From an optimization exercise on the open Yosys and OpenROAD flow, aimed at small area; shortcuts taken in it are not production practice.
RTL that was checked went through simulation tests only; none was proved equivalent to the original.
Not every run is shown, and edits may drop behaviour that the tests do not exercise.
Function not checked in run 4: the RTL went through the layout flow alone.
Power figures rest on the tool's default switching activity, not on a simulated workload.

Run 1, signal wires by layer:
Drawn at 2 px/µm. Two of the layers only.
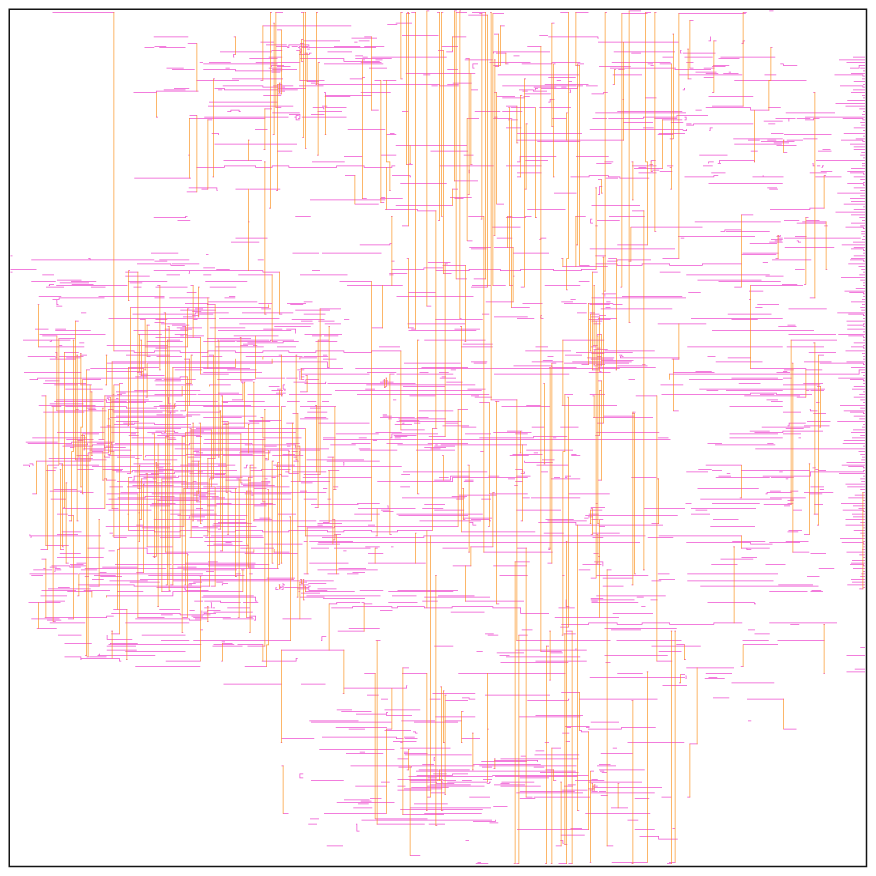
Run 1, IR drop map:
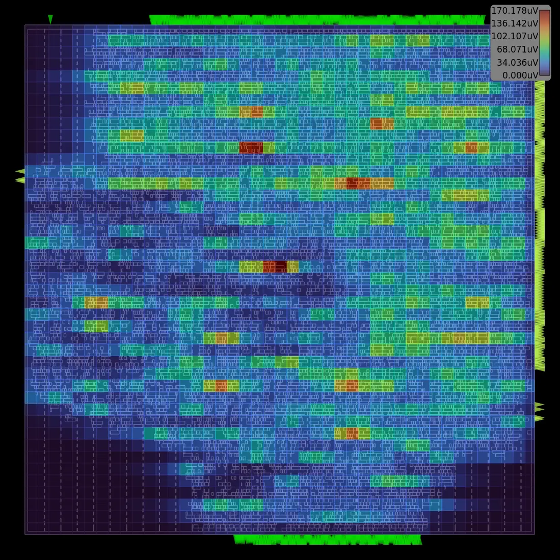
Run 1, signal metal coverage by tile:
Drawn at 1 px/µm. The die is cut into 21 by 21 equal tiles; dark purple is low, yellow is high, scaled to the fullest tile. Values are wire area over tile area, all layers added.
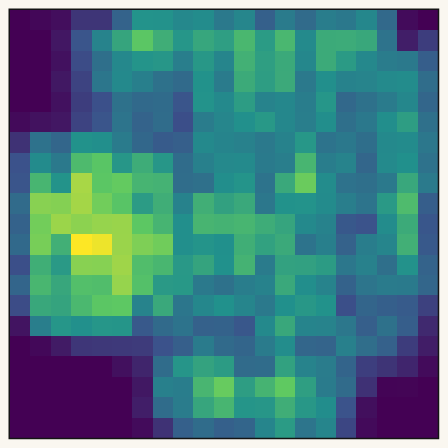
Run 1, the clock tree on the layout:
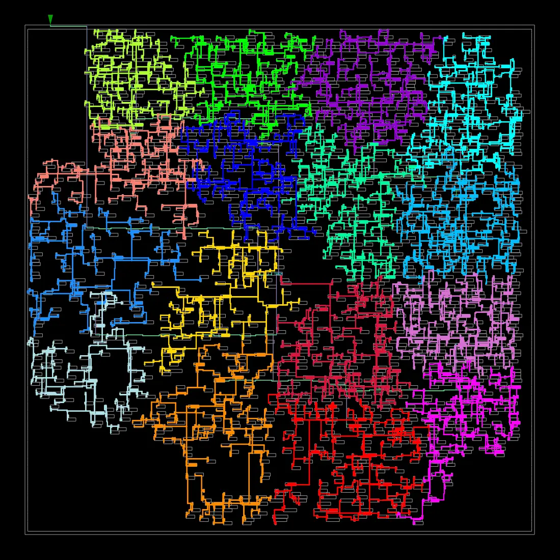
==> design/flow/constraint.sdc <==
create_clock -name core_clock -period 10.0 [get_ports {CLK}]
set_input_delay 2.0000 -clock core_clock [delete_from_list [all_inputs] [get_ports {CLK}]]
set_output_delay 2.0000 -clock core_clock [all_outputs]
set_load 0.01 [all_outputs]
==> design/flow/run.sh <==
#!/bin/bash
# synth_recipe.tcl (not shown) runs the flow's synth.tcl, then flattens the netlist and writes it again
# the make line also repeats each setting of config.mk as NAME=value (left out here)
make -C /OpenROAD-flow-scripts/flow DESIGN_CONFIG=/design/flow/config.mk WORK_HOME=/design/flow/orfs CLKGATE_MAP_FILE= SYNTH_SCRIPT=/design/flow/synth_recipe.tcl finish
==> design/flow/design.v <==
module kernel_control (
  input CLK,
  input RESET,
  input RESET_INsig,
  input DTMBsig,
  input [1:0] kernel_mode,
  input [1:0] KERNEL_MODEsig,
  output reg input_flag_kernel,
  output reg feedback_flag_kernel);
  reg [6:0] clk_counter;
  always @ (negedge CLK)
    begin
      if(RESET_INsig == 1)
        clk_counter <= 0;
      else if(RESET == 1 && DTMBsig == 0)
        clk_counter <= 0;
      else if(DTMBsig == 1)
        begin
          if(KERNEL_MODEsig == 2'b00 && clk_counter == 7'd8)
            clk_counter <= 0;
          else if(KERNEL_MODEsig == 2'b01 && clk_counter == 7'd32)
            clk_counter <= 0;
          else if(KERNEL_MODEsig == 2'b10 && clk_counter == 7'd127)
            clk_counter <= 0;
          else if(KERNEL_MODEsig == 2'b11)
            clk_counter <= 1;
          else 
            clk_counter <= clk_counter + 1;
        end
      else
        begin
          if(kernel_mode == 2'b00 && clk_counter == 7'd8)
            clk_counter <= 0;
          else if(kernel_mode == 2'b01 && clk_counter == 7'd32)
            clk_counter <= 0;
          else if(kernel_mode == 2'b10 && clk_counter == 7'd127)
            clk_counter <= 0;
          else if(kernel_mode == 2'b11)
            clk_counter <= 1;
          else 
            clk_counter <= clk_counter + 1;
        end
    end
  always @ (negedge CLK)
    begin
      if(RESET_INsig == 1)
        begin
          input_flag_kernel <= 1'b0;
          feedback_flag_kernel <= 1'b0;
        end
      else if(RESET == 1 && DTMBsig == 0)
        begin
          input_flag_kernel <= 1'b0;
          feedback_flag_kernel <= 1'b0;
        end
      else 
        begin
          if(clk_counter == 0)
            begin
              input_flag_kernel <= 1'b1;
              feedback_flag_kernel <= 1'b0;
            end
          else 
            begin
              input_flag_kernel <= 1'b0;
              feedback_flag_kernel <= 1'b1;  
            end
        end
    end
endmodule 
module frontmodule #(
  parameter COMPUTE=2'b10,  
  parameter WRITE = 2'b01,
  parameter READ = 2'b11,
  parameter SLEEP = 2'b00,
  parameter ENABLE = 2'b01,  
  parameter DISABLE = 2'b10  
)(
  input TMBsig,
  input DTMBsig,
  input [1:0] XBAR_ADDRsig,
  input [5:0] AXsig, 
  input [5:0] AYsig, 
  input CEBsig, 
  input RSTBsig, 
  input WEBsig, 
  input CMEBsig, 
  input DINsig,
  input [63:0] CM_WLsig, 
  input SIGM_INsig, 
  input ID_INsig, 
  input RESET_INsig,
  input CD_TRANSsig,
  input inputsig_CD_trans,
  input inputsig_flag_kernel,
  input feedbacksig_flag_kernel,
  input [1:0] inputsig_kernel_mode,
  input [1:0] KERNEL_MODEsig,
  input [1:0] inputsig_control,
  input [7:0] inputsig_id,
  input [11:0] inputsig_address, 
  input [63:0] inputsig_data_c,
  input [1:0] inputsig_xbar_address,
  input inputsig_data_w,
  input inputsig_flag,
  input feedbacksig_flag,
  input [63:0] feedbacksig_data,
  input [3:0] feedbacksig_row,
  input [3:0] inputsig_sigmoid_threshold,
  input CLK,
  input RESET,
  output reg [7:0] next_id,
  output reg [1:0] next_control,
  output reg next_data_w,
  output reg posxbar_data_w,
  output reg negxbar_data_w,
  output reg [3:0] next_row , 
  output reg [11:0] next_address, 
  output reg [11:0] posxbar_address, 
  output reg [11:0] negxbar_address,
  output reg [1:0] posxbar_enable,  
  output reg [1:0] negxbar_enable,
  output reg [1:0] next_xbar_address ,
  output reg [1:0] posxbar_control,  
  output reg [63:0] posxbar_data_c, 
  output reg [63:0] next_data_c,
  output reg [1:0] negxbar_control,
  output reg [63:0] negxbar_data_c,
  output reg [3:0] next_sigmoid_threshold,
  output reg next_CD_trans,
  output reg [1:0] next_kernel_mode
);
  reg compute_counter_bit;
  reg [6:0] clk_counter;
  reg [7:0] input_id;
  reg [1:0] input_control;
  reg [11:0] input_address;
  reg [63:0] input_data_c;
  reg input_data_w;
  reg [1:0] input_xbar_address;
  reg [3:0] input_sigmoid_threshold;
  reg input_flag;  
  reg input_CD_trans;
  reg input_flag_kernel;
  reg feedback_flag_kernel;
  reg [1:0]input_kernel_mode;
  reg feedback_flag;  
  reg [63:0] feedback_data;
  reg [3:0] feedback_row;
  wire FEEDBACK_FLAG;
  assign FEEDBACK_FLAG = (input_CD_trans == 1)?feedback_flag_kernel:feedback_flag;
  wire INPUT_FLAG;
  assign INPUT_FLAG = (input_CD_trans == 1)?input_flag_kernel:input_flag;
  always @ (negedge CLK)	 
    begin
      if (RESET_INsig == 1) 
        begin
          input_control <= SLEEP;
          input_address <= 0;
          input_data_c <= 0;
          input_xbar_address <= 0;
          input_data_w <= 0;
          input_flag <= 0;
          input_sigmoid_threshold <= 0;
          input_id <= 0;
          input_CD_trans <= 0;
          input_kernel_mode <= 0;
        end
      else if (clk_counter == 0)
        begin
          if (DTMBsig == 1)	
            begin
              input_control <= {WEBsig,CMEBsig};   
              input_address <= {AXsig[5:0],AYsig[5:0]};
              input_data_c <= CM_WLsig;
              input_xbar_address <= XBAR_ADDRsig;
              input_data_w <= DINsig;
              input_flag <= 1;	 
              if (SIGM_INsig ==1 )
                begin
                  input_sigmoid_threshold <= 4'b1111;	 
                end
              else
                begin
                  input_sigmoid_threshold <= 4'b0000;
                end
              input_id <= {7'b0,ID_INsig};
              input_CD_trans <=	CD_TRANSsig;
              input_kernel_mode <= KERNEL_MODEsig;
            end
          else 
            begin
              if(RESET == 1)
                begin
                  input_control <= SLEEP;
                  input_address <= 0;
                  input_data_c <= 0;
                  input_xbar_address <= 0;
                  input_data_w <= 0;
                  input_flag <= 0;
                  input_sigmoid_threshold <= 0;
                  input_id <= 0;
                  input_CD_trans <= 0;
                  input_kernel_mode <= 0;
                end
              else 
                begin
                  input_control <= inputsig_control;
                  input_address <= inputsig_address;
                  input_data_c <= inputsig_data_c;
                  input_xbar_address <= inputsig_xbar_address;
                  input_data_w <= inputsig_data_w;
                  input_flag <= inputsig_flag;
                  input_sigmoid_threshold <= inputsig_sigmoid_threshold;
                  input_id <= inputsig_id;
                  input_CD_trans <= inputsig_CD_trans;
                  input_kernel_mode <= inputsig_kernel_mode;
                end 
            end
        end
      else
        begin
          input_control <= input_control;
          input_address <= input_address;
          input_data_c <= input_data_c;
          input_xbar_address <= input_xbar_address;
          input_data_w <= input_data_w;
          input_flag <= input_flag;
          input_sigmoid_threshold <= input_sigmoid_threshold;
          input_id <= input_id;
          input_CD_trans <= input_CD_trans;
          input_kernel_mode <= input_kernel_mode;
        end
    end
  always @ (negedge CLK)	 
    begin
      if (RESET_INsig == 1) 
        begin
          clk_counter <= 0;
        end
      else 
        begin
          if(RESET == 1 && DTMBsig == 0)
            begin
              clk_counter <= 0 ;
            end
          else 
            begin 
              clk_counter <= clk_counter + 1;
            end  
        end
      end
  always @ (negedge CLK)	 
    begin
      if (RESET_INsig == 1) 
        begin
          feedback_flag <= 0;
          feedback_data <= 0;
          feedback_row <= 0;
          input_flag_kernel <= 0;
          feedback_flag_kernel <= 0; 
        end
      else
        begin
          if(RESET == 1 && DTMBsig == 0)
            begin
              feedback_flag <= 0;
              feedback_data <= 0;
              feedback_row <= 0;
              input_flag_kernel <= 0;
              feedback_flag_kernel <= 0; 
            end
          else 
            begin
              feedback_flag <= feedbacksig_flag;
              feedback_data <= feedbacksig_data;
              feedback_row <= feedbacksig_row;
              input_flag_kernel <= inputsig_flag_kernel;
              feedback_flag_kernel <= feedbacksig_flag_kernel; 
            end
        end
    end
  always @ (negedge CLK)
    begin
      if (RESET_INsig == 1) 
        begin
          compute_counter_bit <=0;
          posxbar_data_w <= 0;
          posxbar_address <= 0;
          negxbar_data_w <= 0;
          negxbar_address <= 0;
          next_id <= 0;
          posxbar_enable <= DISABLE;
          negxbar_enable <= DISABLE;
          next_control <= SLEEP;
          next_data_c <= 0;
          next_row <= 0;
          posxbar_control <= READ;
          posxbar_data_c <= 0;
          negxbar_control <= READ;
          negxbar_data_c <= 0;
        end
      else
        begin
          if (TMBsig ==1)	 
            begin
              compute_counter_bit <=0;
              next_id <=0;
              next_control <= SLEEP;
              next_data_c <= 0;
              next_row <= 0;
              if (XBAR_ADDRsig == 2'b00)
                begin
                  posxbar_data_w <= DINsig;
                  posxbar_address <= {AXsig[5:0],AYsig[5:0]};
                  posxbar_enable <= {CEBsig,RSTBsig};
                  posxbar_control <= {WEBsig,CMEBsig};
                  posxbar_data_c <= CM_WLsig;
                  negxbar_data_w <= 0;
                  negxbar_address <= 0;
                  negxbar_enable <= DISABLE;
                  negxbar_control <= READ;
                  negxbar_data_c <= 0;
                end
              else if (XBAR_ADDRsig == 2'b01)
                begin
                  posxbar_data_w <= 0;
                  posxbar_address <= 0;
                  posxbar_control <= READ;
                  posxbar_data_c <= 0;
                  posxbar_enable <= DISABLE;
                  negxbar_data_w <= DINsig;
                  negxbar_address <= {AXsig[5:0],AYsig[5:0]};
                  negxbar_enable <= {CEBsig,RSTBsig};
                  negxbar_control <= {WEBsig,CMEBsig};
                  negxbar_data_c <= CM_WLsig;
                end
              else
                begin
                  posxbar_data_w <= 0;
                  posxbar_address <= 0;
                  negxbar_data_w <= 0;
                  negxbar_address <= 0;
                  posxbar_enable <= DISABLE;
                  negxbar_enable <= DISABLE;
                  posxbar_control <= READ;
                  posxbar_data_c <= 0;
                  negxbar_control <= READ;
                  negxbar_data_c <= 0;
                end              
            end
          else
            begin
              if(RESET == 1 && DTMBsig == 0)
                begin
                  compute_counter_bit <=0;
                  posxbar_data_w <= 0;
                  posxbar_address <= 0;
                  negxbar_data_w <= 0;
                  negxbar_address <= 0;
                  next_id <= 0;
                  posxbar_enable <= DISABLE;
                  negxbar_enable <= DISABLE;
                  next_control <= SLEEP;
                  next_data_c <= 0;
                  next_row <= 0;
                  posxbar_control <= READ;
                  posxbar_data_c <= 0;
                  negxbar_control <= READ;
                  negxbar_data_c <= 0;
                end
              else
                begin
                  posxbar_data_w <= input_data_w;    
                  negxbar_data_w <= input_data_w;
                  if (FEEDBACK_FLAG == 1'b0)	 
                    begin
                      if (INPUT_FLAG == 1'b1)
                        begin
                          next_control <= input_control;
                          next_data_c <= input_data_c;
                          next_row <= 4'b0;
                          negxbar_data_c <= input_data_c;
                          posxbar_data_c <= input_data_c;
                          if (input_control == COMPUTE)
                            begin
                              posxbar_address[5:2] <= 4'b0;	
                              negxbar_address[5:2] <= 4'b0;
                              if (next_id != input_id && compute_counter_bit == 0) 
                                begin
                                  compute_counter_bit <= 1;
                                  next_id <= next_id;
                                  posxbar_enable <= DISABLE;
                                  negxbar_enable <= DISABLE;
                                  posxbar_control <= READ;
                                  negxbar_control <= READ;
                                end
                              else if (next_id != input_id && compute_counter_bit == 1)
                                begin
                                  compute_counter_bit <= 0;
                                  next_id <= input_id;
                                  posxbar_enable <= ENABLE;
                                  negxbar_enable <= ENABLE;
                                  posxbar_control <= input_control;
                                  negxbar_control <= input_control;    
                                end 
                              else
                                begin
                                  compute_counter_bit <= 0;
                                  next_id <= next_id;
                                  posxbar_enable <= posxbar_enable;
                                  negxbar_enable <= negxbar_enable;
                                  posxbar_control <= posxbar_control;
                                  negxbar_control <= negxbar_control;
                                end
                            end
                          else if (input_control == READ)
                            begin
                              posxbar_address <= input_address;
                              negxbar_address <= input_address;
                              next_id <= input_id;
                              posxbar_control <= READ;
                              negxbar_control <= READ;  
                              if (input_xbar_address == 2'b00)
                                begin
                                  posxbar_enable <= ENABLE;
                                  negxbar_enable <= DISABLE; 
                                end
                              else if (input_xbar_address == 2'b01)
                                begin
                                  posxbar_enable <= DISABLE;
                                  negxbar_enable <= ENABLE;            
                                end
                              else
                                begin
                                  posxbar_enable <= DISABLE;
                                  negxbar_enable <= DISABLE;            
                                end
                            end
                          else if (input_control == WRITE)
                            begin
                              next_id <= input_id;
                              posxbar_address <= input_address;
                              negxbar_address <= input_address;
                              if (input_xbar_address == 2'b00)
                                begin
                                  posxbar_control <= input_control; 
                                  negxbar_control <= READ; 
                                  posxbar_enable <= ENABLE;
                                  negxbar_enable <= DISABLE;
                                end
                              else if (input_xbar_address == 2'b01)
                                begin
                                  posxbar_control <= READ;
                                  negxbar_control <= input_control;  
                                  posxbar_enable <= DISABLE;
                                  negxbar_enable <= ENABLE;           
                                end
                              else
                                begin
                                  posxbar_control <= READ;
                                  negxbar_control <= READ; 
                                  posxbar_enable <= DISABLE;
                                  negxbar_enable <= DISABLE;             
                                end
                            end
                          else
                            begin
                              next_id <= next_id;
                              posxbar_control <= READ;
                              negxbar_control <= READ;
                              posxbar_enable <= DISABLE;
                              negxbar_enable <= DISABLE; 
                            end
                        end
                      else  
                        begin
                          posxbar_address <= input_address;
                          negxbar_address <= input_address;
                          next_id <= next_id;
                          next_control <= SLEEP; 
                          next_data_c <= next_data_c;
                          next_row <= 4'b0;
                          posxbar_enable <= DISABLE;
                          negxbar_enable <= DISABLE; 
                          posxbar_control <= READ;
                          posxbar_data_c <= input_data_c;
                          negxbar_control <= READ;
                          negxbar_data_c <= input_data_c;
                        end
                    end
                  else  
                    begin
                      next_id <= next_id;
                      next_control <= COMPUTE;
                      next_data_c <= feedback_data;
                      posxbar_control <= COMPUTE;
                      posxbar_address[5:2] <= feedback_row;
                      posxbar_data_c <= feedback_data;
                      negxbar_control <= COMPUTE;
                      negxbar_address[5:2] <= feedback_row;
                      negxbar_data_c <= feedback_data;
                      if (compute_counter_bit == 1)
                        begin
                          posxbar_enable <= ENABLE;
                          negxbar_enable <= ENABLE;              
                          next_row <= feedback_row;
                          compute_counter_bit <= 0;
                        end
                      else if (next_row != feedback_row) 
                        begin
                          posxbar_enable <= DISABLE;
                          negxbar_enable <= DISABLE;
                          next_row <= next_row;
                          compute_counter_bit <= 1;
                        end
                      else
                        begin
                          posxbar_enable <= ENABLE;
                          negxbar_enable <= ENABLE;
                          next_row <= next_row;
                          compute_counter_bit <= 0;
                        end                      
                    end
                end
            end
        end
    end
  always @ (negedge CLK)
    begin
      if (RESET_INsig == 1) 
        begin
          next_address <= 0;
          next_data_w <= 0;
          next_xbar_address <= 2'b00;
          next_sigmoid_threshold <= 4'b0000;
          next_CD_trans <= 0;
          next_kernel_mode <= 0;
        end
      else if (RESET == 1 && DTMBsig == 0)
        begin
          next_address <= 0;
          next_data_w <= 0;
          next_xbar_address <= 2'b00;
          next_sigmoid_threshold <= 4'b0000;
          next_CD_trans <= 0;
          next_kernel_mode <= 0;
        end
      else if (INPUT_FLAG == 1)
        begin
          next_address <= input_address;
          next_data_w <= input_data_w;
          next_xbar_address <= input_xbar_address;
          next_sigmoid_threshold <= input_sigmoid_threshold; 
          next_CD_trans <= input_CD_trans;
          next_kernel_mode <= input_kernel_mode;
        end
      else
        begin
          next_address <= next_address;
          next_data_w <= next_data_w;
          next_xbar_address <= next_xbar_address;
          next_sigmoid_threshold <= next_sigmoid_threshold;
          next_CD_trans <= next_CD_trans;
          next_kernel_mode <= next_kernel_mode;
        end
    end
endmodule
module frontmodule_second #(
  parameter COMPUTE=2'b10,  
  parameter WRITE = 2'b01,
  parameter READ = 2'b11,
  parameter SLEEP = 2'b00,
  parameter ENABLE = 2'b01,  
  parameter DISABLE = 2'b10  
)(
  input TMBsig,
  input DTMBsig,
  input [1:0] XBAR_ADDRsig,
  input [5:0] AXsig,
  input [5:0] AYsig,
  input CEBsig,
  input RSTBsig,
  input WEBsig,
  input CMEBsig,
  input DINsig,
  input [63:0] CM_WLsig,
  input SIGM_INsig,  
  input ID_INsig,
  input RESET_INsig,  
  input LAYERsig,  
  input DTWHOLEsig, 
  input [1:0] inputsig_control,
  input [11:0] inputsig_address,
  input [7:0] inputsig_id,
  input [63:0] inputsig_data_c,
  input [1:0] inputsig_xbar_address,
  input inputsig_data_w,
  input inputsig_data_r,
  input inputsig_flag, 
  input feedbacksig_flag,
  input [63:0] feedbacksig_data,
  input [3:0] feedbacksig_row,
  input [3:0] inputsig_sigmoid_threshold,
  input CLK,
  input RESET,
  output reg next_data_r,
  output reg [1:0] next_control,
  output reg next_data_w,
  output reg posxbar_data_w,
  output reg negxbar_data_w,
  output reg [3:0] next_row ,
  output reg [11:0] next_address, 
  output reg [7:0] next_id,
  output reg [11:0] posxbar_address, 
  output reg [11:0] negxbar_address,
  output reg [1:0] next_xbar_address ,
  output reg [1:0] posxbar_control,
  output reg [1:0] posxbar_enable,   
  output reg [63:0] posxbar_data_c, 
  output reg [63:0] next_data_c,
  output reg [1:0] negxbar_control,   
  output reg [1:0] negxbar_enable,
  output reg [63:0] negxbar_data_c,
  output reg [3:0] next_sigmoid_threshold
);
  reg compute_counter_bit;
  reg [6:0] clk_counter;
  reg input_data_r;
  reg [1:0] input_control;
  reg [11:0] input_address;
  reg [7:0] input_id;
  reg [63:0] input_data_c;
  reg input_data_w;
  reg [1:0] input_xbar_address;
  reg [3:0] input_sigmoid_threshold;
  reg input_flag;  
  reg feedback_flag;  
  reg [63:0] feedback_data;
  reg [3:0] feedback_row;
  always @ (negedge CLK)
    begin
      if (RESET_INsig == 1) 
        begin
          input_id <= 0;
          input_data_r <= 0;
          input_control <= SLEEP;
          input_address <= 0;
          input_data_c <= 0;
          input_xbar_address <= 0;
          input_data_w <= 0;
          input_flag <= 0;
          input_sigmoid_threshold <= 0;
        end
      else if(RESET == 1 && DTMBsig == 0)
        begin
          input_id <= 0;
          input_data_r <= 0;
          input_control <= SLEEP;
          input_address <= 0;
          input_data_c <= 0;
          input_xbar_address <= 0;
          input_data_w <= 0;
          input_flag <= 0;
          input_sigmoid_threshold <= 0;
        end
      else if (clk_counter == 0)
        begin
          if (DTMBsig == 1 && DTWHOLEsig ==0 && LAYERsig == 1)
            begin
              input_control <= {WEBsig,CMEBsig};
              input_address <= {AXsig[5:0],AYsig[5:0]};
              input_data_c <= CM_WLsig;
              input_data_r <= input_data_r;
              input_xbar_address <= XBAR_ADDRsig;
              input_data_w <= DINsig;
              input_flag <= 1;
              if (SIGM_INsig ==1 )
                input_sigmoid_threshold <= 4'b1111;
              else
                input_sigmoid_threshold <= 4'b0000;
              input_id <= {7'b0,ID_INsig};
            end
          else
            begin
              input_control <= inputsig_control;
              input_address <= inputsig_address;
              input_data_c <= inputsig_data_c;
              input_data_r <= inputsig_data_r;
              input_xbar_address <= inputsig_xbar_address;
              input_data_w <= inputsig_data_w;
              input_flag <= inputsig_flag;
              input_sigmoid_threshold <= inputsig_sigmoid_threshold;
              input_id <= inputsig_id;
            end
        end
      else
        begin
          input_id <= input_id;
          input_data_r <= input_data_r;
          input_control <= input_control;
          input_address <= input_address;
          input_data_c <= input_data_c;
          input_xbar_address <= input_xbar_address;
          input_data_w <= input_data_w;
          input_flag <= input_flag;
          input_sigmoid_threshold <= input_sigmoid_threshold;
        end
    end
    always @ (negedge CLK)
    begin
      if (RESET_INsig == 1) 
        begin
          clk_counter <= 0;
        end
      else 
        begin
          if(RESET == 1 && DTMBsig == 0)
            begin
              clk_counter <= 0;
            end
          else
            begin
              clk_counter <= clk_counter + 1;
            end
        end
      end
  always @ (negedge CLK)
    begin
      if (RESET_INsig == 1) 
        begin
          feedback_flag <= 0;
          feedback_data <= 0;
          feedback_row <= 0;
        end
      else
        begin
          if(RESET == 1 && DTMBsig == 0)
            begin
              feedback_flag <= 0;
              feedback_data <= 0;
              feedback_row <= 0;
            end
          else 
            begin
              feedback_flag <= feedbacksig_flag;
              feedback_data <= feedbacksig_data;
              feedback_row <= feedbacksig_row;
            end
        end
    end
  always @ (negedge CLK)
    begin
      if(RESET_INsig == 1) 
        begin
          compute_counter_bit <=0;
          next_id <=0;
          posxbar_data_w <= 0;
          posxbar_address <= 0;
          negxbar_data_w <= 0;
          negxbar_address <= 0;
          posxbar_enable <= DISABLE;
          negxbar_enable <= DISABLE;
          next_control <= SLEEP;
          next_data_c <= 0;
          next_row <= 0;
          posxbar_control <= READ;
          posxbar_data_c <= 0;
          negxbar_control <= READ;
          negxbar_data_c <= 0;
        end
      else
        begin
          if (TMBsig ==1)
            begin
              compute_counter_bit <=0;
              next_id <=0;
              next_control <= SLEEP;
              next_data_c <= 0;
              next_row <= 0;
              if (XBAR_ADDRsig == 2'b10)
                begin
                  posxbar_data_w <= DINsig;
                  posxbar_address <= {AXsig[5:0],AYsig[5:0]};
                  posxbar_enable <= {CEBsig,RSTBsig};
                  posxbar_control <= {WEBsig,CMEBsig};
                  posxbar_data_c <= CM_WLsig;
                  negxbar_data_w <= 0;
                  negxbar_address <= 0;
                  negxbar_enable <= DISABLE;
                  negxbar_control <= READ;
                  negxbar_data_c <= 0;
                end
              else if (XBAR_ADDRsig == 2'b11)
                begin
                  posxbar_data_w <= 0;
                  posxbar_address <= 0;
                  posxbar_control <= READ;
                  posxbar_data_c <= 0;
                  posxbar_enable <= DISABLE;
                  negxbar_data_w <= DINsig;
                  negxbar_address <= {AXsig[5:0],AYsig[5:0]};
                  negxbar_enable <= {CEBsig,RSTBsig};
                  negxbar_control <= {WEBsig,CMEBsig};
                  negxbar_data_c <= CM_WLsig;
                end
              else
                begin
                  posxbar_data_w <= 0;
                  posxbar_address <= 0;
                  negxbar_data_w <= 0;
                  negxbar_address <= 0;
                  posxbar_enable <= DISABLE;
                  negxbar_enable <= DISABLE;
                  posxbar_control <= READ;
                  posxbar_data_c <= 0;
                  negxbar_control <= READ;
                  negxbar_data_c <= 0;
                end              
            end
          else
            if(RESET == 1 && DTMBsig == 0)
              begin
                compute_counter_bit <=0;
                next_id <=0;
                posxbar_data_w <= 0;
                posxbar_address <= 0;
                negxbar_data_w <= 0;
                negxbar_address <= 0;
                posxbar_enable <= DISABLE;
                negxbar_enable <= DISABLE;
                next_control <= SLEEP;
                next_data_c <= 0;
                next_row <= 0;
                posxbar_control <= READ;
                posxbar_data_c <= 0;
                negxbar_control <= READ;
                negxbar_data_c <= 0;
              end
            else
              begin
                posxbar_data_w <= input_data_w;
                negxbar_data_w <= input_data_w;
                if (feedback_flag == 1'b0)
                  begin
                    if (input_flag == 1'b1)
                      begin
                        next_control <= input_control;
                        next_data_c <= input_data_c;
                        next_row <= 4'b0;
                        negxbar_data_c <= input_data_c;
                        posxbar_data_c <= input_data_c;
                        if (input_control == COMPUTE)
                          begin
                            negxbar_address[5:2] <= 4'b0;
                            posxbar_address[5:2] <= 4'b0;
                            if (next_id != input_id && compute_counter_bit == 0)
                              begin
                                compute_counter_bit <= 1;
                                next_id <= next_id;
                                posxbar_enable <= DISABLE;
                                negxbar_enable <= DISABLE;
                                posxbar_control <= READ;
                                negxbar_control <= READ;
                              end
                            else if (next_id != input_id && compute_counter_bit == 1)
                              begin
                                compute_counter_bit <= 0;
                                next_id <= input_id;
                                posxbar_enable <= ENABLE;
                                negxbar_enable <= ENABLE;
                                posxbar_control <= input_control;
                                negxbar_control <= input_control;    
                              end 
                            else
                              begin
                                compute_counter_bit <= 0;
                                next_id <= next_id;
                                posxbar_enable <= posxbar_enable;
                                negxbar_enable <= negxbar_enable;
                                posxbar_control <= posxbar_control;
                                negxbar_control <= negxbar_control;
                              end
                          end
                        else if (input_control == READ)
                          begin
                            posxbar_address <= input_address;
                            negxbar_address <= input_address;
                            next_id <= input_id;
                            posxbar_control <= READ;
                            negxbar_control <= READ;  
                            if (input_xbar_address == 2'b10)
                              begin
                                posxbar_enable <= ENABLE;
                                negxbar_enable <= DISABLE; 
                              end
                            else if (input_xbar_address == 2'b11)
                              begin
                                posxbar_enable <= DISABLE;
                                negxbar_enable <= ENABLE;            
                              end
                            else
                              begin
                                posxbar_enable <= DISABLE;
                                negxbar_enable <= DISABLE;            
                              end    
                          end
                        else if (input_control == WRITE)
                          begin
                            next_id <= input_id;
                            posxbar_address <= input_address;
                            negxbar_address <= input_address;
                            if (input_xbar_address == 2'b10)
                              begin
                                posxbar_control <= input_control; 
                                negxbar_control <= READ; 
                                posxbar_enable <= ENABLE;
                                negxbar_enable <= DISABLE;
                              end
                            else if (input_xbar_address == 2'b11)
                              begin
                                posxbar_control <= READ;
                                negxbar_control <= input_control;  
                                posxbar_enable <= DISABLE;
                                negxbar_enable <= ENABLE;           
                              end
                            else
                              begin
                                posxbar_control <= READ;
                                negxbar_control <= READ; 
                                posxbar_enable <= DISABLE;
                                negxbar_enable <= DISABLE;             
                              end
                          end
                        else
                          begin
                            next_id <= next_id;
                            posxbar_control <= READ;
                            negxbar_control <= READ;
                            posxbar_enable <= DISABLE;
                            negxbar_enable <= DISABLE;
                          end
                      end
                    else  
                      begin
                        posxbar_address <= input_address;
                        negxbar_address <= input_address;
                        next_id <= next_id;
                        next_control <= SLEEP; 
                        next_data_c <= next_data_c;
                        next_row <= 4'b0;
                        posxbar_enable <= DISABLE;
                        negxbar_enable <= DISABLE;
                        posxbar_control <= READ;
                        posxbar_data_c <= input_data_c;
                        negxbar_control <= READ;
                        negxbar_data_c <= input_data_c;
                      end
                  end
                else 
                  begin
                    next_id <= next_id;
                    next_control <= COMPUTE;
                    next_data_c <= feedback_data;
                    posxbar_control <= COMPUTE;
                    posxbar_address[5:2] <= feedback_row;
                    posxbar_data_c <= feedback_data;
                    negxbar_control <= COMPUTE;
                    negxbar_address[5:2] <= feedback_row;
                    negxbar_data_c <= feedback_data;
                    if (compute_counter_bit == 1)
                      begin
                        posxbar_enable <= ENABLE;
                        negxbar_enable <= ENABLE;              
                        next_row <= feedback_row;
                        compute_counter_bit <= 0;
                      end
                    else if (next_row != feedback_row) 
                      begin
                        posxbar_enable <= DISABLE;
                        negxbar_enable <= DISABLE;
                        next_row <= next_row;
                        compute_counter_bit <= 1;
                      end
                    else
                      begin
                        posxbar_enable <= ENABLE;
                        negxbar_enable <= ENABLE;
                        next_row <= next_row;
                        compute_counter_bit <= 0;
                      end
                  end 
            end 
        end 
    end 
always @ (negedge CLK)
  begin
    if (RESET_INsig == 1) 
      begin
        next_address <= 0;
        next_data_w <= 0;
        next_xbar_address <= 0;
        next_sigmoid_threshold <= 0;
        next_data_r <= 0;
      end
    else if(RESET == 1 && DTMBsig == 0)
      begin
        next_address <= 0;
        next_data_w <= 0;
        next_xbar_address <= 0;
        next_sigmoid_threshold <= 0;
        next_data_r <= 0;
      end  
    else if (input_flag ==1)
      begin
        next_address <= input_address;
        next_data_w <= input_data_w;
        next_xbar_address <= input_xbar_address;
        next_sigmoid_threshold <= input_sigmoid_threshold;
        next_data_r <= input_data_r;
      end  
    else
      begin
        next_address <= next_address;
        next_data_w <= next_data_w;
        next_xbar_address <= next_xbar_address;
        next_sigmoid_threshold <= next_sigmoid_threshold;
        next_data_r <= next_data_r;
      end
  end
endmodule
module aftermodule #(
  parameter COMPUTE=2'b10,  
  parameter WRITE = 2'b01,
  parameter READ = 2'b11,
  parameter SLEEP = 2'b00,
  parameter ENABLE = 2'b01,  
  parameter DISABLE = 2'b10  
)(
  input RESET_INsig,
  input DTMBsig,
  input [1:0] fwdsig_control,
  input [7:0] fwdsig_id,
  input [11:0] fwdsig_address,
  input [63:0] fwdsig_data_c,
  input [1:0] fwdsig_xbar_address,
  input fwdsig_data_w,
  input [3:0] posxbarsig_result_c,negxbarsig_result_c,
  input posxbarsig_result_r, negxbarsig_result_r,
  input [3:0] fwdsig_row,
  input [3:0] fwdsig_sigmoid_threshold,
  input CLK,
  input RESET,
  input fwdsig_CD_trans,
  input [1:0] fwdsig_kernel_mode,
  output reg [7:0] output_id,
  output reg [63:0] pre_data_c, output_data_c,
  output reg [3:0] pre_row,
  output reg [1:0] output_control,
  output reg [11:0] output_address,
  output reg [1:0] output_xbar_address,
  output reg output_data_w,
  output reg output_data_r,
  output reg output_flag, 
  output reg pre_flag,
  output reg [3:0] output_sigmoid_threshold
);
  reg [3:0] now_row;
  reg [3:0] sigmoid_threshold; 
  reg [1:0] fwd_control;
  reg [11:0] fwd_address;
  reg [7:0] fwd_id;
  reg [63:0] fwd_data_c;
  reg [1:0] fwd_xbar_address;
  reg fwd_data_w;
  reg [11:0] posxbar_result_c, negxbar_result_c;
  reg posxbar_result_r, negxbar_result_r;
  reg [3:0] fwd_row;
  reg fwd_CD_trans; 
  reg [7:0] reg_file_index;
  reg [255:0] reg_file;
  reg [1:0] input_count;
  reg [1:0] fwd_kernel_mode;
  integer x;
  reg input_full_flag;
  wire [3:0] subtraction_result0;
  wire [3:0] subtraction_result1;
  wire [3:0] subtraction_result2;
  wire [3:0] subtraction_result3;
  assign subtraction_result0 = {1'b0,posxbar_result_c[2:0]} - {1'b0,negxbar_result_c[2:0]};
  assign subtraction_result1 = {1'b0,posxbar_result_c[5:3]} - {1'b0,negxbar_result_c[5:3]};
  assign subtraction_result2 = {1'b0,posxbar_result_c[8:6]} - {1'b0,negxbar_result_c[8:6]};
  assign subtraction_result3 = {1'b0,posxbar_result_c[11:9]} - {1'b0,negxbar_result_c[11:9]};
  always @ (negedge CLK ) 
    begin
      if (RESET_INsig == 1) 
        begin
          fwd_control <= SLEEP;
          fwd_address <= 0;
          fwd_data_c <= 0;
          fwd_xbar_address <= 0;
          fwd_data_w <= 0;
          fwd_row <= 0;
          posxbar_result_r <= 0;
          negxbar_result_r <= 0;
          sigmoid_threshold <= 0;
          fwd_id <=0;
          fwd_CD_trans <= 0;
          fwd_kernel_mode <= 0;
        end
      else
        begin
          if(RESET == 1 && DTMBsig == 0)
            begin
              fwd_control <= SLEEP;
              fwd_address <= 0;
              fwd_data_c <= 0;
              fwd_xbar_address <= 0;
              fwd_data_w <= 0;
              fwd_row <= 0;
              posxbar_result_r <= 0;
              negxbar_result_r <= 0;
              sigmoid_threshold <= 0;
              fwd_id <=0;
              fwd_CD_trans <= 0;
              fwd_kernel_mode <= 0;
            end
          else 
            begin
              fwd_id <=fwdsig_id;
              fwd_control <= fwdsig_control;
              fwd_address <= fwdsig_address;
              fwd_data_c <= fwdsig_data_c;
              fwd_xbar_address <= fwdsig_xbar_address;
              fwd_data_w <= fwdsig_data_w;
              fwd_row <= fwdsig_row;
              fwd_CD_trans <= fwdsig_CD_trans;
              fwd_kernel_mode <= fwdsig_kernel_mode;
              posxbar_result_r <= posxbarsig_result_r;
              negxbar_result_r <= negxbarsig_result_r;
              sigmoid_threshold <= fwdsig_sigmoid_threshold;
            end  
        end
    end
  always @ (negedge CLK)
    begin
      if(RESET_INsig == 1)
        begin
          input_count <= 0;
          posxbar_result_c <= 0;
          negxbar_result_c <= 0;
        end
      else if(RESET == 1 && DTMBsig == 0)
        begin
          input_count <= 0;
          posxbar_result_c <= 0;
          negxbar_result_c <= 0;
        end
      else 
        begin
          case(input_count)
            2'b00:
              begin
                posxbar_result_c[0] <= posxbarsig_result_c[0];
                posxbar_result_c[3] <= posxbarsig_result_c[1];
                posxbar_result_c[6] <= posxbarsig_result_c[2];
                posxbar_result_c[9] <= posxbarsig_result_c[3];
                negxbar_result_c[0] <= negxbarsig_result_c[0];
                negxbar_result_c[3] <= negxbarsig_result_c[1];
                negxbar_result_c[6] <= negxbarsig_result_c[2];
                negxbar_result_c[9] <= negxbarsig_result_c[3];
                input_count <= 2'b01;
              end
            2'b01:
              begin
                posxbar_result_c[1] <= posxbarsig_result_c[0];
                posxbar_result_c[4] <= posxbarsig_result_c[1];
                posxbar_result_c[7] <= posxbarsig_result_c[2];
                posxbar_result_c[10] <= posxbarsig_result_c[3];
                negxbar_result_c[1] <= negxbarsig_result_c[0];
                negxbar_result_c[4] <= negxbarsig_result_c[1];
                negxbar_result_c[7] <= negxbarsig_result_c[2];
                negxbar_result_c[10] <= negxbarsig_result_c[3];
                input_count <= 2'b10;
              end
            2'b10:
              begin
                posxbar_result_c[2] <= posxbarsig_result_c[0];
                posxbar_result_c[5] <= posxbarsig_result_c[1];
                posxbar_result_c[8] <= posxbarsig_result_c[2];
                posxbar_result_c[11] <= posxbarsig_result_c[3];
                negxbar_result_c[2] <= negxbarsig_result_c[0];
                negxbar_result_c[5] <= negxbarsig_result_c[1];
                negxbar_result_c[8] <= negxbarsig_result_c[2];
                negxbar_result_c[11] <= negxbarsig_result_c[3];
                input_count <= 2'b00;
              end
            2'b11:
              begin
                posxbar_result_c <= posxbar_result_c;
                negxbar_result_c <= negxbar_result_c;
                input_count <= 2'b00;
              end
          endcase
        end
    end
  always @ (negedge CLK)  
    begin
      if (RESET_INsig == 1) 
        begin
          now_row <= 0;
          pre_flag <=0;
          pre_row <= 0;
          output_flag <=0;
        end
      else if(RESET == 1 && DTMBsig == 0)
        begin 
          now_row <= 0;
          pre_flag <=0;
          pre_row <= 0;
          output_flag <=0;
        end  
      else if (fwd_control == COMPUTE)
        begin
          if (output_id == fwd_id && fwd_row == 0 && output_flag == 1)  
            begin
              now_row <= 0;
              pre_flag <= 0;
              pre_row <= 0;
              output_flag <= 1'b1;
            end
          else if ((fwd_row != now_row && now_row !=4'b1111)|| output_id != fwd_id)  
            begin
              now_row <= fwd_row;
              pre_row<= fwd_row;
              pre_flag <= 1;
              output_flag <= 0;
            end
          else if (input_count == 2'b00) 
            begin
              output_flag <= 0;
              pre_flag <= 1;
              now_row <= fwd_row;
              pre_row <= fwd_row;
            end
          else if (input_count == 2'b01) 
            begin
              output_flag <= output_flag;
              pre_flag <= pre_flag;
              now_row <= now_row;
              pre_row <= pre_row;
            end
          else if (fwd_row == 4'b1111 && input_count == 2'b10)
            begin
              now_row <= fwd_row;
              output_flag <= 1'b1;
              pre_flag <= 1'b0;
              pre_row <= 4'b0;
            end
          else if (fwd_row != 4'b1111 && input_count == 2'b10)
            begin
              now_row <= fwd_row;
              output_flag <= 1'b0;
              pre_flag <= 1'b1;
              pre_row <= fwd_row+1;
            end
        end
      else
        begin 
          pre_flag <=0;
          pre_row <= 4'b0;
          if (fwd_control == READ || fwd_control == WRITE)
            begin
              output_flag <=1;
            end
          else
            begin          
              output_flag <=output_flag;
            end
        end
    end
  always @ (negedge CLK)
    begin
      if (RESET_INsig == 1)
        begin
          reg_file <= 0;
          reg_file_index <= 0;
        end
      else if (RESET == 1 && DTMBsig == 0)
        begin
          reg_file <= 0;
          reg_file_index <= 0;
        end
      else if (input_count == 2'b10)
        begin
          case ({subtraction_result0[3],sigmoid_threshold[3]})
            2'b00:
                reg_file[reg_file_index] <= (subtraction_result0[2:0]>=sigmoid_threshold[2:0]);
            2'b01:
                reg_file[reg_file_index] <= 1;
            2'b11:
                reg_file[reg_file_index] <= (subtraction_result0[2:0]<sigmoid_threshold[2:0]);
            2'b10:
                reg_file[reg_file_index] <= 0;
          endcase
          case ({subtraction_result1[3],sigmoid_threshold[3]})
            2'b00:
                reg_file[reg_file_index+1] <= (subtraction_result1[2:0]>=sigmoid_threshold[2:0]);
            2'b01:
                reg_file[reg_file_index+1] <= 1;
            2'b11:
                reg_file[reg_file_index+1] <= (subtraction_result1[2:0]<sigmoid_threshold[2:0]);
            2'b10:
                reg_file[reg_file_index+1] <= 0;
          endcase                                                                
          case ({subtraction_result2[3],sigmoid_threshold[3]})
            2'b00:
                reg_file[reg_file_index+2] <= (subtraction_result2[2:0]>=sigmoid_threshold[2:0]);
            2'b01:
                reg_file[reg_file_index+2] <= 1;
            2'b11:
                reg_file[reg_file_index+2] <= (subtraction_result2[2:0]<sigmoid_threshold[2:0]);
            2'b10:
                reg_file[reg_file_index+2] <= 0;
          endcase
          case ({subtraction_result3[3],sigmoid_threshold[3]})
            2'b00:
                reg_file[reg_file_index+3] <= (subtraction_result3[2:0]>=sigmoid_threshold[2:0]);
            2'b01:
                reg_file[reg_file_index+3] <= 1;
            2'b11:
                reg_file[reg_file_index+3] <= (subtraction_result3[2:0]<sigmoid_threshold[2:0]);
            2'b10:
                reg_file[reg_file_index+3] <= 0;
          endcase
          reg_file_index <= reg_file_index + 4;
        end
      else 
        begin
          reg_file_index <= reg_file_index;
          reg_file <= reg_file;
        end
    end
  always @ (negedge CLK)
    begin
      if (RESET_INsig == 1) 
        begin
          output_id <=0;
          output_address <= 0;
          output_data_w <= 0;
          output_xbar_address <= 0;
          output_control <= SLEEP;
          output_sigmoid_threshold <= 0;
          pre_data_c <= 0;  
          output_data_c <= 0;          
          output_data_r <= 0;
        end
      else
        begin
          if(RESET == 1 && DTMBsig == 0)
            begin
              output_id <=0;
              output_address <= 0;
              output_data_w <= 0;
              output_xbar_address <= 0;
              output_control <= SLEEP;
              output_sigmoid_threshold <= 0;
              pre_data_c <= 0;  
              output_data_c <= 0;          
              output_data_r <= 0;
            end
          else 
            begin 
              output_id <= fwd_id;
              output_address <= fwd_address;
              output_data_w <= fwd_data_w;
              output_xbar_address <= fwd_xbar_address;
              output_control <= fwd_control;
              output_sigmoid_threshold <= sigmoid_threshold;
              pre_data_c <= fwd_data_c;  
              if (fwd_control == COMPUTE)
                begin
                  if (output_id == fwd_id && fwd_row == 0 && output_flag == 1)  
                    begin
                      output_data_r <= output_data_r;
                      output_data_c <= output_data_c;             
                    end
                  else
                    begin
                      output_data_r <= output_data_r;
                      if (((fwd_row != now_row && now_row !=4'b1111) || output_id != fwd_id) && input_count == 2'b10)  
                        begin
                          if(fwd_CD_trans == 0)  
                            begin 
                              case ({subtraction_result0[3],sigmoid_threshold[3]})
                                2'b00:
                                    output_data_c[fwd_row*4] <= (subtraction_result0[2:0]>=sigmoid_threshold[2:0]);
                                2'b01:
                                    output_data_c[fwd_row*4] <= 1;
                                2'b11:
                                    output_data_c[fwd_row*4] <= (subtraction_result0[2:0]<sigmoid_threshold[2:0]);
                                2'b10:
                                    output_data_c[fwd_row*4] <= 0;
                              endcase
                              case ({subtraction_result1[3],sigmoid_threshold[3]})
                                2'b00:
                                    output_data_c[fwd_row*4+1] <= (subtraction_result1[2:0]>=sigmoid_threshold[2:0]);
                                2'b01:
                                    output_data_c[fwd_row*4+1] <= 1;
                                2'b11:
                                    output_data_c[fwd_row*4+1] <= (subtraction_result1[2:0]<sigmoid_threshold[2:0]);
                                2'b10:
                                    output_data_c[fwd_row*4+1] <= 0;
                              endcase                                                                
                              case ({subtraction_result2[3],sigmoid_threshold[3]})
                                2'b00:
                                    output_data_c[fwd_row*4+2] <= (subtraction_result2[2:0]>=sigmoid_threshold[2:0]);
                                2'b01:
                                    output_data_c[fwd_row*4+2] <= 1;
                                2'b11:
                                    output_data_c[fwd_row*4+2] <= (subtraction_result2[2:0]<sigmoid_threshold[2:0]);
                                2'b10:
                                    output_data_c[fwd_row*4+2] <= 0;
                              endcase
                              case ({subtraction_result3[3],sigmoid_threshold[3]})
                                2'b00:
                                    output_data_c[fwd_row*4+3] <= (subtraction_result3[2:0]>=sigmoid_threshold[2:0]);
                                2'b01:
                                    output_data_c[fwd_row*4+3] <= 1;
                                2'b11:
                                    output_data_c[fwd_row*4+3] <= (subtraction_result3[2:0]<sigmoid_threshold[2:0]);
                                2'b10:
                                    output_data_c[fwd_row*4+3] <= 0;
                              endcase
                            end
                          else  
                            begin
                              for(x = 0; x<=63; x = x+1)
                                begin
                                  case(fwd_kernel_mode)
                                    2'b00:
                                      begin
                                        output_data_c[x] <= (reg_file[x] || reg_file[x+4] || reg_file[x+32] || reg_file[x+36]);
                                      end
                                    2'b01:
                                      begin
                                        output_data_c[x] <= (reg_file[x] || reg_file[x+16] || reg_file[x+64] || reg_file[x+80]);  
                                      end
                                    2'b10:
                                      begin
                                        output_data_c[x] <= (reg_file[x] || reg_file[x+64] || reg_file[x+128] || reg_file[x+192]);  
                                      end
                                    2'b11:
                                      begin
                                        output_data_c[x] <= output_data_c[x];    
                                      end    
                                  endcase
                                end
                            end
                        end
                      else
                        begin
                          output_data_c <= output_data_c;       
                        end
                    end
                end              
              else if (fwd_control == WRITE)
                begin
                  output_data_r <= output_data_r;
                  output_data_c <= output_data_c;
                end
              else if (fwd_control == READ)
                begin
                  output_data_c <= output_data_c;
                  if (fwd_xbar_address == 2'b00)
                    begin
                      output_data_r <= posxbar_result_r;
                    end
                  else if (fwd_xbar_address == 2'b01)
                    begin
                      output_data_r <= negxbar_result_r;             
                    end
                  else
                    begin
                      output_data_r <= output_data_r;
                    end
                end
              else  
                begin
                  output_data_c <= output_data_c;
                  output_data_r <= output_data_r;
                end
            end    
        end
    end
endmodule
module aftermodule_second #(
  parameter COMPUTE=2'b10,  
  parameter WRITE = 2'b01,
  parameter READ = 2'b11,
  parameter SLEEP = 2'b00,
  parameter ENABLE = 2'b01,  
  parameter DISABLE = 2'b10  
)(
  input RESET_INsig,
  input DTMBsig,
  input [1:0] fwdsig_control,
  input [11:0] fwdsig_address,
  input [7:0] fwdsig_id,
  input [63:0] fwdsig_data_c,
  input [1:0] fwdsig_xbar_address,
  input fwdsig_data_w,
  input fwdsig_data_r,
  input [3:0] posxbarsig_result_c, negxbarsig_result_c,
  input posxbarsig_result_r, negxbarsig_result_r,
  input [3:0] fwdsig_row,
  input [3:0]fwdsig_sigmoid_threshold,
  input CLK,
  input RESET,
  output reg [63:0] pre_data_c, output_data_c,
  output reg [3:0] pre_row,
  output reg [1:0] output_control,
  output reg [11:0] output_address,
  output reg [7:0] output_id,
  output reg [1:0] output_xbar_address,
  output reg output_data_w,
  output reg output_data_r,
  output reg output_flag, 
  output reg pre_flag,
  output reg [3:0] output_sigmoid_threshold
);
  reg [3:0] now_row;
  reg [3:0] sigmoid_threshold;
  reg [1:0] fwd_control;
  reg [11:0] fwd_address;
  reg [7:0] fwd_id;
  reg [63:0] fwd_data_c;
  reg [1:0] fwd_xbar_address;
  reg fwd_data_w;
  reg fwd_data_r;
  reg [11:0] posxbar_result_c, negxbar_result_c;
  reg posxbar_result_r, negxbar_result_r;
  reg [3:0] fwd_row;
  reg [1:0] input_count;
  wire [3:0] subtraction_result0;
  wire [3:0] subtraction_result1;
  wire [3:0] subtraction_result2;
  wire [3:0] subtraction_result3;
  assign subtraction_result0 = {1'b0,posxbar_result_c[2:0]} - {1'b0,negxbar_result_c[2:0]};
  assign subtraction_result1 = {1'b0,posxbar_result_c[5:3]} - {1'b0,negxbar_result_c[5:3]};
  assign subtraction_result2 = {1'b0,posxbar_result_c[8:6]} - {1'b0,negxbar_result_c[8:6]};
  assign subtraction_result3 = {1'b0,posxbar_result_c[11:9]} - {1'b0,negxbar_result_c[11:9]};
  always @ (negedge CLK ) 
    begin
      if (RESET_INsig == 1) 
        begin
          fwd_id <= 0;
          fwd_control <= SLEEP;
          fwd_address <= 0;
          fwd_data_c <= 0;
          fwd_xbar_address <= 0;
          fwd_data_w <= 0;
          fwd_data_r <= 0;
          fwd_row <= 0;
          posxbar_result_r <= 0;
          negxbar_result_r <= 0;
          sigmoid_threshold <= 0;
        end
      else
        begin
          if(RESET == 1 && DTMBsig == 0)
            begin
              fwd_id <= 0;
              fwd_control <= SLEEP;
              fwd_address <= 0;
              fwd_data_c <= 0;
              fwd_xbar_address <= 0;
              fwd_data_w <= 0;
              fwd_data_r <= 0;
              fwd_row <= 0;
              posxbar_result_r <= 0;
              negxbar_result_r <= 0;
              sigmoid_threshold <= 0;
            end
          else 
            begin
              fwd_id <= fwdsig_id;
              fwd_control <= fwdsig_control;
              fwd_address <= fwdsig_address;
              fwd_data_c <= fwdsig_data_c;
              fwd_xbar_address <= fwdsig_xbar_address;
              fwd_data_w <= fwdsig_data_w;
              fwd_data_r <= fwdsig_data_r;
              fwd_row <= fwdsig_row;
              posxbar_result_r <= posxbarsig_result_r;
              negxbar_result_r <= negxbarsig_result_r;
              sigmoid_threshold <= fwdsig_sigmoid_threshold;
            end
        end
    end
  always @ (negedge CLK)
    begin
      if(RESET_INsig == 1)
        begin
          input_count <= 0;
          posxbar_result_c <= 0;
          negxbar_result_c <= 0;
        end
      else if(RESET == 1 && DTMBsig == 0)
        begin
          input_count <= 0;
          posxbar_result_c <= 0;
          negxbar_result_c <= 0;
        end
      else 
        begin
          input_count <= input_count + 1;
          case(input_count)
            2'b00:
              begin
                posxbar_result_c[0] <= posxbarsig_result_c[0];
                posxbar_result_c[3] <= posxbarsig_result_c[1];
                posxbar_result_c[6] <= posxbarsig_result_c[2];
                posxbar_result_c[9] <= posxbarsig_result_c[3];
                negxbar_result_c[0] <= negxbarsig_result_c[0];
                negxbar_result_c[3] <= negxbarsig_result_c[1];
                negxbar_result_c[6] <= negxbarsig_result_c[2];
                negxbar_result_c[9] <= negxbarsig_result_c[3];
                input_count <= 2'b01;
              end
            2'b01:
              begin
                posxbar_result_c[1] <= posxbarsig_result_c[0];
                posxbar_result_c[4] <= posxbarsig_result_c[1];
                posxbar_result_c[7] <= posxbarsig_result_c[2];
                posxbar_result_c[10] <= posxbarsig_result_c[3];
                negxbar_result_c[1] <= negxbarsig_result_c[0];
                negxbar_result_c[4] <= negxbarsig_result_c[1];
                negxbar_result_c[7] <= negxbarsig_result_c[2];
                negxbar_result_c[10] <= negxbarsig_result_c[3];
                input_count <= 2'b10;
              end
            2'b10:
              begin
                posxbar_result_c[2] <= posxbarsig_result_c[0];
                posxbar_result_c[5] <= posxbarsig_result_c[1];
                posxbar_result_c[8] <= posxbarsig_result_c[2];
                posxbar_result_c[11] <= posxbarsig_result_c[3];
                negxbar_result_c[2] <= negxbarsig_result_c[0];
                negxbar_result_c[5] <= negxbarsig_result_c[1];
                negxbar_result_c[8] <= negxbarsig_result_c[2];
                negxbar_result_c[11] <= negxbarsig_result_c[3];
                input_count <= 2'b00;
              end
            2'b11:
              begin
                posxbar_result_c <= posxbar_result_c;
                negxbar_result_c <= negxbar_result_c;
                input_count <= 2'b00;
              end
          endcase
        end
    end  
  always @ (negedge CLK)  
    begin
      if (RESET_INsig == 1) 
        begin
          now_row <= 0;
          pre_flag <=0;
          pre_row <= 4'b0;
          output_flag <=0;
        end
      else if (RESET == 1 && DTMBsig == 0)
        begin
          now_row <= 0;
          pre_flag <=0;
          pre_row <= 4'b0;
          output_flag <=0;
        end
      else if (fwd_control == COMPUTE)
        begin
          if (output_id == fwd_id && fwd_row == 0 && output_flag == 1)  
            begin
              now_row <= 0;
              pre_flag <= 1'b0;
              pre_row <= 4'b0;
              output_flag <= 1'b1;
            end
          else if ((fwd_row != now_row && now_row !=4'b1111)|| output_id != fwd_id)  
            begin
              now_row <= fwd_row;
              pre_row<= fwd_row;
              pre_flag <= 1;
              output_flag <= 0;
            end
          else if (input_count == 2'b00)
            begin
              output_flag <= 0;
              pre_flag <= 1;
              now_row <= fwd_row;
              pre_row <= fwd_row;
            end
          else if (input_count == 2'b01)
            begin
              output_flag <= output_flag;
              pre_flag <= pre_flag;
              now_row <= now_row;
              pre_row <= pre_row;
            end
          else if (fwd_row == 4'b1111 && input_count == 2'b10)
            begin
              now_row <= fwd_row;
              output_flag <= 1'b1;
              pre_flag <= 1'b0;
              pre_row <= 4'b0;
            end
          else if (fwd_row != 4'b1111 && input_count == 2'b10)
            begin
              now_row <= fwd_row;
              output_flag <= 1'b0;
              pre_flag <= 1'b1;
              pre_row <= fwd_row+1;
            end
        end
      else
        begin 
          pre_flag <=0;
          pre_row <= 4'b0;
          if (fwd_control == READ || fwd_control == WRITE)
            begin
              output_flag <=1;
            end
          else
            begin          
              output_flag <=output_flag;
            end
        end
    end
  always @ (negedge CLK)
    begin
      if (RESET_INsig == 1) 
        begin
          output_id <=0;
          output_address <= 0;
          output_data_w <= 0;
          output_xbar_address <= 0;
          output_control <= SLEEP;
          output_sigmoid_threshold <= 0;
          pre_data_c <= 0;  
          output_data_c <= 0;          
          output_data_r <= 0;
        end
      else if(RESET == 1 && DTMBsig == 0)
        begin
          output_id <=0;
          output_address <= 0;
          output_data_w <= 0;
          output_xbar_address <= 0;
          output_control <= SLEEP;
          output_sigmoid_threshold <= 0;
          pre_data_c <= 0;  
          output_data_c <= 0;          
          output_data_r <= 0;
        end
      else
        begin
          output_id <= fwd_id;
          output_address <= fwd_address;
          output_data_w <= fwd_data_w;
          output_xbar_address <= fwd_xbar_address;
          output_control <= fwd_control;
          output_sigmoid_threshold <= sigmoid_threshold;
          pre_data_c <= fwd_data_c;  
          if (fwd_control == COMPUTE)
            begin
              if (output_id == fwd_id && fwd_row == 0 && output_flag == 1)  
                begin
                  output_data_r <= output_data_r;
                  output_data_c <= output_data_c;             
                end
              else
                begin
                  output_data_r <= output_data_r;
                  if (((fwd_row != now_row && now_row !=4'b1111) || output_id != fwd_id) && input_count == 2'b10)  
                    begin
                      case ({subtraction_result0[3],sigmoid_threshold[3]})
                            2'b00:
                                output_data_c[fwd_row*4] <= (subtraction_result0[2:0]>=sigmoid_threshold[2:0]);
                            2'b01:
                                output_data_c[fwd_row*4] <= 1;
                            2'b11:
                                output_data_c[fwd_row*4] <= (subtraction_result0[2:0]<sigmoid_threshold[2:0]);
                            2'b10:
                                output_data_c[fwd_row*4] <= 0;
                          endcase
                          case ({subtraction_result1[3],sigmoid_threshold[3]})
                            2'b00:
                                output_data_c[fwd_row*4+1] <= (subtraction_result1[2:0]>=sigmoid_threshold[2:0]);
                            2'b01:
                                output_data_c[fwd_row*4+1] <= 1;
                            2'b11:
                                output_data_c[fwd_row*4+1] <= (subtraction_result1[2:0]<sigmoid_threshold[2:0]);
                            2'b10:
                                output_data_c[fwd_row*4+1] <= 0;
                          endcase                                                                
                          case ({subtraction_result2[3],sigmoid_threshold[3]})
                            2'b00:
                                output_data_c[fwd_row*4+2] <= (subtraction_result2[2:0]>=sigmoid_threshold[2:0]);
                            2'b01:
                                output_data_c[fwd_row*4+2] <= 1;
                            2'b11:
                                output_data_c[fwd_row*4+2] <= (subtraction_result2[2:0]<sigmoid_threshold[2:0]);
                            2'b10:
                                output_data_c[fwd_row*4+2] <= 0;
                          endcase
                          case ({subtraction_result3[3],sigmoid_threshold[3]})
                            2'b00:
                                output_data_c[fwd_row*4+3] <= (subtraction_result3[2:0]>=sigmoid_threshold[2:0]);
                            2'b01:
                                output_data_c[fwd_row*4+3] <= 1;
                            2'b11:
                                output_data_c[fwd_row*4+3] <= (subtraction_result3[2:0]<sigmoid_threshold[2:0]);
                            2'b10:
                                output_data_c[fwd_row*4+3] <= 0;
                          endcase
                    end
                  else
                    begin
                      output_data_c <= output_data_c; 
                    end
                  end
              end              
          else if (fwd_control == WRITE)
            begin
              output_data_r <= output_data_r;
              output_data_c <= output_data_c;
            end
          else if (fwd_control == READ)
            begin
              output_data_c <= output_data_c;
              if (fwd_xbar_address == 2'b10)
                begin
                  output_data_r <= posxbar_result_r;
                end
              else if (fwd_xbar_address == 2'b11)
                begin
                  output_data_r <= negxbar_result_r;             
                end
              else
                begin
                  output_data_r <= fwd_data_r;
                end
            end
          else  
            begin
              output_data_c <= output_data_c;
              output_data_r <= output_data_r;
            end
        end
    end
endmodule
module all_modules
  (
  input TMBsig,
  input DTMBsig,
  input LAYERsig,
  input DTWHOLEsig,
  input RESET_INsig,
  input SIGM_INsig,
  input ID_INsig,
  input [1:0] XBAR_ADDRsig,
  input [5:0] AXsig,
  input [5:0] AYsig,
  input CEBsig,
  input RSTBsig,
  input WEBsig,
  input CMEBsig,
  input DINsig,
  input [63:0] CM_WLsig,
  input CD_TRANSsig,
  input [1:0] KERNEL_MODEsig,
  input [1:0] inputsig_control,
  input [11:0] inputsig_address,
  input [7:0] inputsig_id,
  input [63:0] inputsig_data_c,
  input [1:0] inputsig_xbar_address,
  input inputsig_data_w,
  input inputsig_flag,
  input [3:0] inputsig_sigmoid_threshold,
  input [1:0] inputsig_kernel_mode, 
  input inputsig_CD_trans,
  input CLK,
  input RESET,
  input [11:0] xb0_DO_CM, xb1_DO_CM, xb2_DO_CM, xb3_DO_CM,
  input xb0_DO_R, xb1_DO_R, xb2_DO_R, xb3_DO_R,
  output xb0_DIN, xb1_DIN, xb2_DIN, xb3_DIN,
  output [5:0] xb0_AX, xb1_AX, xb2_AX, xb3_AX,
  output [5:0] xb0_AY, xb1_AY, xb2_AY, xb3_AY,
  output xb0_WEB, xb1_WEB, xb2_WEB, xb3_WEB,
  output xb0_CMEB, xb1_CMEB, xb2_CMEB, xb3_CMEB,
  output [63:0] xb0_WL_CM, xb1_WL_CM, xb2_WL_CM, xb3_WL_CM,
  output xb0_CEB, xb1_CEB, xb2_CEB, xb3_CEB,
  output xb0_RSTB, xb1_RSTB, xb2_RSTB, xb3_RSTB,
  output reg [11:0] DO_CMpo,
  output reg DO_Rpo,
  output [7:0] output_id_2,
  output [63:0] output_data_c_2,
  output [1:0] output_control_2,
  output [11:0] output_address_2,
  output [1:0] output_xbar_address_2,
  output output_data_w_2,
  output output_data_r_2,
  output output_flag_2, 
  output [3:0] output_sigmoid_threshold_2
);
  wire inputsig_flag_kernel;
  wire feedbacksig_flag_kernel;
  wire [1:0] next_control_1;
  wire next_data_w_1,posxbar_data_w_1,negxbar_data_w_1;
  wire [3:0] next_row_1 ;
  wire [11:0] next_address_1, posxbar_address_1, negxbar_address_1;
  wire [7:0] next_id_1;
  wire [1:0] next_xbar_address_1 ;
  wire [1:0] posxbar_control_1;
  wire [63:0] posxbar_data_c_1, next_data_c_1;
  wire [1:0] negxbar_control_1;
  wire [63:0] negxbar_data_c_1;
  wire [3:0] next_sigmoid_threshold_1;
  wire [1:0] posxbar_enable_1;
  wire [1:0] negxbar_enable_1;
  wire next_CD_trans_1;
  wire [1:0] next_kernel_mode_1;
  wire [11:0] xbar_result_c_pos_1;
  wire xbar_result_r_pos_1;
  wire [11:0] xbar_result_c_neg_1;
  wire xbar_result_r_neg_1;
  wire [63:0] pre_data_c_1; 
  wire [3:0] pre_row_1;
  wire pre_flag_1;
  wire [63:0] output_data_c_1;
  wire [1:0] output_control_1;
  wire [11:0] output_address_1;
  wire [7:0] output_id_1;
  wire [1:0] output_xbar_address_1;
  wire output_data_w_1;
  wire output_data_r_1;
  wire output_flag_1;  
  wire [3:0] output_sigmoid_threshold_1;
  wire next_data_r_2;
  wire [1:0] next_control_2;
  wire next_data_w_2;
  wire posxbar_data_w_2;
  wire negxbar_data_w_2;
  wire [3:0] next_row_2 ;
  wire [11:0] next_address_2;
  wire [7:0] next_id_2;
  wire [11:0] posxbar_address_2;
  wire [11:0] negxbar_address_2;
  wire [1:0] next_xbar_address_2;
  wire [1:0] posxbar_control_2;
  wire [63:0] posxbar_data_c_2;
  wire [63:0] next_data_c_2;
  wire [1:0] negxbar_control_2;
  wire [63:0] negxbar_data_c_2;
  wire [3:0] next_sigmoid_threshold_2;
  wire [1:0] posxbar_enable_2;
  wire [1:0] negxbar_enable_2;
  wire [11:0] xbar_result_c_pos_2;
  wire xbar_result_r_pos_2;
  wire [11:0] xbar_result_c_neg_2;
  wire xbar_result_r_neg_2;
  wire pre_flag_2;
  wire [3:0] pre_row_2;
  wire [63:0] pre_data_c_2;
  kernel_control
    ker_con(
      .CLK (CLK),
      .RESET (RESET),
      .RESET_INsig (RESET_INsig),
      .DTMBsig (DTMBsig),
      .kernel_mode(inputsig_kernel_mode),
      .KERNEL_MODEsig(KERNEL_MODEsig),
      .input_flag_kernel(inputsig_flag_kernel),
      .feedback_flag_kernel(feedbacksig_flag_kernel)
      );
   frontmodule 
    front1(
    .CLK        (CLK),
    .RESET      (RESET),
    .RESET_INsig (RESET_INsig),
    .SIGM_INsig (SIGM_INsig),
    .ID_INsig (ID_INsig),
    .TMBsig (TMBsig),
    .DTMBsig (DTMBsig),
    .XBAR_ADDRsig (XBAR_ADDRsig),
    .AXsig (AXsig),
    .AYsig (AYsig),
    .CEBsig (CEBsig),
    .RSTBsig (RSTBsig),
    .WEBsig (WEBsig),
    .CMEBsig (CMEBsig),
    .DINsig (DINsig),
    .CM_WLsig (CM_WLsig),
    .CD_TRANSsig(CD_TRANSsig),
    .inputsig_CD_trans(inputsig_CD_trans),
    .inputsig_flag_kernel(inputsig_flag_kernel),
    .feedbacksig_flag_kernel(feedbacksig_flag_kernel),
    .inputsig_kernel_mode(inputsig_kernel_mode),
    .KERNEL_MODEsig(KERNEL_MODEsig),
    .inputsig_id(inputsig_id),
    .inputsig_control(inputsig_control),
    .inputsig_address(inputsig_address),
    .inputsig_data_c(inputsig_data_c),
    .inputsig_xbar_address(inputsig_xbar_address),
    .inputsig_data_w(inputsig_data_w),
    .inputsig_flag(inputsig_flag),
    .inputsig_sigmoid_threshold(inputsig_sigmoid_threshold),
    .feedbacksig_flag(pre_flag_1),
    .feedbacksig_data(pre_data_c_1),
    .feedbacksig_row(pre_row_1),
    .next_control(next_control_1),
    .next_data_w(next_data_w_1),
    .posxbar_data_w(posxbar_data_w_1),
    .negxbar_data_w(negxbar_data_w_1),
    .next_row (next_row_1),
    .next_address(next_address_1), 
    .posxbar_address(posxbar_address_1), 
    .negxbar_address(negxbar_address_1),
    .next_xbar_address(next_xbar_address_1) ,
    .posxbar_control(posxbar_control_1),
    .posxbar_data_c(posxbar_data_c_1), 
    .next_data_c(next_data_c_1),
    .posxbar_enable(posxbar_enable_1),
    .negxbar_control(negxbar_control_1),
    .negxbar_data_c(negxbar_data_c_1),
    .negxbar_enable(negxbar_enable_1),
    .next_sigmoid_threshold (next_sigmoid_threshold_1),
    .next_id (next_id_1),
    .next_CD_trans (next_CD_trans_1),
    .next_kernel_mode(next_kernel_mode_1)
    );
  assign xb0_DIN = posxbar_data_w_1;
  assign xb0_AX = posxbar_address_1[11:6];
  assign xb0_AY = posxbar_address_1[5:0];
  assign xb0_WEB = posxbar_control_1[1];
  assign xb0_CMEB = posxbar_control_1[0];
  assign xb0_WL_CM = posxbar_data_c_1;
  assign xb0_CEB = posxbar_enable_1[1];
  assign xb0_RSTB = posxbar_enable_1[0];
  assign xbar_result_c_pos_1 = xb0_DO_CM;
  assign xbar_result_r_pos_1 = xb0_DO_R;
  assign xb1_DIN = negxbar_data_w_1;
  assign xb1_AX = negxbar_address_1[11:6];
  assign xb1_AY = negxbar_address_1[5:0];
  assign xb1_WEB = negxbar_control_1[1];
  assign xb1_CMEB = negxbar_control_1[0];
  assign xb1_WL_CM = negxbar_data_c_1;
  assign xb1_CEB = negxbar_enable_1[1];
  assign xb1_RSTB = negxbar_enable_1[0];
  assign xbar_result_c_neg_1 = xb1_DO_CM;
  assign xbar_result_r_neg_1 = xb1_DO_R;
    aftermodule 
    after1(
    .CLK        (CLK),
    .DTMBsig    (DTMBsig),
    .RESET      (RESET),
    .RESET_INsig (RESET_INsig),
    .fwdsig_control   (next_control_1),
    .fwdsig_address   (next_address_1),
    .fwdsig_data_c    (next_data_c_1),
    .fwdsig_xbar_address    (next_xbar_address_1),
    .fwdsig_data_w    (next_data_w_1),
    .posxbarsig_result_c    (xbar_result_c_pos_1),
    .negxbarsig_result_c    (xbar_result_c_neg_1),
    .posxbarsig_result_r    (xbar_result_r_pos_1),
    .negxbarsig_result_r    (xbar_result_r_neg_1),
    .fwdsig_row   (next_row_1),
    .fwdsig_sigmoid_threshold (next_sigmoid_threshold_1),
    .fwdsig_id (next_id_1),
    .fwdsig_CD_trans (next_CD_trans_1),
    .fwdsig_kernel_mode (next_kernel_mode_1),
    .output_id (output_id_1),
    .pre_data_c   (pre_data_c_1),
    .output_data_c    (output_data_c_1),
    .pre_row    (pre_row_1),
    .output_control   (output_control_1),
    .output_address   (output_address_1),
    .output_xbar_address    (output_xbar_address_1),
    .output_data_w    (output_data_w_1),
    .output_data_r    (output_data_r_1),
    .output_flag      (output_flag_1),
    .output_sigmoid_threshold (output_sigmoid_threshold_1),
    .pre_flag     (pre_flag_1)
    );
    frontmodule_second 
    front2nd1(
    .CLK        (CLK),
    .RESET      (RESET),
    .RESET_INsig (RESET_INsig),
    .SIGM_INsig (SIGM_INsig),
    .ID_INsig (ID_INsig),
    .TMBsig (TMBsig),
    .DTMBsig (DTMBsig),
    .XBAR_ADDRsig (XBAR_ADDRsig),
    .AXsig (AXsig),
    .AYsig (AYsig),
    .CEBsig (CEBsig),
    .RSTBsig (RSTBsig),
    .WEBsig (WEBsig),
    .CMEBsig (CMEBsig),
    .DINsig (DINsig),
    .CM_WLsig (CM_WLsig),
    .LAYERsig (LAYERsig),
    .DTWHOLEsig (DTWHOLEsig),
    .inputsig_id (output_id_1),
    .inputsig_control(output_control_1),
    .inputsig_address(output_address_1),
    .inputsig_data_c(output_data_c_1),
    .inputsig_xbar_address(output_xbar_address_1),
    .inputsig_data_w(output_data_w_1),
    .inputsig_flag(output_flag_1),
    .inputsig_sigmoid_threshold(output_sigmoid_threshold_1),
    .feedbacksig_flag(pre_flag_2),
    .feedbacksig_data(pre_data_c_2),
    .feedbacksig_row(pre_row_2),
    .inputsig_data_r(output_data_r_1),
    .next_id (next_id_2),
    .next_data_r (next_data_r_2),
    .next_control(next_control_2),
    .next_data_w(next_data_w_2),
    .posxbar_data_w(posxbar_data_w_2),
    .negxbar_data_w(negxbar_data_w_2),
    .next_row (next_row_2),
    .next_address(next_address_2), 
    .posxbar_address(posxbar_address_2), 
    .negxbar_address(negxbar_address_2),
    .next_xbar_address(next_xbar_address_2) ,
    .posxbar_control(posxbar_control_2),
    .posxbar_enable (posxbar_enable_2),
    .posxbar_data_c(posxbar_data_c_2), 
    .next_data_c(next_data_c_2),
    .negxbar_control(negxbar_control_2),
    .negxbar_enable(negxbar_enable_2),
    .negxbar_data_c(negxbar_data_c_2),
    .next_sigmoid_threshold (next_sigmoid_threshold_2)
    );
  assign xb2_DIN = posxbar_data_w_2;
  assign xb2_AX = posxbar_address_2[11:6];
  assign xb2_AY = posxbar_address_2[5:0];
  assign xb2_WEB = posxbar_control_2[1];
  assign xb2_CMEB = posxbar_control_2[0];
  assign xb2_WL_CM = posxbar_data_c_2;
  assign xb2_CEB = posxbar_enable_2[1];
  assign xb2_RSTB = posxbar_enable_2[0];
  assign xbar_result_c_pos_2 = xb2_DO_CM;
  assign xbar_result_r_pos_2 = xb2_DO_R;
  assign xb3_DIN = negxbar_data_w_2;
  assign xb3_AX = negxbar_address_2[11:6];
  assign xb3_AY = negxbar_address_2[5:0];
  assign xb3_WEB = negxbar_control_2[1];
  assign xb3_CMEB = negxbar_control_2[0];
  assign xb3_WL_CM = negxbar_data_c_2;
  assign xb3_CEB = negxbar_enable_2[1];
  assign xb3_RSTB = negxbar_enable_2[0];
  assign xbar_result_c_neg_2 = xb3_DO_CM;
  assign xbar_result_r_neg_2 = xb3_DO_R;
    aftermodule_second
    after2nd1(
    .CLK        (CLK),
    .DTMBsig    (DTMBsig),
    .RESET      (RESET),
    .RESET_INsig (RESET_INsig),
    .fwdsig_id (next_id_2),
    .fwdsig_control   (next_control_2),
    .fwdsig_address   (next_address_2),
    .fwdsig_data_c    (next_data_c_2),
    .fwdsig_xbar_address    (next_xbar_address_2),
    .fwdsig_data_w    (next_data_w_2),
    .posxbarsig_result_c    (xbar_result_c_pos_2),
    .negxbarsig_result_c    (xbar_result_c_neg_2),
    .posxbarsig_result_r    (xbar_result_r_pos_2),
    .negxbarsig_result_r    (xbar_result_r_neg_2),
    .fwdsig_row   (next_row_2),
    .fwdsig_sigmoid_threshold (next_sigmoid_threshold_2),
    .fwdsig_data_r (next_data_r_2),
    .output_id (output_id_2),
    .pre_data_c   (pre_data_c_2),
    .output_data_c    (output_data_c_2),
    .pre_row    (pre_row_2),
    .output_control   (output_control_2),
    .output_address   (output_address_2),
    .output_xbar_address    (output_xbar_address_2),
    .output_data_w    (output_data_w_2),
    .output_data_r    (output_data_r_2),
    .output_flag      (output_flag_2),
    .output_sigmoid_threshold (output_sigmoid_threshold_2),
    .pre_flag     (pre_flag_2)
    );
    always @ (negedge CLK)
  begin
    if (TMBsig == 1 )
      begin
        if (XBAR_ADDRsig == 2'b00)
          begin
            DO_Rpo <= xbar_result_r_pos_1;
            DO_CMpo <= xbar_result_c_pos_1;
          end
        else if (XBAR_ADDRsig == 2'b01)
          begin
            DO_Rpo <= xbar_result_r_neg_1;
            DO_CMpo <= xbar_result_c_neg_1;
          end
        else if (XBAR_ADDRsig == 2'b10)
          begin
            DO_Rpo <= xbar_result_r_pos_2;
            DO_CMpo <= xbar_result_c_pos_2;
          end
        else if (XBAR_ADDRsig == 2'b11)
          begin
            DO_Rpo <= xbar_result_r_neg_2;
            DO_CMpo <= xbar_result_c_neg_2;
          end
      end
    else if(DTMBsig ==1 && LAYERsig == 0 && DTWHOLEsig == 0)
      begin
        DO_Rpo <= output_data_r_1;
        DO_CMpo <= {output_id_1[0],output_data_c_1[10:0]};
      end      
    else if(DTMBsig ==1 && DTWHOLEsig == 1)
      begin
        DO_Rpo <= output_data_r_2;
        DO_CMpo <= {output_id_2[0],output_data_c_2[10:0]};
      end  
    else if(DTMBsig ==1 && LAYERsig == 1 && DTWHOLEsig == 0)
      begin
        DO_Rpo <= output_data_r_2;
        DO_CMpo <= {output_id_2[0],output_data_c_2[10:0]};
      end     
  end
endmodule
==> design/flow/config.mk <==
export PLATFORM = sky130hd
export DESIGN_NAME = all_modules
export DESIGN_NICKNAME = all_modules
export VERILOG_FILES = /design/flow/design.v
export SDC_FILE = /design/flow/constraint.sdc
export NUM_CORES = 4
export LEC_CHECK = 0
export CAP_MARGIN = 20
export CORE_MARGIN = 2
export CORE_UTILIZATION = 40
export SLEW_MARGIN = 20
==> impl_metrics.csv, run 1 <==
group,metric,value,unit
yosys,yosys.area.top_type_share,48.22,%
layout,inverters_excl_clock,111,
global_routing,grt_max_degree,217,
yosys,yosysTopAreaCell,"dfxtp_1",
status,outcome,"no timing/DRC/antenna violations",
place,hpwlAfterDp,215.8,mm
detailed_routing,via_per_inst,5.720,
worst_setup_path,path_depth,1,
layout,register_area,35050,µm²
worst_setup_path,reg2reg_to,"after1.reg_file[15]",
yosys,synth.distinct_cells,93,
place,place_ws,0.2935,ns
layout,drive_gt1_share,6.150,%
worst_setup_path,cpLargestDelayFamily,"buffers and inverters",
sta,worstMarginPinSlew,1.188,ns
yosys,syn-mean-instance-area,8.542,µm²
global_routing,use_met1,40.05,%
detailed_routing,wl_met2,141.7,mm
yosys,synth.most_common_cell,"dfxtp_1",
layout,clk_share,14.16,%
power,p_seq_share,37.5,%
layout,clkbuf_count,198,
yosys,synth.yosys.seq_area_share,48.77,%
power,power_leader,"clock",
floorplan,core,178400,µm²
detailed_routing,post_drt_wl_per_cell,23.98,µm
worst_setup_path,worstRegToRegCells,11,
min_path,hold_depth,1,
global_routing,grt.total_usage,32.97,%
worst_setup_path,r2r_start,"after1.posxbar_result_c[9]",
floorplan,die_area,183100,µm²
worst_setup_path,cpMaxStageDelayCell,"clkdlybuf4s50_1",
sta,fin_ws,0.9426,ns
detailed_routing,wl_met1,125.8,mm
worst_setup_path,path_cells,"clkdlybuf4s50_1",
place,place_congestion,1.005,
clock_network,post_cts_buffers,0,
sta,setup_tns,0,ns
layout,nFillCells,16935,
yosys,synthAdderAreaFrac,1.755,%
worst_setup_path,startpoint,"after2nd1.output_control[0]",
power,power_frac_comb,8.8,%
layout,multi_input_area_share,36.22,%
worst_setup_path,crit_type,"flip-flop to primary output",
power,p_comb,0.00172,W
sta,hold_viol_final,0,
global_routing,grt_first_pass_wirelength,460.0,mm
place,io_buffers,675,
layout,largestClassByArea,"sequential cells",
detailed_routing,highest_layer,"met5",
About 'signal wires by layer':
| colour | layer | wire length |
|---|---|---|
| orange | metal 4 | 19800 µm |
| magenta | metal 3 | 27.0 mm |

About 'IR drop map':
PD cells: 206.4 nW/µm²
Tot Pwr: 0.01950 W
P_sw: 0.006310 W
Pint: 0.01319 W

About 'signal metal coverage by tile':
nearly empty tiles: 10%
tiles over half the peak: 32%
mean over tiles: 0.29

About 'the clock tree on the layout':
H-tree depth: 4
total CTS buffers: 195
CTS root buffer: clkbuf_16
# clock sinks: 1744
num sequential: 1744

==> run 2: too many edits to list; what changed since run 1 <==
design/flow/design.v: 2240 -> 577 lines; modules unchanged: 0
  all_modules: edited, 379 -> 577 lines
  removed: kernel_control, frontmodule, frontmodule_second, aftermodule, aftermodule_second
--- a/design/flow/config.mk
+++ b/design/flow/config.mk
@@ -9,3 +9,4 @@
 export CORE_MARGIN = 2
 export CORE_UTILIZATION = 40
+export CTS_BUF_LIST = sky130_fd_sc_hd__clkbuf_4 sky130_fd_sc_hd__clkbuf_8
 export SLEW_MARGIN = 20
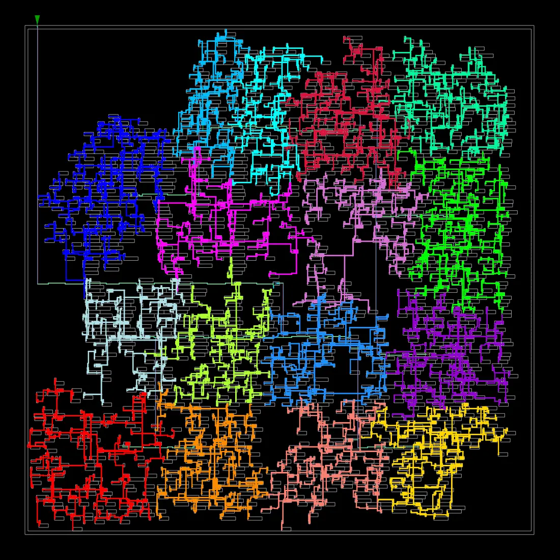
Run 2: the clock tree on the layout
total CTS buffers: 292
num sequential: 1562
# clock sinks: 1562
H-tree depth: 5

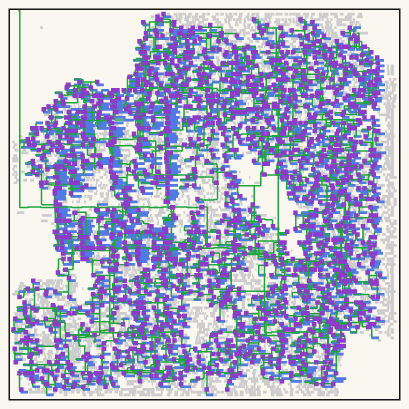
Run 2: clock wires, drivers and flops
Drawn at 1 px/µm.
[purple] clock drivers | count: 1854
[blue] flip-flops | count: 1562
[green] clock wires | length: 28.2 mm
flops lie: widely spread

==> impl_metrics.csv, run 2 <==
group,metric,value,unit
status,outcome,"no timing/DRC/antenna violations",
power,p_seq_share,42.3,%
worst_setup_path,cpMaxStageDelayCell,"dfxtp_4",
worst_setup_path,reg2reg_to,"i2_dat[22]",
detailed_routing,via_per_inst,5.256,
place,hpwlAfterDp,141.5,mm
layout,largestClassByArea,"sequential cells",
global_routing,grt.total_usage,27.30,%
global_routing,use_met1,33.58,%
yosys,yosys.area.top_type_share,42.85,%
clock_network,post_cts_buffers,0,
worst_setup_path,r2r_start,"cc[3]",
layout,nFillCells,13754,
floorplan,core,147500,µm²
detailed_routing,wl_met2,99.22,mm
min_path,hold_depth,0,
layout,inverters_excl_clock,98,
layout,clkbuf_count,297,
sta,hold_viol_final,0,
worst_setup_path,cpLargestDelayFamily,"flip-flops",
sta,setup_tns,0,ns
yosys,yosysTopAreaCell,"dfxtp_1",
worst_setup_path,worstRegToRegCells,6,
worst_setup_path,path_cells,"nor2b_1 > clkdlybuf4s50_1",
detailed_routing,post_drt_wl_per_cell,20.96,µm
place,place_congestion,0.9465,
sta,fin_ws,0.2608,ns
power,p_comb,0.00137,W
yosys,synth.yosys.seq_area_share,57.69,%
detailed_routing,highest_layer,"met5",
worst_setup_path,startpoint,"f2_dzp",
clock_network,root_buffer,"clkbuf_8",
yosys,synth.distinct_cells,89,
floorplan,die_area,151300,µm²
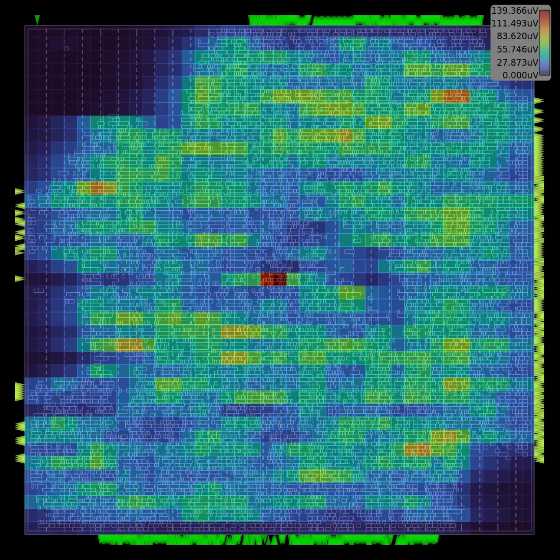
Run 2: IR drop map
PD cells: 213.3 nW/µm²
Tot Pwr: 0.01684 W
P_sw: 0.005446 W
Pint: 0.01139 W

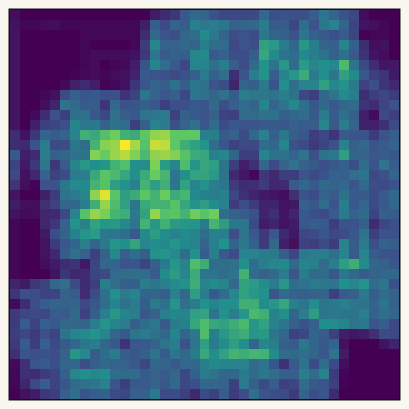
Run 2: signal metal coverage by tile
Drawn at 1 px/µm. The die is cut into 39 by 39 equal tiles; dark purple is low, yellow is high, scaled to the fullest tile. Values are wire area over tile area, all layers added.
final WL: 213.1 mm
Vias: 53444

## Run 3: what changed since run 2
--- a/design/flow/config.mk
+++ b/design/flow/config.mk
@@ -10,3 +10,2 @@
 export CORE_UTILIZATION = 40
-export CTS_BUF_LIST = sky130_fd_sc_hd__clkbuf_4 sky130_fd_sc_hd__clkbuf_8
 export SLEW_MARGIN = 20
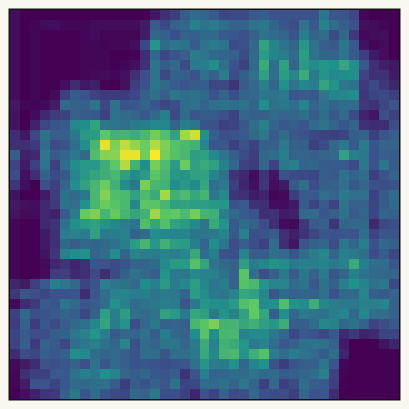
Run 3: signal metal coverage by tile
Drawn at 1 px/µm. The die is cut into 39 by 39 equal tiles; dark purple is low, yellow is high, scaled to the fullest tile. Values are wire area over tile area, all layers added.
Vias: 52614
WL per Instance: 21.15 µm
final WL: 211.3 mm

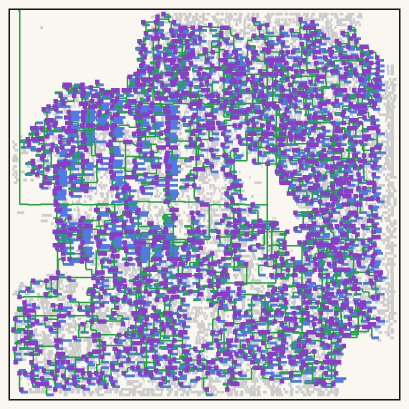
Run 3: clock wires, drivers and flops
Drawn at 1 px/µm.
[blue] flip-flops | count: 1562
[green] clock wires | length: 26.4 mm
[purple] clock drivers | count: 1731
flops lie: widely spread
routed clock nets: 1732

==> impl_metrics.csv, run 3 <==
group,metric,value,unit
place,place_ws,0.6662,ns
place,place_congestion,0.9465,
worst_setup_path,startpoint,"f2_dzp",
yosys,synth.distinct_cells,89,
floorplan,core,147500,µm²
worst_setup_path,path_cells,"nor2b_1 > clkdlybuf4s50_1",
worst_setup_path,cpMaxStageDelayCell,"dfxtp_4",
sta,fin_ws,0.4228,ns
global_routing,grt_max_degree,159,
yosys,synth.most_common_cell,"dfxtp_1",
layout,register_area,34230,µm²
layout,nFillCells,13705,
yosys,yosys.area.top_type_share,42.85,%
min_path,hold_depth,0,
layout,largestClassByArea,"sequential cells",
worst_setup_path,path_depth,2,
status,outcome,"no timing/DRC/antenna violations",
worst_setup_path,reg2reg_to,"i1_dat[27]",
global_routing,grt.total_usage,27.15,%
place,hpwlAfterDp,141.5,mm
layout,seq_cells,1562,
sta,hold_viol_final,0,
detailed_routing,highest_layer,"met5",
layout,inverters_excl_clock,98,
clock_network,cts_sinks,1562,
detailed_routing,wl_met2,98.43,mm
sta,setup_tns,0,ns
power,power_leader,"clock",
worst_setup_path,crit_type,"flip-flop to primary output",
layout,clk_share,14.36,%
power,power_frac_comb,7.9,%
layout,drive_gt1_share,5.402,%
yosys,synthAdderAreaFrac,1.769,%
power,p_comb,0.00136,W
yosys,syn-mean-instance-area,10.15,µm²
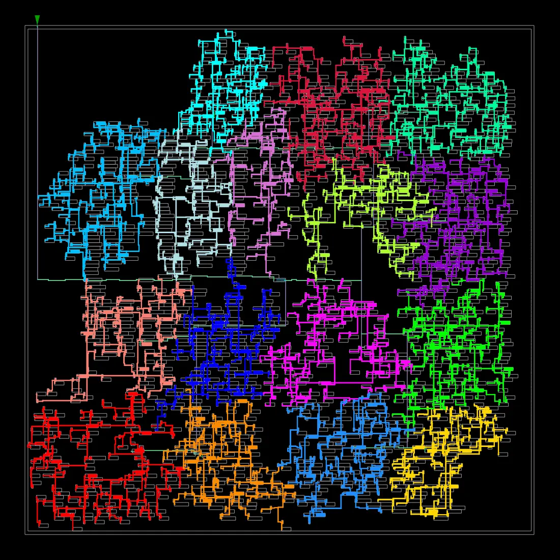
Run 3: the clock tree on the layout
total CTS buffers: 169
H-tree depth: 4

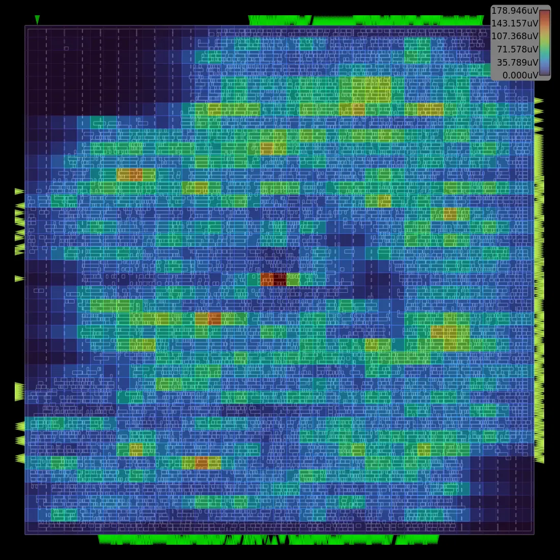
Run 3: IR drop map
PD cells: 217.5 nW/µm²
Tot Pwr: 0.01720 W
Pint: 0.01179 W

## Run 4: what changed since run 3
--- a/design/flow/design.v
+++ b/design/flow/design.v
@@ -186,5 +186,5 @@
     else if (IN1) f1_N <= i1_dat;
-  reg [63:0] f1_D;
+  reg [63:0] f1_Dn;    
   reg f1_dzp, f1_dzn;
-  always @(negedge CLK) f1_D <= TMBsig ? CM_WLsig : (FB1 ? f1_B : i1_dat);
+  always @(negedge CLK) f1_Dn <= ~(TMBsig ? CM_WLsig : (FB1 ? f1_B : i1_dat));
   always @(negedge CLK)
@@ -428,5 +428,5 @@
     else if (IN2) f2_N <= i2_dat;
-  reg [63:0] f2_D;
+  reg [63:0] f2_Dn;    
   reg f2_dzp, f2_dzn;
-  always @(negedge CLK) f2_D <= TMBsig ? CM_WLsig : (FB2 ? f2_B : i2_dat);
+  always @(negedge CLK) f2_Dn <= ~(TMBsig ? CM_WLsig : (FB2 ? f2_B : i2_dat));
   always @(negedge CLK)
@@ -554,4 +554,4 @@
   assign xb0_CMEB = f1_pctl[0];      assign xb1_CMEB = f1_xctl[0];
-  assign xb0_WL_CM = f1_D & {64{~f1_dzp}};
-  assign xb1_WL_CM = f1_D & {64{~f1_dzn}};
+  assign xb0_WL_CM = ~(f1_Dn | {64{f1_dzp}});
+  assign xb1_WL_CM = ~(f1_Dn | {64{f1_dzn}});
   assign xb0_CEB = f1_pen[1];        assign xb1_CEB = f1_nen[1];
@@ -563,4 +563,4 @@
   assign xb2_CMEB = f2_pctl[0];      assign xb3_CMEB = f2_xctl[0];
-  assign xb2_WL_CM = f2_D & {64{~f2_dzp}};
-  assign xb3_WL_CM = f2_D & {64{~f2_dzn}};
+  assign xb2_WL_CM = ~(f2_Dn | {64{f2_dzp}});
+  assign xb3_WL_CM = ~(f2_Dn | {64{f2_dzn}});
   assign xb2_CEB = f2_pen[1];        assign xb3_CEB = f2_nen[1];
--- a/design/flow/config.mk
+++ b/design/flow/config.mk
@@ -10,2 +10,4 @@
 export CORE_UTILIZATION = 40
+export CTS_CLUSTER_DIAMETER = 80
+export CTS_CLUSTER_SIZE = 30
 export SLEW_MARGIN = 20
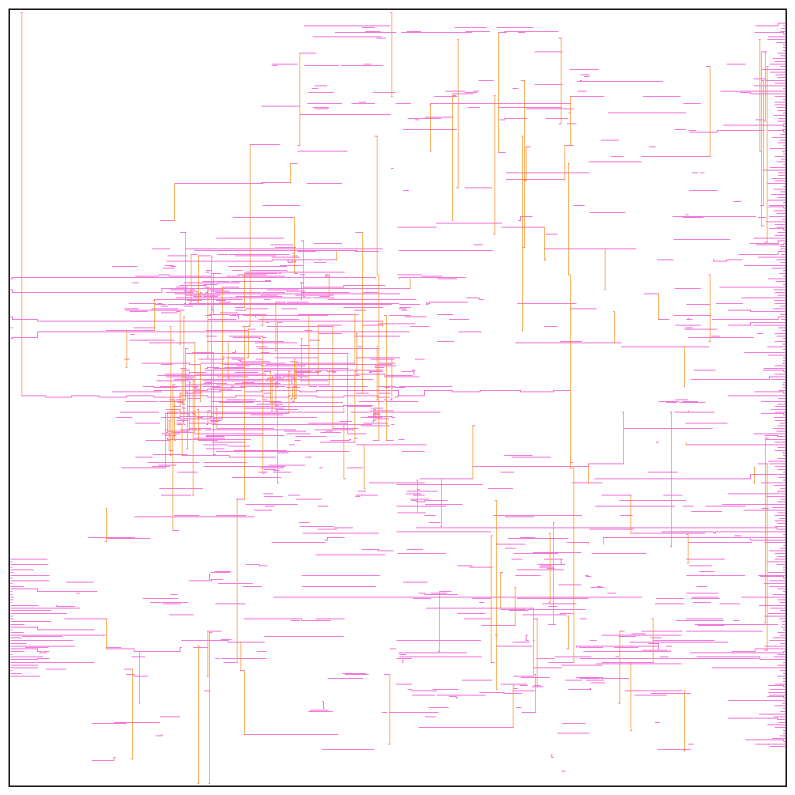
Run 4: signal wires by layer
Drawn at 2 px/µm. Two of the layers only.
| colour | layer | wire length |
|---|---|---|
| magenta | metal 3 | 16400 µm |
| orange | metal 4 | 5180 µm |

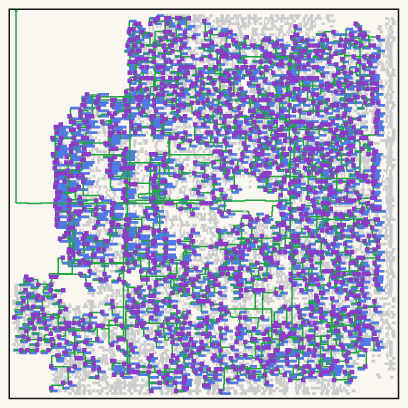
Run 4: clock wires, drivers and flops
Drawn at 1 px/µm.
Clock Skew: 0.06500 ns
Clock Power Share: 42.9%
Worst-Skew Late Latency: 0.77 ns

==> impl_metrics.csv, run 4 <==
group,metric,value,unit
status,outcome,"no timing/DRC/antenna violations",
layout,inverters_excl_clock,87,
layout,seq_cells,1562,
worst_setup_path,crit_type,"flip-flop to primary output",
place,place_ws,0.5781,ns
place,io_buffers,675,
power,powerDensity,198.2,nW/µm²
yosys,yosysTopAreaCell,"dfxtp_1",
yosys,synth.distinct_cells,86,
layout,largestClassByArea,"sequential cells",
sta,worstMarginPinSlew,1.246,ns
global_routing,grt.total_usage,26.75,%
layout,register_area,34220,µm²
detailed_routing,wl_met1,90.18,mm
power,power_leader,"sequential cells",
yosys,synth.yosys.seq_area_share,58.07,%
worst_setup_path,path_depth,3,
place,place_congestion,0.9318,
clock_network,cts_sinks,1562,
power,power_frac_comb,10.0,%
power,power.total,0.01510,W
yosys,synth.most_common_cell,"dfxtp_1",
layout,clk_share,11.33,%
global_routing,use_met1,33.99,%
layout,clkbuf_count,79,
detailed_routing,highest_layer,"met5",
clock_network,root_buffer,"clkbuf_16",
detailed_routing,post_drt_wl_per_cell,21.12,µm
worst_setup_path,r2r_start,"a1_frow[0]",
min_path,hold_depth,0,
global_routing,grt_first_pass_wirelength,310.3,mm
global_routing,grt_max_degree,188,
worst_setup_path,cpLargestDelayFamily,"buffers and inverters",
power,p_seq_share,47.1,%
worst_setup_path,worstRegToRegCells,7,
detailed_routing,vias,51991,
worst_setup_path,startpoint,"f2_dzn",
yosys,yosys.area.top_type_share,43.13,%
layout,drive_gt1_share,4.726,%
detailed_routing,via_per_inst,5.295,
layout,multi_input_area_share,30.07,%
detailed_routing,wl_met2,95.49,mm
power,p_comb,0.00150,W
worst_setup_path,reg2reg_to,"a1_O[9]",
floorplan,core,145900,µm²
clock_network,post_cts_buffers,0,
floorplan,die_area,150300,µm²
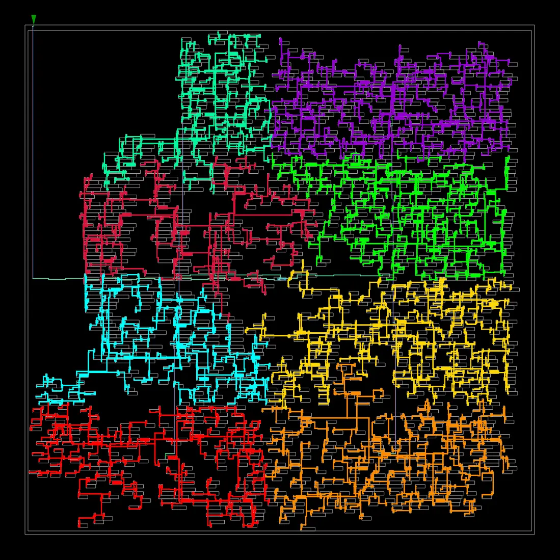
Run 4: the clock tree on the layout
H-tree depth: 3
total CTS buffers: 76

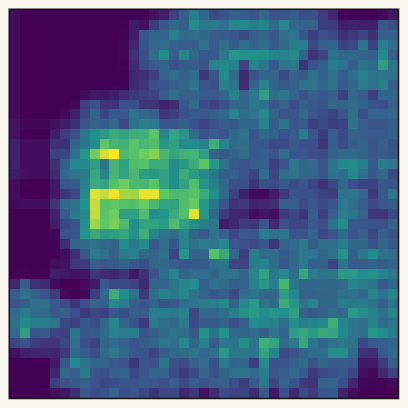
Run 4: signal metal coverage by tile
Drawn at 1 px/µm. The die is cut into 39 by 39 equal tiles; dark purple is low, yellow is high, scaled to the fullest tile. Values are wire area over tile area, all layers added.
mean over tiles: 0.23
densest ninth of the die: middle
fullest tile: 0.77
tiles over half the peak: 10%

